From an optimization exercise on the open Yosys and OpenROAD flow, aimed at small area; shortcuts taken in it are not production practice. For this run, only the layout was checked, not whether the RTL still works. Power and IR drop assume default switching activity.

==> design/flow/design.v <==
`timescale 1ns / 1ps
module moving_snake
	(
	clk,rst_n,up,down,right,left,
	start,x0,y0,x1,y1,x2,y2,x3,y3,
	x4,y4,x5,y5,x6,y6,x7,y7,x8,y8,
	x9,y9,x10,y10,x11,y11,x12,y12,x13,y13,
	x14,y14,x15,y15,o_over,o_win	
	);
	input clk;
	input rst_n;
	input up;
	input down;
	input left;
	input right;	
	input start;
	output [5:0]x0;
	output [5:0]y0;	
	output [5:0]x1;
	output [5:0]y1;
	output [5:0]x2;
	output [5:0]y2;
	output [5:0]x3;
	output [5:0]y3;	
	output [5:0]x4;
	output [5:0]y4;
	output [5:0]x5;
	output [5:0]y5;
	output [5:0]x6;
	output [5:0]y6;
	output [5:0]x7;
	output [5:0]y7;
	output [5:0]x8;
	output [5:0]y8;
	output [5:0]x9;
	output [5:0]y9;	
	output [5:0]x10;
	output [5:0]y10;	
	output [5:0]x11;
	output [5:0]y11;	
	output [5:0]x12;
	output [5:0]y12;	
	output [5:0]x13;
	output [5:0]y13;	
	output [5:0]x14;
	output [5:0]y14;
	output [5:0]x15;
	output [5:0]y15;
	output o_over;
	output o_win;					
	parameter T1S=39_999_999,T2S=19_999_999;	
	parameter idle = 5'b00001,snake_up = 5'b00010,
	snake_down = 5'b00100,snake_left = 5'b01000,snake_right = 5'b10000;
	reg [4:0]moving_cstate,moving_nstate;
	reg [5:0]reg_x1;
	reg [5:0]reg_x2;
	reg [5:0]reg_x3;	
	reg [5:0]reg_x4;	
	reg [5:0]reg_x5;
	reg [5:0]reg_x6;
	reg [5:0]reg_x7;
	reg [5:0]reg_x8;
	reg [5:0]reg_x9;
	reg [5:0]reg_x10;
	reg [5:0]reg_x11;
	reg [5:0]reg_x12;
	reg [5:0]reg_x13;
	reg [5:0]reg_x14;
	reg [5:0]reg_x15;										
	reg [5:0]reg_x0;					
	reg [5:0]reg_y1;
	reg [5:0]reg_y2;
	reg [5:0]reg_y3;
	reg [5:0]reg_y4;
	reg [5:0]reg_y5;
	reg [5:0]reg_y6;
	reg [5:0]reg_y7;
	reg [5:0]reg_y8;
	reg [5:0]reg_y9;
	reg [5:0]reg_y10;
	reg [5:0]reg_y11;
	reg [5:0]reg_y12;
	reg [5:0]reg_y13;
	reg [5:0]reg_y14;
	reg [5:0]reg_y15;				
	reg [5:0]reg_y0;		 
	reg [25:0]count;
	reg [10:0]count0;
	reg [10:0]count1;
	reg [25:0]count2;
	reg [3:0]i;
	reg over;
	reg win;
	always @(posedge clk or negedge rst_n) 
	begin
		if(!rst_n)
			count<=26'd0;
		else if(count==T1S)
			count<=26'd0;
		else
			count<=count+26'd1;
	end 
	always @(posedge clk or negedge rst_n) 
	begin
		if(!rst_n)
			count2<=26'd0;
		else if(count2==T2S)
			count2<=26'd0;
		else
			count2<=count2+26'd1;
	end 
	always @(posedge clk or negedge rst_n) 
	begin
		if(!rst_n)
			count0<=11'd1;
		else if(count0==11'd15)	
			count0<=11'd1;		
		else if(count==T1S)
			count0<=count0+11'd1;
	end 
	always @(posedge clk or negedge rst_n) 
	begin
		if(!rst_n)
			count1<=11'd1;
		else if(count1==11'd15)	
			count1<=11'd1;		
		else if(count2==T2S)
			count1<=count1+11'd1;
	end 	
	always @(posedge clk or negedge rst_n)
	begin
		if(!rst_n)
			moving_cstate <= idle;
		else
			moving_cstate <= moving_nstate;
	end
	always @(moving_cstate or up or down or left or  right or start)
	begin 
		case(moving_cstate)	
			idle:
			begin
				if(start)
					moving_nstate <= snake_down;
				else
					moving_nstate <= idle;
			end		
			snake_up:
			begin
				if(!left)
					moving_nstate <= snake_left;
				else if(!right)
					moving_nstate <= snake_right;
				else
					moving_nstate <= snake_up;
			end		
			snake_down:
			begin			
				if(!left)
					moving_nstate <= snake_left;
				else if(!right)
					moving_nstate <= snake_right;								
				else
					moving_nstate <= snake_down;
			end		
			snake_left:
			begin			
				if(!up)
					moving_nstate <= snake_up;
				else if(!down)
					moving_nstate <= snake_down;									
				else
					moving_nstate <= snake_left;
			end		
			snake_right:
			begin		
				if(!up)
					moving_nstate <= snake_up;
				else if(!down)
					moving_nstate <= snake_down;									
				else
					moving_nstate <= snake_right;
			end
			default:
			begin
				moving_nstate <= idle;
			end
		endcase
	end
	always @(posedge clk or negedge rst_n)
	begin
		if(!rst_n)
			begin
			reg_x1<=5'd6;
			reg_x2<=5'd7;
			reg_x3<=5'd8;
			reg_y1<=5'd7;
			reg_y2<=5'd7;
			reg_y3<=5'd7;
			reg_x4<=5'd0;
			reg_y4<=5'd0;
			reg_x5<=5'd0;
			reg_y5<=5'd0;	
			reg_x6<=5'd0;
			reg_y6<=5'd0;	
			reg_x7<=5'd0;
			reg_y7<=5'd0;	
			reg_x8<=5'd0;
			reg_y8<=5'd0;	
			reg_x9<=5'd0;
			reg_y9<=5'd0;
			reg_x10<=5'd0;
			reg_y10<=5'd0;
			reg_x11<=5'd0;
			reg_y11<=5'd0;
			reg_x12<=5'd0;
			reg_y12<=5'd0;
			reg_x13<=5'd0;
			reg_y13<=5'd0;
			reg_x14<=5'd0;
			reg_y14<=5'd0;
			reg_x15<=5'd0;
			reg_y15<=5'd0;														
			reg_x0<=5'd12;
			reg_y0<=5'd7;	
			i<=4'd0;	
			over <= 1'b0;
			win <= 1'b0;				
			end
		else
		case(moving_nstate)
			idle:
				begin
			reg_x1<=5'd6;
			reg_x2<=5'd7;
			reg_x3<=5'd8;
			reg_y1<=5'd7;
			reg_y2<=5'd7;
			reg_y3<=5'd7;
			reg_x4<=5'd0;
			reg_y4<=5'd0;
			reg_x5<=5'd0;
			reg_y5<=5'd0;	
			reg_x6<=5'd0;
			reg_y6<=5'd0;	
			reg_x7<=5'd0;
			reg_y7<=5'd0;	
			reg_x8<=5'd0;
			reg_y8<=5'd0;	
			reg_x9<=5'd0;
			reg_y9<=5'd0;
			reg_x10<=5'd0;
			reg_y10<=5'd0;
			reg_x11<=5'd0;
			reg_y11<=5'd0;
			reg_x12<=5'd0;
			reg_y12<=5'd0;
			reg_x13<=5'd0;
			reg_y13<=5'd0;
			reg_x14<=5'd0;
			reg_y14<=5'd0;
			reg_x15<=5'd0;
			reg_y15<=5'd0;														
			reg_x0<=5'd12;
			reg_y0<=5'd7;								
				end
			snake_up:
				begin
				if((count==T1S)&&(i==4'd0))
					begin
					if((reg_y1==reg_y0)&&(reg_x1==reg_x0))
						begin
						i<=i+4'd1;
						reg_x0<=count0;
						reg_y0<=count1;						
						end						
					else
					begin							
					reg_y3<=reg_y2;
					reg_y2<=reg_y1;
					reg_y1<=reg_y1-11'd1;			
					reg_x3<=reg_x2;
					reg_x2<=reg_x1;
					reg_x1<=reg_x1;
					end
					end	
				else if((reg_x1==5'd0)||(reg_x1==5'd15)||(reg_y1==5'd0)||(reg_y1==5'd15)||((reg_y1==reg_y4)&&(reg_x1==reg_x4))||((reg_y1==reg_y5)&&(reg_x1==reg_x5))||
					((reg_y1==reg_y6)&&(reg_x1==reg_x6))||((reg_y1==reg_y7)&&(reg_x1==reg_x7))||((reg_y1==reg_y8)&&(reg_x1==reg_x8))||((reg_y1==reg_y9)&&(reg_x1==reg_x9))||((reg_y1==reg_y10)&&(reg_x1==reg_x10))||
					((reg_y1==reg_y11)&&(reg_x1==reg_x11))||((reg_y1==reg_y12)&&(reg_x1==reg_x12))||((reg_y1==reg_y13)&&(reg_x1==reg_x13))||((reg_y1==reg_y14)&&(reg_x1==reg_x14))||((reg_y1==reg_y15)&&(reg_x1==reg_x15))) 	
					over <= 1'b1;															
				else if((count==T1S)&&(i==4'd1))
					begin
					if((reg_y1==reg_y0)&&(reg_x1==reg_x0))
						begin
						i<=i+4'd1;
						reg_x0<=count0;
						reg_y0<=count1;						
						end												
					else				
					begin
					reg_y4<=reg_y3;
					reg_y3<=reg_y2;
					reg_y2<=reg_y1;
					reg_y1<=reg_y1-5'd1;
					reg_x4<=reg_x3;			
					reg_x3<=reg_x2;
					reg_x2<=reg_x1;
					reg_x1<=reg_x1;
					end	
					end			
				else if((count==T1S)&&(i==4'd2))
					begin
					if((reg_y1==reg_y0)&&(reg_x1==reg_x0))
						begin
						i<=i+4'd1;
						reg_x0<=count0;
						reg_y0<=count1;						
						end						
					else				
					begin
					reg_y5<=reg_y4;
					reg_y4<=reg_y3;
					reg_y3<=reg_y2;
					reg_y2<=reg_y1;
					reg_y1<=reg_y1-5'd1;
					reg_x5<=reg_x4;
					reg_x4<=reg_x3;			
					reg_x3<=reg_x2;
					reg_x2<=reg_x1;
					reg_x1<=reg_x1;
					end
					end
				else if((count==T1S)&&(i==4'd3))
					begin
					if((reg_y1==reg_y0)&&(reg_x1==reg_x0))
						begin
						i<=i+4'd1;
						reg_x0<=count0;
						reg_y0<=count1;						
						end						
					else				
					begin
					reg_y6<=reg_y5;
					reg_y5<=reg_y4;
					reg_y4<=reg_y3;
					reg_y3<=reg_y2;
					reg_y2<=reg_y1;
					reg_y1<=reg_y1-5'd1;
					reg_x6<=reg_x5;
					reg_x5<=reg_x4;
					reg_x4<=reg_x3;			
					reg_x3<=reg_x2;
					reg_x2<=reg_x1;
					reg_x1<=reg_x1;
					end
					end	
				else if((count==T1S)&&(i==4'd4))
					begin
					if((reg_y1==reg_y0)&&(reg_x1==reg_x0))
						begin
						i<=i+4'd1;
						reg_x0<=count0;
						reg_y0<=count1;						
						end					
					else				
					begin
					reg_y7<=reg_y6;
					reg_y6<=reg_y5;
					reg_y5<=reg_y4;
					reg_y4<=reg_y3;
					reg_y3<=reg_y2;
					reg_y2<=reg_y1;
					reg_y1<=reg_y1-5'd1;
					reg_x7<=reg_x6;
					reg_x6<=reg_x5;
					reg_x5<=reg_x4;
					reg_x4<=reg_x3;			
					reg_x3<=reg_x2;
					reg_x2<=reg_x1;
					reg_x1<=reg_x1;
					end
					end				
				else if((count==T1S)&&(i==4'd5))
					begin
					if((reg_y1==reg_y0)&&(reg_x1==reg_x0))
						begin
						i<=i+4'd1;
						reg_x0<=count0;
						reg_y0<=count1;						
						end					
					else				
					begin
					reg_y8<=reg_y7;
					reg_y7<=reg_y6;
					reg_y6<=reg_y5;
					reg_y5<=reg_y4;
					reg_y4<=reg_y3;
					reg_y3<=reg_y2;
					reg_y2<=reg_y1;
					reg_y1<=reg_y1-5'd1;
					reg_x8<=reg_x7;
					reg_x7<=reg_x6;
					reg_x6<=reg_x5;
					reg_x5<=reg_x4;
					reg_x4<=reg_x3;			
					reg_x3<=reg_x2;
					reg_x2<=reg_x1;
					reg_x1<=reg_x1;
					end
					end			
				else if((count==T1S)&&(i==4'd6))
					begin
					if((reg_y1==reg_y0)&&(reg_x1==reg_x0))
						begin
						i<=i+4'd1;
						reg_x0<=count0;
						reg_y0<=count1;						
						end						
					else				
					begin
					reg_y9<=reg_y8;
					reg_y8<=reg_y7;
					reg_y7<=reg_y6;
					reg_y6<=reg_y5;
					reg_y5<=reg_y4;
					reg_y4<=reg_y3;
					reg_y3<=reg_y2;
					reg_y2<=reg_y1;
					reg_y1<=reg_y1-5'd1;
					reg_x9<=reg_x8;
					reg_x8<=reg_x7;
					reg_x7<=reg_x6;
					reg_x6<=reg_x5;
					reg_x5<=reg_x4;
					reg_x4<=reg_x3;			
					reg_x3<=reg_x2;
					reg_x2<=reg_x1;
					reg_x1<=reg_x1;
					end
					end		
				else if((count==T1S)&&(i==4'd7))
					begin
					if((reg_y1==reg_y0)&&(reg_x1==reg_x0))
						begin
						i<=i+4'd1;
						reg_x0<=count0;
						reg_y0<=count1;						
						end						
					else				
					begin
					reg_y10<=reg_y9;
					reg_y9<=reg_y8;
					reg_y8<=reg_y7;
					reg_y7<=reg_y6;
					reg_y6<=reg_y5;
					reg_y5<=reg_y4;
					reg_y4<=reg_y3;
					reg_y3<=reg_y2;
					reg_y2<=reg_y1;
					reg_y1<=reg_y1-5'd1;
					reg_x10<=reg_x9;
					reg_x9<=reg_x8;
					reg_x8<=reg_x7;
					reg_x7<=reg_x6;
					reg_x6<=reg_x5;
					reg_x5<=reg_x4;
					reg_x4<=reg_x3;			
					reg_x3<=reg_x2;
					reg_x2<=reg_x1;
					reg_x1<=reg_x1;
					end
					end		
				else if((count==T1S)&&(i==4'd8))
					begin
					if((reg_y1==reg_y0)&&(reg_x1==reg_x0))
						begin
						i<=i+4'd1;
						reg_x0<=count0;
						reg_y0<=count1;						
						end					
					else				
					begin
					reg_y11<=reg_y10;
					reg_y10<=reg_y9;
					reg_y9<=reg_y8;
					reg_y8<=reg_y7;
					reg_y7<=reg_y6;
					reg_y6<=reg_y5;
					reg_y5<=reg_y4;
					reg_y4<=reg_y3;
					reg_y3<=reg_y2;
					reg_y2<=reg_y1;
					reg_y1<=reg_y1-5'd1;
					reg_x11<=reg_x10;
					reg_x10<=reg_x9;
					reg_x9<=reg_x8;
					reg_x8<=reg_x7;
					reg_x7<=reg_x6;
					reg_x6<=reg_x5;
					reg_x5<=reg_x4;
					reg_x4<=reg_x3;			
					reg_x3<=reg_x2;
					reg_x2<=reg_x1;
					reg_x1<=reg_x1;
					end
					end		
				else if((count2==T2S)&&(i==4'd9))
					begin
					if((reg_y1==reg_y0)&&(reg_x1==reg_x0))
						begin
						i<=i+4'd1;
						reg_x0<=count0;
						reg_y0<=count1;						
						end					
					else				
					begin
					reg_y12<=reg_y11;
					reg_y11<=reg_y10;
					reg_y10<=reg_y9;
					reg_y9<=reg_y8;
					reg_y8<=reg_y7;
					reg_y7<=reg_y6;
					reg_y6<=reg_y5;
					reg_y5<=reg_y4;
					reg_y4<=reg_y3;
					reg_y3<=reg_y2;
					reg_y2<=reg_y1;
					reg_y1<=reg_y1-5'd1;
					reg_x12<=reg_x11;
					reg_x11<=reg_x10;
					reg_x10<=reg_x9;
					reg_x9<=reg_x8;
					reg_x8<=reg_x7;
					reg_x7<=reg_x6;
					reg_x6<=reg_x5;
					reg_x5<=reg_x4;
					reg_x4<=reg_x3;			
					reg_x3<=reg_x2;
					reg_x2<=reg_x1;
					reg_x1<=reg_x1;
					end
					end		
				else if((count2==T2S)&&(i==4'd10))
					begin
					if((reg_y1==reg_y0)&&(reg_x1==reg_x0))
						begin
						i<=i+4'd1;
						reg_x0<=count0;
						reg_y0<=count1;						
						end						
					else				
					begin
					reg_y13<=reg_y12;
					reg_y12<=reg_y11;
					reg_y11<=reg_y10;
					reg_y10<=reg_y9;
					reg_y9<=reg_y8;
					reg_y8<=reg_y7;
					reg_y7<=reg_y6;
					reg_y6<=reg_y5;
					reg_y5<=reg_y4;
					reg_y4<=reg_y3;
					reg_y3<=reg_y2;
					reg_y2<=reg_y1;
					reg_y1<=reg_y1-5'd1;
					reg_x13<=reg_x12;
					reg_x12<=reg_x11;
					reg_x11<=reg_x10;
					reg_x10<=reg_x9;
					reg_x9<=reg_x8;
					reg_x8<=reg_x7;
					reg_x7<=reg_x6;
					reg_x6<=reg_x5;
					reg_x5<=reg_x4;
					reg_x4<=reg_x3;			
					reg_x3<=reg_x2;
					reg_x2<=reg_x1;
					reg_x1<=reg_x1;
					end
					end		
				else if((count2==T2S)&&(i==4'd11))
					begin
					if((reg_y1==reg_y0)&&(reg_x1==reg_x0))
						begin
						i<=i+4'd1;
						reg_x0<=count0;
						reg_y0<=count1;						
						end						
					else				
					begin
					reg_y14<=reg_y13;
					reg_y13<=reg_y12;
					reg_y12<=reg_y11;
					reg_y11<=reg_y10;
					reg_y10<=reg_y9;
					reg_y9<=reg_y8;
					reg_y8<=reg_y7;
					reg_y7<=reg_y6;
					reg_y6<=reg_y5;
					reg_y5<=reg_y4;
					reg_y4<=reg_y3;
					reg_y3<=reg_y2;
					reg_y2<=reg_y1;
					reg_y1<=reg_y1-5'd1;
					reg_x14<=reg_x13;
					reg_x13<=reg_x12;
					reg_x12<=reg_x11;
					reg_x11<=reg_x10;
					reg_x10<=reg_x9;
					reg_x9<=reg_x8;
					reg_x8<=reg_x7;
					reg_x7<=reg_x6;
					reg_x6<=reg_x5;
					reg_x5<=reg_x4;
					reg_x4<=reg_x3;			
					reg_x3<=reg_x2;
					reg_x2<=reg_x1;
					reg_x1<=reg_x1;
					end
					end		
				else if((count2==T2S)&&(i==4'd12))
					begin
					if((reg_y1==reg_y0)&&(reg_x1==reg_x0))
						begin
						i<=i+4'd1;
						reg_x0<=count0;
						reg_y0<=count1;						
						end					
					else				
					begin
					reg_y15<=reg_y14;
					reg_y14<=reg_y13;
					reg_y13<=reg_y12;
					reg_y12<=reg_y11;
					reg_y11<=reg_y10;
					reg_y10<=reg_y9;
					reg_y9<=reg_y8;
					reg_y8<=reg_y7;
					reg_y7<=reg_y6;
					reg_y6<=reg_y5;
					reg_y5<=reg_y4;
					reg_y4<=reg_y3;
					reg_y3<=reg_y2;
					reg_y2<=reg_y1;
					reg_y1<=reg_y1-5'd1;
					reg_x15<=reg_x14;
					reg_x14<=reg_x13;
					reg_x13<=reg_x12;
					reg_x12<=reg_x11;
					reg_x11<=reg_x10;
					reg_x10<=reg_x9;
					reg_x9<=reg_x8;
					reg_x8<=reg_x7;
					reg_x7<=reg_x6;
					reg_x6<=reg_x5;
					reg_x5<=reg_x4;
					reg_x4<=reg_x3;			
					reg_x3<=reg_x2;
					reg_x2<=reg_x1;
					reg_x1<=reg_x1;
					end
					end		
				else if(i==4'd13)
					win <= 1'b1;																																							
				end						
			snake_down:
				begin
				if((count==T1S)&&(i==4'd0))
					begin
					if((reg_y1==reg_y0)&&(reg_x1==reg_x0))
						begin
						i<=i+4'd1;
						reg_x0<=count0;
						reg_y0<=count1;						
						end																				
					else
					begin
					reg_y3<=reg_y2;
					reg_y2<=reg_y1;
					reg_y1<=reg_y1+5'd1;			
					reg_x3<=reg_x2;
					reg_x2<=reg_x1;
					reg_x1<=reg_x1;
					end	
					end	
				else if((reg_x1==5'd0)||(reg_x1==5'd15)||(reg_y1==5'd0)||(reg_y1==5'd15)||((reg_y1==reg_y4)&&(reg_x1==reg_x4))||((reg_y1==reg_y5)&&(reg_x1==reg_x5))||
					((reg_y1==reg_y6)&&(reg_x1==reg_x6))||((reg_y1==reg_y7)&&(reg_x1==reg_x7))||((reg_y1==reg_y8)&&(reg_x1==reg_x8))||((reg_y1==reg_y9)&&(reg_x1==reg_x9))||((reg_y1==reg_y10)&&(reg_x1==reg_x10))||
					((reg_y1==reg_y11)&&(reg_x1==reg_x11))||((reg_y1==reg_y12)&&(reg_x1==reg_x12))||((reg_y1==reg_y13)&&(reg_x1==reg_x13))||((reg_y1==reg_y14)&&(reg_x1==reg_x14))||((reg_y1==reg_y15)&&(reg_x1==reg_x15))) 	
					over <= 1'b1;																					
				else if((count==T1S)&&(i==4'd1))
					begin
					if((reg_y1==reg_y0)&&(reg_x1==reg_x0))
						begin
						i<=i+4'd1;
						reg_x0<=count0;
						reg_y0<=count1;						
						end											
					else
					begin
					reg_y4<=reg_y3;
					reg_y3<=reg_y2;
					reg_y2<=reg_y1;
					reg_y1<=reg_y1+5'd1;
					reg_x4<=reg_x3;			
					reg_x3<=reg_x2;
					reg_x2<=reg_x1;
					reg_x1<=reg_x1;
					end	
					end			
				else if((count==T1S)&&(i==4'd2))
					begin
					if((reg_y1==reg_y0)&&(reg_x1==reg_x0))
						begin
						i<=i+4'd1;
						reg_x0<=count0;
						reg_y0<=count1;							
						end									
					else					
					begin
					reg_y5<=reg_y4;
					reg_y4<=reg_y3;
					reg_y3<=reg_y2;
					reg_y2<=reg_y1;
					reg_y1<=reg_y1+5'd1;
					reg_x5<=reg_x4;
					reg_x4<=reg_x3;			
					reg_x3<=reg_x2;
					reg_x2<=reg_x1;
					reg_x1<=reg_x1;
					end	
					end
				else if((count==T1S)&&(i==4'd3))
					begin
					if((reg_y1==reg_y0)&&(reg_x1==reg_x0))
						begin
						i<=i+4'd1;
						reg_x0<=count0;
						reg_y0<=count1;						
						end											
					else				
					begin
					reg_y6<=reg_y5;
					reg_y5<=reg_y4;
					reg_y4<=reg_y3;
					reg_y3<=reg_y2;
					reg_y2<=reg_y1;
					reg_y1<=reg_y1+5'd1;
					reg_x6<=reg_x5;
					reg_x5<=reg_x4;
					reg_x4<=reg_x3;			
					reg_x3<=reg_x2;
					reg_x2<=reg_x1;
					reg_x1<=reg_x1;
					end
					end			
				else if((count==T1S)&&(i==4'd4))
					begin
					if((reg_y1==reg_y0)&&(reg_x1==reg_x0))
						begin
						i<=i+4'd1;
						reg_x0<=count0;
						reg_y0<=count1;						
						end											
					else				
					begin
					reg_y7<=reg_y6;
					reg_y6<=reg_y5;
					reg_y5<=reg_y4;
					reg_y4<=reg_y3;
					reg_y3<=reg_y2;
					reg_y2<=reg_y1;
					reg_y1<=reg_y1+5'd1;
					reg_x7<=reg_x6;
					reg_x6<=reg_x5;
					reg_x5<=reg_x4;
					reg_x4<=reg_x3;			
					reg_x3<=reg_x2;
					reg_x2<=reg_x1;
					reg_x1<=reg_x1;
					end
					end				
				else if((count==T1S)&&(i==4'd5))
					begin
					if((reg_y1==reg_y0)&&(reg_x1==reg_x0))
						begin
						i<=i+4'd1;
						reg_x0<=count0;
						reg_y0<=count1;						
						end											
					else				
					begin
					reg_y8<=reg_y7;
					reg_y7<=reg_y6;
					reg_y6<=reg_y5;
					reg_y5<=reg_y4;
					reg_y4<=reg_y3;
					reg_y3<=reg_y2;
					reg_y2<=reg_y1;
					reg_y1<=reg_y1+5'd1;
					reg_x8<=reg_x7;
					reg_x7<=reg_x6;
					reg_x6<=reg_x5;
					reg_x5<=reg_x4;
					reg_x4<=reg_x3;			
					reg_x3<=reg_x2;
					reg_x2<=reg_x1;
					reg_x1<=reg_x1;
					end
					end		
				else if((count==T1S)&&(i==4'd6))
					begin
					if((reg_y1==reg_y0)&&(reg_x1==reg_x0))
						begin
						i<=i+4'd1;
						reg_x0<=count0;
						reg_y0<=count1;						
						end											
					else				
					begin
					reg_y9<=reg_y8;
					reg_y8<=reg_y7;
					reg_y7<=reg_y6;
					reg_y6<=reg_y5;
					reg_y5<=reg_y4;
					reg_y4<=reg_y3;
					reg_y3<=reg_y2;
					reg_y2<=reg_y1;
					reg_y1<=reg_y1+5'd1;
					reg_x9<=reg_x8;
					reg_x8<=reg_x7;
					reg_x7<=reg_x6;
					reg_x6<=reg_x5;
					reg_x5<=reg_x4;
					reg_x4<=reg_x3;			
					reg_x3<=reg_x2;
					reg_x2<=reg_x1;
					reg_x1<=reg_x1;
					end
					end		
				else if((count==T1S)&&(i==4'd7))
					begin
					if((reg_y1==reg_y0)&&(reg_x1==reg_x0))
						begin
						i<=i+4'd1;
						reg_x0<=count0;
						reg_y0<=count1;						
						end									
					else				
					begin
					reg_y10<=reg_y9;
					reg_y9<=reg_y8;
					reg_y8<=reg_y7;
					reg_y7<=reg_y6;
					reg_y6<=reg_y5;
					reg_y5<=reg_y4;
					reg_y4<=reg_y3;
					reg_y3<=reg_y2;
					reg_y2<=reg_y1;
					reg_y1<=reg_y1+5'd1;
					reg_x10<=reg_x9;
					reg_x9<=reg_x8;
					reg_x8<=reg_x7;
					reg_x7<=reg_x6;
					reg_x6<=reg_x5;
					reg_x5<=reg_x4;
					reg_x4<=reg_x3;			
					reg_x3<=reg_x2;
					reg_x2<=reg_x1;
					reg_x1<=reg_x1;
					end
					end		
				else if((count==T1S)&&(i==4'd8))
					begin
					if((reg_y1==reg_y0)&&(reg_x1==reg_x0))
						begin
						i<=i+4'd1;
						reg_x0<=count0;
						reg_y0<=count1;						
						end												
					else				
					begin
					reg_y11<=reg_y10;
					reg_y10<=reg_y9;
					reg_y9<=reg_y8;
					reg_y8<=reg_y7;
					reg_y7<=reg_y6;
					reg_y6<=reg_y5;
					reg_y5<=reg_y4;
					reg_y4<=reg_y3;
					reg_y3<=reg_y2;
					reg_y2<=reg_y1;
					reg_y1<=reg_y1+5'd1;
					reg_x11<=reg_x10;
					reg_x10<=reg_x9;
					reg_x9<=reg_x8;
					reg_x8<=reg_x7;
					reg_x7<=reg_x6;
					reg_x6<=reg_x5;
					reg_x5<=reg_x4;
					reg_x4<=reg_x3;			
					reg_x3<=reg_x2;
					reg_x2<=reg_x1;
					reg_x1<=reg_x1;
					end
					end		
				else if((count2==T2S)&&(i==4'd9))
					begin
					if((reg_y1==reg_y0)&&(reg_x1==reg_x0))
						begin
						i<=i+4'd1;
						reg_x0<=count0;
						reg_y0<=count1;						
						end											
					else				
					begin
					reg_y12<=reg_y11;
					reg_y11<=reg_y10;
					reg_y10<=reg_y9;
					reg_y9<=reg_y8;
					reg_y8<=reg_y7;
					reg_y7<=reg_y6;
					reg_y6<=reg_y5;
					reg_y5<=reg_y4;
					reg_y4<=reg_y3;
					reg_y3<=reg_y2;
					reg_y2<=reg_y1;
					reg_y1<=reg_y1+5'd1;
					reg_x12<=reg_x11;
					reg_x11<=reg_x10;
					reg_x10<=reg_x9;
					reg_x9<=reg_x8;
					reg_x8<=reg_x7;
					reg_x7<=reg_x6;
					reg_x6<=reg_x5;
					reg_x5<=reg_x4;
					reg_x4<=reg_x3;			
					reg_x3<=reg_x2;
					reg_x2<=reg_x1;
					reg_x1<=reg_x1;
					end
					end		
				else if((count2==T2S)&&(i==4'd10))
					begin
					if((reg_y1==reg_y0)&&(reg_x1==reg_x0))
						begin
						i<=i+4'd1;
						reg_x0<=count0;
						reg_y0<=count1;						
						end												
					else				
					begin
					reg_y13<=reg_y12;
					reg_y12<=reg_y11;
					reg_y11<=reg_y10;
					reg_y10<=reg_y9;
					reg_y9<=reg_y8;
					reg_y8<=reg_y7;
					reg_y7<=reg_y6;
					reg_y6<=reg_y5;
					reg_y5<=reg_y4;
					reg_y4<=reg_y3;
					reg_y3<=reg_y2;
					reg_y2<=reg_y1;
					reg_y1<=reg_y1+5'd1;
					reg_x13<=reg_x12;
					reg_x12<=reg_x11;
					reg_x11<=reg_x10;
					reg_x10<=reg_x9;
					reg_x9<=reg_x8;
					reg_x8<=reg_x7;
					reg_x7<=reg_x6;
					reg_x6<=reg_x5;
					reg_x5<=reg_x4;
					reg_x4<=reg_x3;			
					reg_x3<=reg_x2;
					reg_x2<=reg_x1;
					reg_x1<=reg_x1;
					end
					end		
				else if((count2==T2S)&&(i==4'd11))
					begin
					if((reg_y1==reg_y0)&&(reg_x1==reg_x0))
						begin
						i<=i+4'd1;
						reg_x0<=count0;
						reg_y0<=count1;						
						end												
					else				
					begin
					reg_y14<=reg_y13;
					reg_y13<=reg_y12;
					reg_y12<=reg_y11;
					reg_y11<=reg_y10;
					reg_y10<=reg_y9;
					reg_y9<=reg_y8;
					reg_y8<=reg_y7;
					reg_y7<=reg_y6;
					reg_y6<=reg_y5;
					reg_y5<=reg_y4;
					reg_y4<=reg_y3;
					reg_y3<=reg_y2;
					reg_y2<=reg_y1;
					reg_y1<=reg_y1+5'd1;
					reg_x14<=reg_x13;
					reg_x13<=reg_x12;
					reg_x12<=reg_x11;
					reg_x11<=reg_x10;
					reg_x10<=reg_x9;
					reg_x9<=reg_x8;
					reg_x8<=reg_x7;
					reg_x7<=reg_x6;
					reg_x6<=reg_x5;
					reg_x5<=reg_x4;
					reg_x4<=reg_x3;			
					reg_x3<=reg_x2;
					reg_x2<=reg_x1;
					reg_x1<=reg_x1;
					end
					end		
				else if((count2==T2S)&&(i==4'd12))
					begin
					if((reg_y1==reg_y0)&&(reg_x1==reg_x0))
						begin
						i<=i+4'd1;
						reg_x0<=count0;
						reg_y0<=count1;						
						end												
					else				
					begin
					reg_y15<=reg_y14;
					reg_y14<=reg_y13;
					reg_y13<=reg_y12;
					reg_y12<=reg_y11;
					reg_y11<=reg_y10;
					reg_y10<=reg_y9;
					reg_y9<=reg_y8;
					reg_y8<=reg_y7;
					reg_y7<=reg_y6;
					reg_y6<=reg_y5;
					reg_y5<=reg_y4;
					reg_y4<=reg_y3;
					reg_y3<=reg_y2;
					reg_y2<=reg_y1;
					reg_y1<=reg_y1+5'd1;
					reg_x15<=reg_x14;
					reg_x14<=reg_x13;
					reg_x13<=reg_x12;
					reg_x12<=reg_x11;
					reg_x11<=reg_x10;
					reg_x10<=reg_x9;
					reg_x9<=reg_x8;
					reg_x8<=reg_x7;
					reg_x7<=reg_x6;
					reg_x6<=reg_x5;
					reg_x5<=reg_x4;
					reg_x4<=reg_x3;			
					reg_x3<=reg_x2;
					reg_x2<=reg_x1;
					reg_x1<=reg_x1;
					end
					end	
				else if(i==4'd13)		
					win <= 1'b1;												
				end					
			snake_left:
				begin
				if((count==T1S)&&(i==4'd0))
					begin
					if((reg_y1==reg_y0)&&(reg_x1==reg_x0))
						begin
						i<=i+4'd1;
						reg_x0<=count0;
						reg_y0<=count1;						
						end												
					else
					begin
					reg_y3<=reg_y2;
					reg_y2<=reg_y1;
					reg_y1<=reg_y1;			
					reg_x3<=reg_x2;
					reg_x2<=reg_x1;
					reg_x1<=reg_x1-5'd1;
					end	
					end	
				else if((reg_x1==5'd0)||(reg_x1==5'd15)||(reg_y1==5'd0)||(reg_y1==5'd15)||((reg_y1==reg_y4)&&(reg_x1==reg_x4))||((reg_y1==reg_y5)&&(reg_x1==reg_x5))||
					((reg_y1==reg_y6)&&(reg_x1==reg_x6))||((reg_y1==reg_y7)&&(reg_x1==reg_x7))||((reg_y1==reg_y8)&&(reg_x1==reg_x8))||((reg_y1==reg_y9)&&(reg_x1==reg_x9))||((reg_y1==reg_y10)&&(reg_x1==reg_x10))||
					((reg_y1==reg_y11)&&(reg_x1==reg_x11))||((reg_y1==reg_y12)&&(reg_x1==reg_x12))||((reg_y1==reg_y13)&&(reg_x1==reg_x13))||((reg_y1==reg_y14)&&(reg_x1==reg_x14))||((reg_y1==reg_y15)&&(reg_x1==reg_x15))) 	
					over <= 1'b1;												
				else if((count==T1S)&&(i==4'd1))
					begin
					if((reg_y1==reg_y0)&&(reg_x1==reg_x0))
						begin
						i<=i+4'd1;
						reg_x0<=count0;
						reg_y0<=count1;						
						end						
					else					
					begin
					reg_y4<=reg_y3;
					reg_y3<=reg_y2;
					reg_y2<=reg_y1;
					reg_y1<=reg_y1;
					reg_x4<=reg_x3;			
					reg_x3<=reg_x2;
					reg_x2<=reg_x1;
					reg_x1<=reg_x1-5'd1;
					end
					end				
				else if((count==T1S)&&(i==4'd2))
					begin
					if((reg_y1==reg_y0)&&(reg_x1==reg_x0))
						begin
						i<=i+4'd1;
						reg_x0<=count0;
						reg_y0<=count1;						
						end						
					else					
					begin
					reg_y5<=reg_y4;
					reg_y4<=reg_y3;
					reg_y3<=reg_y2;
					reg_y2<=reg_y1;
					reg_y1<=reg_y1;
					reg_x5<=reg_x4;
					reg_x4<=reg_x3;			
					reg_x3<=reg_x2;
					reg_x2<=reg_x1;
					reg_x1<=reg_x1-5'd1;
					end
					end	
				else if((count==T1S)&&(i==4'd3))
					begin
					if((reg_y1==reg_y0)&&(reg_x1==reg_x0))
						begin
						i<=i+4'd1;
						reg_x0<=count0;
						reg_y0<=count1;						
						end					
					else				
					begin
					reg_y6<=reg_y5;
					reg_y5<=reg_y4;
					reg_y4<=reg_y3;
					reg_y3<=reg_y2;
					reg_y2<=reg_y1;
					reg_y1<=reg_y1;
					reg_x6<=reg_x5;
					reg_x5<=reg_x4;
					reg_x4<=reg_x3;			
					reg_x3<=reg_x2;
					reg_x2<=reg_x1;
					reg_x1<=reg_x1-5'd1;
					end
					end	
				else if((count==T1S)&&(i==4'd4))
					begin
					if((reg_y1==reg_y0)&&(reg_x1==reg_x0))
						begin
						i<=i+4'd1;
						reg_x0<=count0;
						reg_y0<=count1;						
						end						
					else				
					begin
					reg_y7<=reg_y6;
					reg_y6<=reg_y5;
					reg_y5<=reg_y4;
					reg_y4<=reg_y3;
					reg_y3<=reg_y2;
					reg_y2<=reg_y1;
					reg_y1<=reg_y1;
					reg_x7<=reg_x6;
					reg_x6<=reg_x5;
					reg_x5<=reg_x4;
					reg_x4<=reg_x3;			
					reg_x3<=reg_x2;
					reg_x2<=reg_x1;
					reg_x1<=reg_x1-5'd1;
					end
					end				
				else if((count==T1S)&&(i==4'd5))
					begin
					if((reg_y1==reg_y0)&&(reg_x1==reg_x0))
						begin
						i<=i+4'd1;
						reg_x0<=count0;
						reg_y0<=count1;						
						end					
					else				
					begin
					reg_y8<=reg_y7;
					reg_y7<=reg_y6;
					reg_y6<=reg_y5;
					reg_y5<=reg_y4;
					reg_y4<=reg_y3;
					reg_y3<=reg_y2;
					reg_y2<=reg_y1;
					reg_y1<=reg_y1;
					reg_x8<=reg_x7;
					reg_x7<=reg_x6;
					reg_x6<=reg_x5;
					reg_x5<=reg_x4;
					reg_x4<=reg_x3;			
					reg_x3<=reg_x2;
					reg_x2<=reg_x1;
					reg_x1<=reg_x1-5'd1;
					end
					end		
				else if((count==T1S)&&(i==4'd6))
					begin
					if((reg_y1==reg_y0)&&(reg_x1==reg_x0))
						begin
						i<=i+4'd1;
						reg_x0<=count0;
						reg_y0<=count1;						
						end						
					else				
					begin
					reg_y9<=reg_y8;
					reg_y8<=reg_y7;
					reg_y7<=reg_y6;
					reg_y6<=reg_y5;
					reg_y5<=reg_y4;
					reg_y4<=reg_y3;
					reg_y3<=reg_y2;
					reg_y2<=reg_y1;
					reg_y1<=reg_y1;
					reg_x9<=reg_x8;
					reg_x8<=reg_x7;
					reg_x7<=reg_x6;
					reg_x6<=reg_x5;
					reg_x5<=reg_x4;
					reg_x4<=reg_x3;			
					reg_x3<=reg_x2;
					reg_x2<=reg_x1;
					reg_x1<=reg_x1-5'd1;
					end
					end		
				else if((count==T1S)&&(i==4'd7))
					begin
					if((reg_y1==reg_y0)&&(reg_x1==reg_x0))
						begin
						i<=i+4'd1;
						reg_x0<=count0;
						reg_y0<=count1;						
						end						
					else				
					begin
					reg_y10<=reg_y9;
					reg_y9<=reg_y8;
					reg_y8<=reg_y7;
					reg_y7<=reg_y6;
					reg_y6<=reg_y5;
					reg_y5<=reg_y4;
					reg_y4<=reg_y3;
					reg_y3<=reg_y2;
					reg_y2<=reg_y1;
					reg_y1<=reg_y1;
					reg_x10<=reg_x9;
					reg_x9<=reg_x8;
					reg_x8<=reg_x7;
					reg_x7<=reg_x6;
					reg_x6<=reg_x5;
					reg_x5<=reg_x4;
					reg_x4<=reg_x3;			
					reg_x3<=reg_x2;
					reg_x2<=reg_x1;
					reg_x1<=reg_x1-5'd1;
					end
					end		
				else if((count==T1S)&&(i==4'd8))
					begin
					if((reg_y1==reg_y0)&&(reg_x1==reg_x0))
						begin
						i<=i+4'd1;
						reg_x0<=count0;
						reg_y0<=count1;						
						end						
					else				
					begin
					reg_y11<=reg_y10;
					reg_y10<=reg_y9;
					reg_y9<=reg_y8;
					reg_y8<=reg_y7;
					reg_y7<=reg_y6;
					reg_y6<=reg_y5;
					reg_y5<=reg_y4;
					reg_y4<=reg_y3;
					reg_y3<=reg_y2;
					reg_y2<=reg_y1;
					reg_y1<=reg_y1;
					reg_x11<=reg_x10;
					reg_x10<=reg_x9;
					reg_x9<=reg_x8;
					reg_x8<=reg_x7;
					reg_x7<=reg_x6;
					reg_x6<=reg_x5;
					reg_x5<=reg_x4;
					reg_x4<=reg_x3;			
					reg_x3<=reg_x2;
					reg_x2<=reg_x1;
					reg_x1<=reg_x1-5'd1;
					end
					end		
				else if((count2==T2S)&&(i==4'd9))
					begin
					if((reg_y1==reg_y0)&&(reg_x1==reg_x0))
						begin
						i<=i+4'd1;
						reg_x0<=count0;
						reg_y0<=count1;						
						end						
					else				
					begin
					reg_y12<=reg_y11;
					reg_y11<=reg_y10;
					reg_y10<=reg_y9;
					reg_y9<=reg_y8;
					reg_y8<=reg_y7;
					reg_y7<=reg_y6;
					reg_y6<=reg_y5;
					reg_y5<=reg_y4;
					reg_y4<=reg_y3;
					reg_y3<=reg_y2;
					reg_y2<=reg_y1;
					reg_y1<=reg_y1;
					reg_x12<=reg_x11;
					reg_x11<=reg_x10;
					reg_x10<=reg_x9;
					reg_x9<=reg_x8;
					reg_x8<=reg_x7;
					reg_x7<=reg_x6;
					reg_x6<=reg_x5;
					reg_x5<=reg_x4;
					reg_x4<=reg_x3;			
					reg_x3<=reg_x2;
					reg_x2<=reg_x1;
					reg_x1<=reg_x1-5'd1;
					end
					end		
				else if((count2==T2S)&&(i==4'd10))
					begin
					if((reg_y1==reg_y0)&&(reg_x1==reg_x0))
						begin
						i<=i+4'd1;
						reg_x0<=count0;
						reg_y0<=count1;						
						end						
					else				
					begin
					reg_y13<=reg_y12;
					reg_y12<=reg_y11;
					reg_y11<=reg_y10;
					reg_y10<=reg_y9;
					reg_y9<=reg_y8;
					reg_y8<=reg_y7;
					reg_y7<=reg_y6;
					reg_y6<=reg_y5;
					reg_y5<=reg_y4;
					reg_y4<=reg_y3;
					reg_y3<=reg_y2;
					reg_y2<=reg_y1;
					reg_y1<=reg_y1;
					reg_x13<=reg_x12;
					reg_x12<=reg_x11;
					reg_x11<=reg_x10;
					reg_x10<=reg_x9;
					reg_x9<=reg_x8;
					reg_x8<=reg_x7;
					reg_x7<=reg_x6;
					reg_x6<=reg_x5;
					reg_x5<=reg_x4;
					reg_x4<=reg_x3;			
					reg_x3<=reg_x2;
					reg_x2<=reg_x1;
					reg_x1<=reg_x1-5'd1;
					end
					end		
				else if((count2==T2S)&&(i==4'd11))
					begin
					if((reg_y1==reg_y0)&&(reg_x1==reg_x0))
						begin
						i<=i+4'd1;
						reg_x0<=count0;
						reg_y0<=count1;						
						end						
					else				
					begin
					reg_y14<=reg_y13;
					reg_y13<=reg_y12;
					reg_y12<=reg_y11;
					reg_y11<=reg_y10;
					reg_y10<=reg_y9;
					reg_y9<=reg_y8;
					reg_y8<=reg_y7;
					reg_y7<=reg_y6;
					reg_y6<=reg_y5;
					reg_y5<=reg_y4;
					reg_y4<=reg_y3;
					reg_y3<=reg_y2;
					reg_y2<=reg_y1;
					reg_y1<=reg_y1;
					reg_x14<=reg_x13;
					reg_x13<=reg_x12;
					reg_x12<=reg_x11;
					reg_x11<=reg_x10;
					reg_x10<=reg_x9;
					reg_x9<=reg_x8;
					reg_x8<=reg_x7;
					reg_x7<=reg_x6;
					reg_x6<=reg_x5;
					reg_x5<=reg_x4;
					reg_x4<=reg_x3;			
					reg_x3<=reg_x2;
					reg_x2<=reg_x1;
					reg_x1<=reg_x1-5'd1;
					end
					end		
				else if((count2==T2S)&&(i==4'd12))
					begin
					if((reg_y1==reg_y0)&&(reg_x1==reg_x0))
						begin
						i<=i+4'd1;
						reg_x0<=count0;
						reg_y0<=count1;						
						end					
					else				
					begin
					reg_y15<=reg_y14;
					reg_y14<=reg_y13;
					reg_y13<=reg_y12;
					reg_y12<=reg_y11;
					reg_y11<=reg_y10;
					reg_y10<=reg_y9;
					reg_y9<=reg_y8;
					reg_y8<=reg_y7;
					reg_y7<=reg_y6;
					reg_y6<=reg_y5;
					reg_y5<=reg_y4;
					reg_y4<=reg_y3;
					reg_y3<=reg_y2;
					reg_y2<=reg_y1;
					reg_y1<=reg_y1;
					reg_x15<=reg_x14;
					reg_x14<=reg_x13;
					reg_x13<=reg_x12;
					reg_x12<=reg_x11;
					reg_x11<=reg_x10;
					reg_x10<=reg_x9;
					reg_x9<=reg_x8;
					reg_x8<=reg_x7;
					reg_x7<=reg_x6;
					reg_x6<=reg_x5;
					reg_x5<=reg_x4;
					reg_x4<=reg_x3;			
					reg_x3<=reg_x2;
					reg_x2<=reg_x1;
					reg_x1<=reg_x1-5'd1;
					end
					end	
				else if(i==4'd13)
					win <= 1'b1;												
				end									
			snake_right:	
				begin	
				if((count==T1S)&&(i==4'd0))
					begin
					if((reg_y1==reg_y0)&&(reg_x1==reg_x0))
						begin
						i<=i+4'd1;
						reg_x0<=count0;
						reg_y0<=count1;						
						end															
					else
					begin
					reg_y3<=reg_y2;
					reg_y2<=reg_y1;
					reg_y1<=reg_y1;			
					reg_x3<=reg_x2;
					reg_x2<=reg_x1;
					reg_x1<=reg_x1+5'd1;
					end	
					end		
				else if((reg_x1==5'd0)||(reg_x1==5'd15)||(reg_y1==5'd0)||(reg_y1==5'd15)||((reg_y1==reg_y4)&&(reg_x1==reg_x4))||((reg_y1==reg_y5)&&(reg_x1==reg_x5))||
					((reg_y1==reg_y6)&&(reg_x1==reg_x6))||((reg_y1==reg_y7)&&(reg_x1==reg_x7))||((reg_y1==reg_y8)&&(reg_x1==reg_x8))||((reg_y1==reg_y9)&&(reg_x1==reg_x9))||((reg_y1==reg_y10)&&(reg_x1==reg_x10))||
					((reg_y1==reg_y11)&&(reg_x1==reg_x11))||((reg_y1==reg_y12)&&(reg_x1==reg_x12))||((reg_y1==reg_y13)&&(reg_x1==reg_x13))||((reg_y1==reg_y14)&&(reg_x1==reg_x14))||((reg_y1==reg_y15)&&(reg_x1==reg_x15))) 	
					over <= 1'b1;																			
				else if((count==T1S)&&(i==4'd1))
					begin
					if((reg_y1==reg_y0)&&(reg_x1==reg_x0))
						begin
						i<=i+4'd1;
						reg_x0<=count0;
						reg_y0<=count1;						
						end											
					else					
					begin
					reg_y4<=reg_y3;
					reg_y3<=reg_y2;
					reg_y2<=reg_y1;
					reg_y1<=reg_y1;
					reg_x4<=reg_x3;			
					reg_x3<=reg_x2;
					reg_x2<=reg_x1;
					reg_x1<=reg_x1+5'd1;
					end
					end				
				else if((count==T1S)&&(i==4'd2))
					begin
					if((reg_y1==reg_y0)&&(reg_x1==reg_x0))
						begin
						i<=i+4'd1;
						reg_x0<=count0;
						reg_y0<=count1;							
						end											
					else					
					begin
					reg_y5<=reg_y4;
					reg_y4<=reg_y3;
					reg_y3<=reg_y2;
					reg_y2<=reg_y1;
					reg_y1<=reg_y1;
					reg_x5<=reg_x4;
					reg_x4<=reg_x3;			
					reg_x3<=reg_x2;
					reg_x2<=reg_x1;
					reg_x1<=reg_x1+5'd1;
					end
					end
				else if((count==T1S)&&(i==4'd3))
					begin
					if((reg_y1==reg_y0)&&(reg_x1==reg_x0))
						begin
						i<=i+4'd1;
						reg_x0<=count0;
						reg_y0<=count1;						
						end												
					else				
					begin
					reg_y6<=reg_y5;
					reg_y5<=reg_y4;
					reg_y4<=reg_y3;
					reg_y3<=reg_y2;
					reg_y2<=reg_y1;
					reg_y1<=reg_y1;
					reg_x6<=reg_x5;
					reg_x5<=reg_x4;
					reg_x4<=reg_x3;			
					reg_x3<=reg_x2;
					reg_x2<=reg_x1;
					reg_x1<=reg_x1+5'd1;
					end
					end				
				else if((count==T1S)&&(i==4'd4))
					begin
					if((reg_y1==reg_y0)&&(reg_x1==reg_x0))
						begin
						i<=i+4'd1;
						reg_x0<=count0;
						reg_y0<=count1;						
						end											
					else				
					begin
					reg_y7<=reg_y6;
					reg_y6<=reg_y5;
					reg_y5<=reg_y4;
					reg_y4<=reg_y3;
					reg_y3<=reg_y2;
					reg_y2<=reg_y1;
					reg_y1<=reg_y1;
					reg_x7<=reg_x6;
					reg_x6<=reg_x5;
					reg_x5<=reg_x4;
					reg_x4<=reg_x3;			
					reg_x3<=reg_x2;
					reg_x2<=reg_x1;
					reg_x1<=reg_x1+5'd1;
					end
					end
				else if((count==T1S)&&(i==4'd5))
					begin
					if((reg_y1==reg_y0)&&(reg_x1==reg_x0))
						begin
						i<=i+4'd1;
						reg_x0<=count0;
						reg_y0<=count1;						
						end											
					else				
					begin
					reg_y8<=reg_y7;
					reg_y7<=reg_y6;
					reg_y6<=reg_y5;
					reg_y5<=reg_y4;
					reg_y4<=reg_y3;
					reg_y3<=reg_y2;
					reg_y2<=reg_y1;
					reg_y1<=reg_y1;
					reg_x8<=reg_x7;
					reg_x7<=reg_x6;
					reg_x6<=reg_x5;
					reg_x5<=reg_x4;
					reg_x4<=reg_x3;			
					reg_x3<=reg_x2;
					reg_x2<=reg_x1;
					reg_x1<=reg_x1+5'd1;
					end
					end	
				else if((count==T1S)&&(i==4'd6))
					begin
					if((reg_y1==reg_y0)&&(reg_x1==reg_x0))
						begin
						i<=i+4'd1;
						reg_x0<=count0;
						reg_y0<=count1;						
						end											
					else				
					begin
					reg_y9<=reg_y8;
					reg_y8<=reg_y7;
					reg_y7<=reg_y6;
					reg_y6<=reg_y5;
					reg_y5<=reg_y4;
					reg_y4<=reg_y3;
					reg_y3<=reg_y2;
					reg_y2<=reg_y1;
					reg_y1<=reg_y1;
					reg_x9<=reg_x8;
					reg_x8<=reg_x7;
					reg_x7<=reg_x6;
					reg_x6<=reg_x5;
					reg_x5<=reg_x4;
					reg_x4<=reg_x3;			
					reg_x3<=reg_x2;
					reg_x2<=reg_x1;
					reg_x1<=reg_x1+5'd1;
					end
					end		
				else if((count==T1S)&&(i==4'd7))
					begin
					if((reg_y1==reg_y0)&&(reg_x1==reg_x0))
						begin
						i<=i+4'd1;
						reg_x0<=count0;
						reg_y0<=count1;						
						end											
					else				
					begin
					reg_y10<=reg_y9;
					reg_y9<=reg_y8;
					reg_y8<=reg_y7;
					reg_y7<=reg_y6;
					reg_y6<=reg_y5;
					reg_y5<=reg_y4;
					reg_y4<=reg_y3;
					reg_y3<=reg_y2;
					reg_y2<=reg_y1;
					reg_y1<=reg_y1;
					reg_x10<=reg_x9;
					reg_x9<=reg_x8;
					reg_x8<=reg_x7;
					reg_x7<=reg_x6;
					reg_x6<=reg_x5;
					reg_x5<=reg_x4;
					reg_x4<=reg_x3;			
					reg_x3<=reg_x2;
					reg_x2<=reg_x1;
					reg_x1<=reg_x1+5'd1;
					end
					end		
				else if((count==T1S)&&(i==4'd8))
					begin
					if((reg_y1==reg_y0)&&(reg_x1==reg_x0))
						begin
						i<=i+4'd1;
						reg_x0<=count0;
						reg_y0<=count1;						
						end											
					else				
					begin
					reg_y11<=reg_y10;
					reg_y10<=reg_y9;
					reg_y9<=reg_y8;
					reg_y8<=reg_y7;
					reg_y7<=reg_y6;
					reg_y6<=reg_y5;
					reg_y5<=reg_y4;
					reg_y4<=reg_y3;
					reg_y3<=reg_y2;
					reg_y2<=reg_y1;
					reg_y1<=reg_y1;
					reg_x11<=reg_x10;
					reg_x10<=reg_x9;
					reg_x9<=reg_x8;
					reg_x8<=reg_x7;
					reg_x7<=reg_x6;
					reg_x6<=reg_x5;
					reg_x5<=reg_x4;
					reg_x4<=reg_x3;			
					reg_x3<=reg_x2;
					reg_x2<=reg_x1;
					reg_x1<=reg_x1+5'd1;
					end
					end		
				else if((count2==T2S)&&(i==4'd9))
					begin
					if((reg_y1==reg_y0)&&(reg_x1==reg_x0))
						begin
						i<=i+4'd1;
						reg_x0<=count0;
						reg_y0<=count1;						
						end											
					else				
					begin
					reg_y12<=reg_y11;
					reg_y11<=reg_y10;
					reg_y10<=reg_y9;
					reg_y9<=reg_y8;
					reg_y8<=reg_y7;
					reg_y7<=reg_y6;
					reg_y6<=reg_y5;
					reg_y5<=reg_y4;
					reg_y4<=reg_y3;
					reg_y3<=reg_y2;
					reg_y2<=reg_y1;
					reg_y1<=reg_y1;
					reg_x12<=reg_x11;
					reg_x11<=reg_x10;
					reg_x10<=reg_x9;
					reg_x9<=reg_x8;
					reg_x8<=reg_x7;
					reg_x7<=reg_x6;
					reg_x6<=reg_x5;
					reg_x5<=reg_x4;
					reg_x4<=reg_x3;			
					reg_x3<=reg_x2;
					reg_x2<=reg_x1;
					reg_x1<=reg_x1+5'd1;
					end
					end		
				else if((count2==T2S)&&(i==4'd10))
					begin
					if((reg_y1==reg_y0)&&(reg_x1==reg_x0))
						begin
						i<=i+4'd1;
						reg_x0<=count0;
						reg_y0<=count1;						
						end											
					else				
					begin
					reg_y13<=reg_y12;
					reg_y12<=reg_y11;
					reg_y11<=reg_y10;
					reg_y10<=reg_y9;
					reg_y9<=reg_y8;
					reg_y8<=reg_y7;
					reg_y7<=reg_y6;
					reg_y6<=reg_y5;
					reg_y5<=reg_y4;
					reg_y4<=reg_y3;
					reg_y3<=reg_y2;
					reg_y2<=reg_y1;
					reg_y1<=reg_y1;
					reg_x13<=reg_x12;
					reg_x12<=reg_x11;
					reg_x11<=reg_x10;
					reg_x10<=reg_x9;
					reg_x9<=reg_x8;
					reg_x8<=reg_x7;
					reg_x7<=reg_x6;
					reg_x6<=reg_x5;
					reg_x5<=reg_x4;
					reg_x4<=reg_x3;			
					reg_x3<=reg_x2;
					reg_x2<=reg_x1;
					reg_x1<=reg_x1+5'd1;
					end
					end		
				else if((count2==T2S)&&(i==4'd11))
					begin
					if((reg_y1==reg_y0)&&(reg_x1==reg_x0))
						begin
						i<=i+4'd1;
						reg_x0<=count0;
						reg_y0<=count1;						
						end										
					else				
					begin
					reg_y14<=reg_y13;
					reg_y13<=reg_y12;
					reg_y12<=reg_y11;
					reg_y11<=reg_y10;
					reg_y10<=reg_y9;
					reg_y9<=reg_y8;
					reg_y8<=reg_y7;
					reg_y7<=reg_y6;
					reg_y6<=reg_y5;
					reg_y5<=reg_y4;
					reg_y4<=reg_y3;
					reg_y3<=reg_y2;
					reg_y2<=reg_y1;
					reg_y1<=reg_y1;
					reg_x14<=reg_x13;
					reg_x13<=reg_x12;
					reg_x12<=reg_x11;
					reg_x11<=reg_x10;
					reg_x10<=reg_x9;
					reg_x9<=reg_x8;
					reg_x8<=reg_x7;
					reg_x7<=reg_x6;
					reg_x6<=reg_x5;
					reg_x5<=reg_x4;
					reg_x4<=reg_x3;			
					reg_x3<=reg_x2;
					reg_x2<=reg_x1;
					reg_x1<=reg_x1+5'd1;
					end
					end		
				else if((count2==T2S)&&(i==4'd12))
					begin
					if((reg_y1==reg_y0)&&(reg_x1==reg_x0))
						begin
						i<=i+4'd1;
						reg_x0<=count0;
						reg_y0<=count1;						
						end											
					else				
					begin
					reg_y15<=reg_y14;
					reg_y14<=reg_y13;
					reg_y13<=reg_y12;
					reg_y12<=reg_y11;
					reg_y11<=reg_y10;
					reg_y10<=reg_y9;
					reg_y9<=reg_y8;
					reg_y8<=reg_y7;
					reg_y7<=reg_y6;
					reg_y6<=reg_y5;
					reg_y5<=reg_y4;
					reg_y4<=reg_y3;
					reg_y3<=reg_y2;
					reg_y2<=reg_y1;
					reg_y1<=reg_y1;
					reg_x15<=reg_x14;
					reg_x14<=reg_x13;
					reg_x13<=reg_x12;
					reg_x12<=reg_x11;
					reg_x11<=reg_x10;
					reg_x10<=reg_x9;
					reg_x9<=reg_x8;
					reg_x8<=reg_x7;
					reg_x7<=reg_x6;
					reg_x6<=reg_x5;
					reg_x5<=reg_x4;
					reg_x4<=reg_x3;			
					reg_x3<=reg_x2;
					reg_x2<=reg_x1;
					reg_x1<=reg_x1+5'd1;
					end
					end	
				else if(i==4'd13)
					win <= 1'b1;											
				end				
			endcase														
	end
	assign x0=reg_x0;
	assign y0=reg_y0;	
	assign x1=reg_x1;
	assign x2=reg_x2;
	assign x3=reg_x3;	
	assign x4=reg_x4;
	assign x5=reg_x5;	
	assign y1=reg_y1;
	assign y2=reg_y2;	
	assign y3=reg_y3;
	assign y4=reg_y4;
	assign y5=reg_y5;
	assign x6=reg_x6;	
	assign y6=reg_y6;
	assign x7=reg_x7;	
	assign y7=reg_y7;
	assign x8=reg_x8;	
	assign y8=reg_y8;
	assign x9=reg_x9;	
	assign y9=reg_y9;
	assign x10=reg_x10;	
	assign y10=reg_y10;
	assign x11=reg_x11;	
	assign y11=reg_y11;
	assign x12=reg_x12;	
	assign y12=reg_y12;
	assign x13=reg_x13;	
	assign y13=reg_y13;
	assign x14=reg_x14;	
	assign y14=reg_y14;	
	assign x15=reg_x15;	
	assign y15=reg_y15;	
	assign o_win=win;
	assign o_over=over;
endmodule	
`timescale 1ns / 1ps
module transform(
    input clk,
    input ce,
    input rst_n,
    input [5:0] x0,
    input [5:0] x1,
    input [5:0] x2,
    input [5:0] x3,
    input [5:0] x4,
    input [5:0] x5,
    input [5:0] x6,
    input [5:0] x7,
    input [5:0] x8,
    input [5:0] x9,
    input [5:0] x10,
    input [5:0] x11,
    input [5:0] x12,
    input [5:0] x13,
    input [5:0] x14,
    input [5:0] x15,
    input [5:0] y0,
    input [5:0] y1,
    input [5:0] y2,
    input [5:0] y3,
    input [5:0] y4,
    input [5:0] y5,
    input [5:0] y6,
    input [5:0] y7,
    input [5:0] y8,
    input [5:0] y9,
    input [5:0] y10,
    input [5:0] y11,
    input [5:0] y12,
    input [5:0] y13,
    input [5:0] y14,
    input [5:0] y15,
    input over,
    input win,
    input [9:0] x,
    input [9:0] y,
    output c_red,
    output c_green,
    output c_blue
    );
reg red;
reg blue;
reg green;
assign c_red=red;
assign c_green=green;
assign c_blue=blue;
always @(posedge clk or negedge rst_n)
  begin
  if(!rst_n)
    begin
    blue<=0;
    red<=0;
    green<=0;
    end
  else if(ce)
  begin
  if(over==0 && win==1)
    begin
     if((x>=0 && x<=39) || (x>=600 && x<=639) || (y>=0 && y<=29) || (y>=450 && y<=479))
      begin
		blue<=0;
		red<=0;
		green<=0;
	   end
	  else if( ((y>=90 && y<=119)&&((x>=160 && x<=199)||(x>=440&&x<=479))) ||
              ((y>=120 && y<=149)&&((x>=160 && x<=199)||(x>=440&&x<=479))) ||
              ((y>=150 && y<=179)&&((x>=160 && x<=239)||(x>=400&&x<=479)))||
              ((y>=180 && y<=209)&&((x>=200 && x<=239)||(x>=400&&x<=439)))||				  
              ((y>=210 && y<=239)&&((x>=200 && x<=239)||(x>=400&&x<=439)))||		
              ((y>=240 && y<=269)&&((x>=200 && x<=279)||(x>=360&&x<=439)))||
              ((y>=270 && y<=299)&&((x>=240 && x<=279)||(x>=360&&x<=399)))||
              ((y>=300 && y<=329)&&((x>=240 && x<=399)))||
              ((y>=330 && y<=359)&&((x>=280 && x<=359)))  )
				 begin
				 blue<=1;
		       red<=1;
		       green<=1;
				 end
		else
         begin
			blue<=1;
		   red<=0;
		   green<=0;
         end			
    end
  else if(over==1 && win==0)
    begin
     if((x>=0 && x<=39 && y>=0 && y<=479) || (x>=600 && x<=639 && y>=0 && y<=479) || (y>=0 && y<=29 && x>=0 && x<=639) || (y>=450 && y<=479 && x>=0 && x<=639))
      begin
		blue<=0;
		red<=0;
		green<=0;
	   end
	  else if( ((y>=60 && y<=89)&&((x>=80 && x<=239)||(x>=320&&x<=359)||(x>=520&&x<=559))) ||
	           ((y>=90 && y<=119)&&((x>=80 && x<=119)||(x>=200&&x<=239)||(x>=320&&x<=359)||(x>=520&&x<=559))) ||
              ((y>=120 && y<=149)&&((x>=80 && x<=119)||(x>=200&&x<=239)||(x>=320&&x<=399)||(x>=480&&x<=559))) ||
              ((y>=150 && y<=179)&&((x>=80 && x<=239)||(x>=360&&x<=519)))||		
              ((y>=210 && y<=239)&&((x>=80 && x<=239)||(x>=320&&x<=519)))||		
              ((y>=240 && y<=269)&&((x>=80 && x<=119)||(x>=320&&x<=359)||(x>=480&&x<=519)))||
              ((y>=270 && y<=299)&&((x>=80 && x<=119)||(x>=320&&x<=359)||(x>=480&&x<=519)))||
              ((y>=300 && y<=329)&&((x>=80 && x<=239)||(x>=320&&x<=519)))||
              ((y>=330 && y<=359)&&((x>=80 && x<=119)||(x>=320&&x<=399)))||
				  ((y>=360 && y<=389)&&((x>=80 && x<=119)||(x>=320&&x<=359)||(x>=400&&x<=439)))||
				  ((y>=390 && y<=419)&&((x>=80 && x<=239)||(x>=320&&x<=359)||(x>=440&&x<=519)))  )
				 begin
			   blue<=1;
		       red<=1;
		       green<=1;
				 end
		else
         begin
			blue<=1;
		   red<=0;
		   green<=0;
         end			
    end
else
    begin
     if((x>=0 && x<=39) || (x>=600 && x<=639) || (y>=0 && y<=29) || (y>=450 && y<=479))
      begin
		blue<=0;
		red<=0;
		green<=0;
	   end
	 else if( (x>=(40*x0) && x<=(40*x0+39) && y>=(30*y0) && y<=(30*y0+29)) ||
	           (x>=(40*x1) && x<=(40*x1+39) && y>=(30*y1) && y<=(30*y1+29)) ||
				  (x>=(40*x2) && x<=(40*x2+39) && y>=(30*y2) && y<=(30*y2+29)) ||
				  (x>=(40*x3) && x<=(40*x3+39) && y>=(30*y3) && y<=(30*y3+29)) ||
				  (x>=(40*x4) && x<=(40*x4+39) && y>=(30*y4) && y<=(30*y4+29)) ||
				  (x>=(40*x5) && x<=(40*x5+39) && y>=(30*y5) && y<=(30*y5+29)) ||
				  (x>=(40*x6) && x<=(40*x6+39) && y>=(30*y6) && y<=(30*y6+29)) ||
				  (x>=(40*x7) && x<=(40*x7+39) && y>=(30*y7) && y<=(30*y7+29)) ||
				  (x>=(40*x8) && x<=(40*x8+39) && y>=(30*y8) && y<=(30*y8+29)) ||
				  (x>=(40*x9) && x<=(40*x9+39) && y>=(30*y9) && y<=(30*y9+29)) ||
				  (x>=(40*x10) && x<=(40*x10+39) && y>=(30*y10) && y<=(30*y10+29)) ||
				  (x>=(40*x11) && x<=(40*x11+39) && y>=(30*y11) && y<=(30*y11+29)) ||
				  (x>=(40*x12) && x<=(40*x12+39) && y>=(30*y12) && y<=(30*y12+29)) ||
				  (x>=(40*x13) && x<=(40*x13+39) && y>=(30*y13) && y<=(30*y13+29)) ||
				  (x>=(40*x14) && x<=(40*x14+39) && y>=(30*y14) && y<=(30*y14+29)) ||
				  (x>=(40*x15) && x<=(40*x15+39) && y>=(30*y15) && y<=(30*y15+29)) )
				 begin
				 blue<=1;
		       red<=1;
		       green<=1;
				 end
		else
         begin
			blue<=1;
		   red<=0;
		   green<=0;
         end			
    end
  end
  end
endmodule
`timescale 1ns / 1ps
module vga_256(clk,ce,rst,nvga_r,nvga_g,nvga_b,hsync,vsync,vga_r,vga_g,vga_b,x_dis,y_dis);
  input clk;
  input ce;
  input rst;
  input nvga_r;
  input nvga_g;
  input nvga_b;
  output hsync;
  output vsync;
  output vga_r;
  output vga_g;
  output vga_b;
  output [9:0]x_dis;
  output [9:0]y_dis;
  reg [9:0] x_cnt; 
  reg [9:0] y_cnt; 
  always @(posedge clk or negedge rst)  
   if(!rst)
    x_cnt <= 10'd0;
   else if(ce) begin
    if(x_cnt == 10'd799)
     x_cnt <= 10'd0;
    else
     x_cnt <= x_cnt+1'b1;
   end
  always @(posedge clk or negedge rst)  
   if(!rst)
    y_cnt <= 10'd0;
   else if(ce) begin
    if(y_cnt == 10'd524)  
     y_cnt <= 10'd0;
    else if(x_cnt == 10'd799)
     y_cnt <= y_cnt+1'b1;
   end
  reg hsync_r,vsync_r; 
  always @(posedge clk or negedge rst)
   if(!rst)
    hsync_r <= 1'b1;
   else if(ce) begin
    if(x_cnt == 10'd0)
     hsync_r <= 1'b0;
    else if(x_cnt == 10'd96)
     hsync_r <= 1'b1;
   end
  always @(posedge clk or negedge rst)
   if(!rst)
    vsync_r <= 1'b1;
   else if(ce) begin
    if(y_cnt == 10'd0)
     vsync_r <= 1'b0;
    else if(y_cnt == 10'd2)
     vsync_r <= 1'b1;
   end
  assign hsync = hsync_r;
  assign vsync = vsync_r;
  wire [9:0] x_dis; 
  wire [9:0] y_dis; 
  assign x_dis = x_cnt - 10'd142;
  assign y_dis = y_cnt - 10'd33;
  assign  vga_r = nvga_r;
  assign  vga_g = nvga_g;
  assign  vga_b = nvga_b;
endmodule
`timescale 1ns / 1ps
module snake_top(
    input        clk,
    input        rst,
    input        start,
    input  [3:0] btn,
    output       hsync,
    output       vsync,
    output       vga_r,
    output       vga_g,
    output       vga_b
    );
   wire rst_n = ~rst;
   wire [5:0] x0, x1, x2, x3, x4, x5, x6, x7, x8, x9, x10, x11, x12, x13, x14, x15;
   wire [5:0] y0, y1, y2, y3, y4, y5, y6, y7, y8, y9, y10, y11, y12, y13, y14, y15;
   wire o_over, o_win;
   wire c_red, c_green, c_blue;
   wire [9:0] x_dis, y_dis;
   reg ce;
   always @(posedge clk or negedge rst_n)
      if(!rst_n)
         ce <= 1'b1;
      else
         ce <= ~ce;
   moving_snake #(.T1S(4095), .T2S(2047)) u_snake (
      .clk(clk),
      .rst_n(rst_n),
      .up(~btn[3]),
      .down(~btn[2]),
      .left(~btn[1]),
      .right(~btn[0]),
      .start(start),
      .o_over(o_over),
      .o_win(o_win),
      .x0(x0), .y0(y0),
      .x1(x1), .y1(y1),
      .x2(x2), .y2(y2),
      .x3(x3), .y3(y3),
      .x4(x4), .y4(y4),
      .x5(x5), .y5(y5),
      .x6(x6), .y6(y6),
      .x7(x7), .y7(y7),
      .x8(x8), .y8(y8),
      .x9(x9), .y9(y9),
      .x10(x10), .y10(y10),
      .x11(x11), .y11(y11),
      .x12(x12), .y12(y12),
      .x13(x13), .y13(y13),
      .x14(x14), .y14(y14),
      .x15(x15), .y15(y15));
   transform u_transform (
      .clk(clk),
      .ce(ce),
      .rst_n(rst_n),
      .over(o_over),
      .win(o_win),
      .x(x_dis),
      .y(y_dis),
      .c_red(c_red),
      .c_green(c_green),
      .c_blue(c_blue),
      .x0(x0), .y0(y0),
      .x1(x1), .y1(y1),
      .x2(x2), .y2(y2),
      .x3(x3), .y3(y3),
      .x4(x4), .y4(y4),
      .x5(x5), .y5(y5),
      .x6(x6), .y6(y6),
      .x7(x7), .y7(y7),
      .x8(x8), .y8(y8),
      .x9(x9), .y9(y9),
      .x10(x10), .y10(y10),
      .x11(x11), .y11(y11),
      .x12(x12), .y12(y12),
      .x13(x13), .y13(y13),
      .x14(x14), .y14(y14),
      .x15(x15), .y15(y15));
   vga_256 u_vga (
      .clk(clk),
      .ce(ce),
      .rst(rst_n),
      .nvga_r(c_red),
      .nvga_g(c_green),
      .nvga_b(c_blue),
      .hsync(hsync),
      .vsync(vsync),
      .vga_r(vga_r),
      .vga_g(vga_g),
      .vga_b(vga_b),
      .x_dis(x_dis),
      .y_dis(y_dis));
endmodule
==> design/flow/run.sh <==
#!/bin/bash
# synth_recipe.tcl (not shown) runs the flow's synth.tcl, then flattens the netlist and writes it again
# the make line also repeats each setting of config.mk as NAME=value (left out here)
make -C /OpenROAD-flow-scripts/flow DESIGN_CONFIG=/design/flow/config.mk WORK_HOME=/design/flow/orfs CLKGATE_MAP_FILE= SYNTH_SCRIPT=/design/flow/synth_recipe.tcl finish
==> design/flow/config.mk <==
export PLATFORM = sky130hd
export DESIGN_NAME = snake_top
export DESIGN_NICKNAME = snake_top
export VERILOG_FILES = /design/flow/design.v
export SDC_FILE = /design/flow/constraint.sdc
export NUM_CORES = 4
export LEC_CHECK = 0
export CAP_MARGIN = 20
export CORE_MARGIN = 2
export CORE_UTILIZATION = 40
export SLEW_MARGIN = 20
==> design/flow/constraint.sdc <==
create_clock -name core_clock -period 20.0 [get_ports {clk}]
set_input_delay 4.0000 -clock core_clock [delete_from_list [all_inputs] [get_ports {clk}]]
set_output_delay 4.0000 -clock core_clock [all_outputs]
set_load 0.01 [all_outputs]
**The metal 1 layer**

The bar under the picture is 100 um long. Supply wires on this layer in gray.
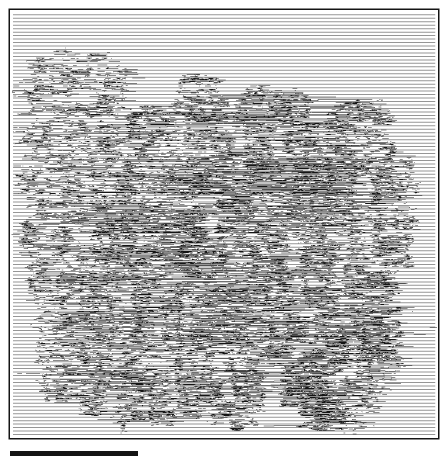
nets with wire on the layer: 5618
share of all routed wire: 46%
wire length on this layer: 57.9 mm
main direction: horizontal

**Met2 routing**

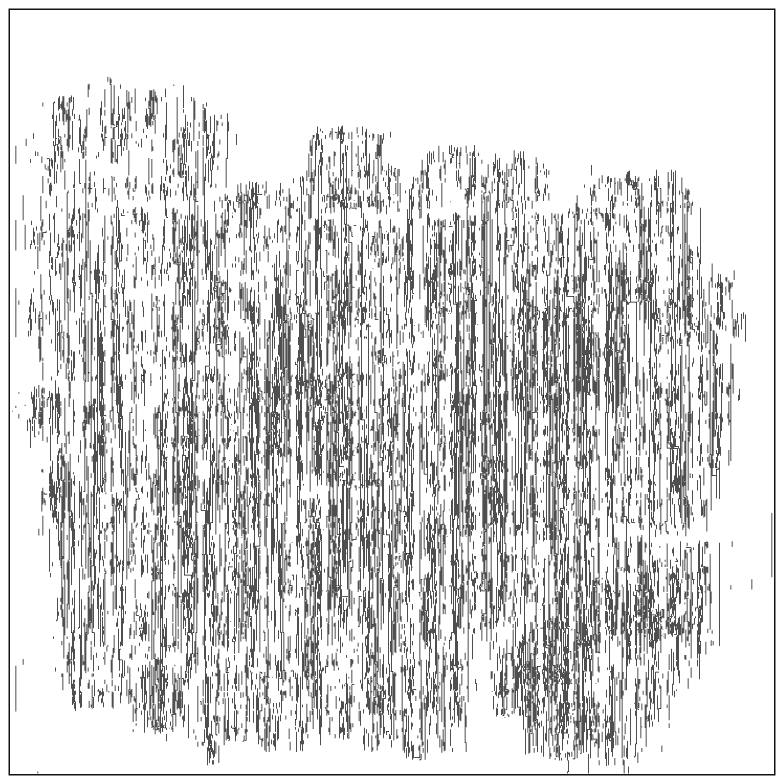
main direction: vertical
nets with wire on the layer: 4833

**The metal 3 layer**

The bar under the picture is 100 um long.
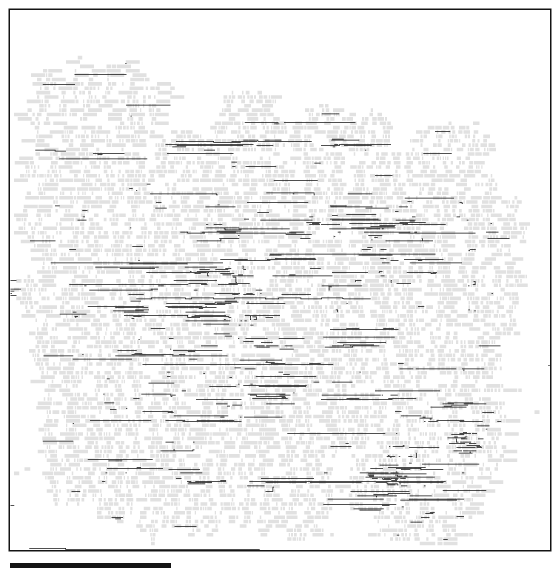
share of all routed wire: 5.2%
nets with wire on the layer: 248
wire length on this layer: 6490 um
main direction: horizontal
longest straight run: 122 um

**The metal 4 layer**

Supply wires on this layer in gray.
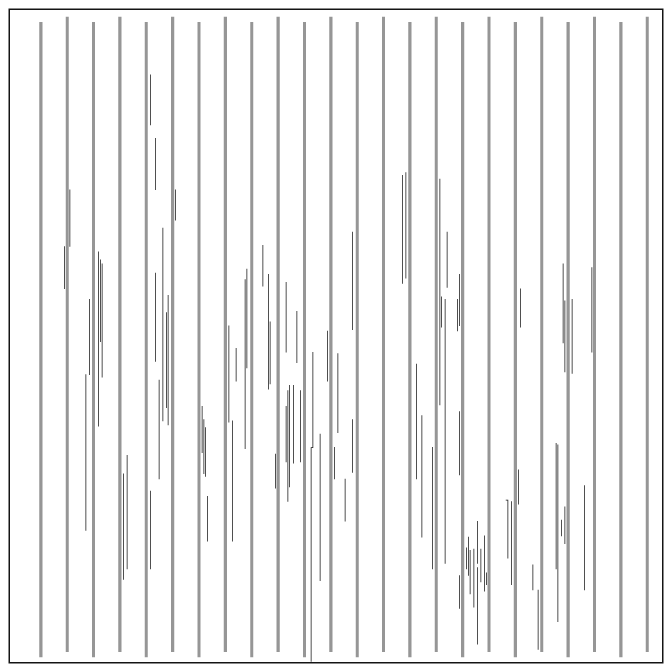
main direction: vertical
nets with wire on the layer: 50
share of all routed wire: 2.8%
longest straight run: 136 um

**Clock routing**

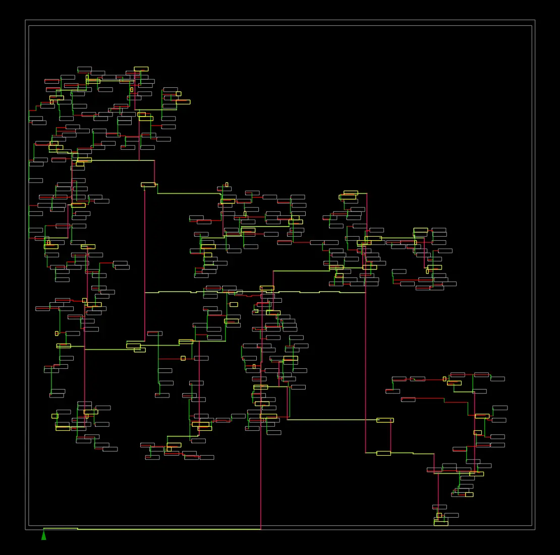
Setup Skew: 0.0628 ns
clock sinks: 302
clk latency of the worst-skew pair: 0.64 ns
Inserted Clock Buffers: 40

-- per-stage QoR --
| stage | total power, mW | hold WS (ns) |
|---|---|---|
| 5_1_grt | 2.72 | 0.481 |
| 3_3_place_gp | 1.75 | 0.452 |
| 3_5_place_dp | 1.77 | 0.449 |
| 4_1_cts | 2.55 | 0.464 |
| 2_1_floorplan | 1.53 | 0.434 |
| 6_report | 2.53 | 0.464 |
-- worst paths after layout --
| path | from | end | slack [ns] | cells past startpoint |
|---|---|---|---|---|
| max in group asynchronous | rst | u_snake.reg_y13[5]$_DFFE_PP0P_ | 14.57 | 3 |
| setup / recovery | start | u_snake.reg_x4[4]$_DFFE_PP0P_ | 12.04 | 11 |
| setup reg to reg | u_vga.y_cnt[1]$_DFFE_PP0P_ | u_transform.green$_DFFE_PP0P_ | 13.03 | 19 |
| hold / removal | u_snake.count2[8]$_DFF_PP0_ | u_snake.count2[8]$_DFF_PP0_ | 0.46 | 1 |
| hold reg to reg | u_snake.count2[8]$_DFF_PP0_ | u_snake.count2[8]$_DFF_PP0_ | 0.46 | 1 |
| min in group asynchronous | rst | u_snake.reg_x2[3]$_DFFE_PP0P_ | 3.92 | 2 |
==> summary.txt <==
Layout
  – Data buffer area share: 0.0114
  – Fraction of area in multi-input gates: 0.721
  – Largest registers: u_snake.count2: 26 flops, u_snake.count: 26 flops
  – Final Util: 0.433
  – Buffers, non-clock: 68
  – Final instance area: 47200 um2

Placement
  – Dpl hpwl: approximately 92000 um
  – I/O Buffers: 11
  – Placed insts: roughly 6400
  – Placer Congestion: approximately 0.89
  – Post-placement cell area: 45800 um2

Clock tree
  – Setup bufs post-CTS: 0
  – CTS Hold Bufs: 0
  – CTS tree: yes
  – H-tree depth: 2

Timing
  – Final Max Tran Viols: 0
  – Post-route clock period utilization: 0.398
  – Worst slew pin tran: 1.12 ns
  – RSZ-0062 raised after global routing: false
  – Fin crit period: 7.96 ns

Drt
  – Initial DRC count: 2665
  – Routed length per placed instance: slightly below 20 um
  – Final ANT Viol Nets: 0
  – Uppermost layer routed: met4
  – Metal3 WL: approximately 6500 um
  – Total number of vias: 36694

Critical path
  – Setup crit start kind: input pin
  – Crit-path max cell delay: 0.84 ns
  – Critical path class: in2reg
  – Cell family with most CP delay: compound AO/OA/AOI/OAI gates
  – Critical-path maximum fanout: 49

Yosys
  – Syn Inst Count: around 5000
  – Top FF cell, synth: dfrtp_1
  – Mux cell area share after synthesis: 0.0289
  – Largest family of logic cells by synthesized area: adder cells

Floorplanning
  – Io pins: 12
  – Horiz. Die Dim: 336 um
  – Total die area: approximately 110000 um2

Outcome
  – Status: timing/DRC/antenna clean

Global routing
  – Gr busiest metal: met2

Flow run
  – Max-cap violations: 0

Power and ir drop
  – Sw frac: 0.404

afterwards: timing with drivers on the ports:
No port has a modelled driver above. Below, the same layout with a new extraction and two added sets of constraints. Step 1 assumes that a clkbuf_16 drives the clock port and a buf_2 every other input. Step 2 adds t to the input delays and takes it off the output delays; t is the mean of the earliest and latest rising clock arrival at the registers after step 1. Input paths then give back, and output paths get back, about the clock's delay inside the block. Three values: ideal ports, drivers, drivers and shift; two values: the first two.
t, ns: 0.674
setup WS [ns]: 12.044 / 12.088 / 11.414
hold WS [ns]: 0.464 / 0.464 / 0.464
pins driven straight from the clock port: 1
After both steps setup and hold are still met in this run. For this run, drivers alone change the setup slack by +0.044 ns; drivers and shift together by -0.630 ns.
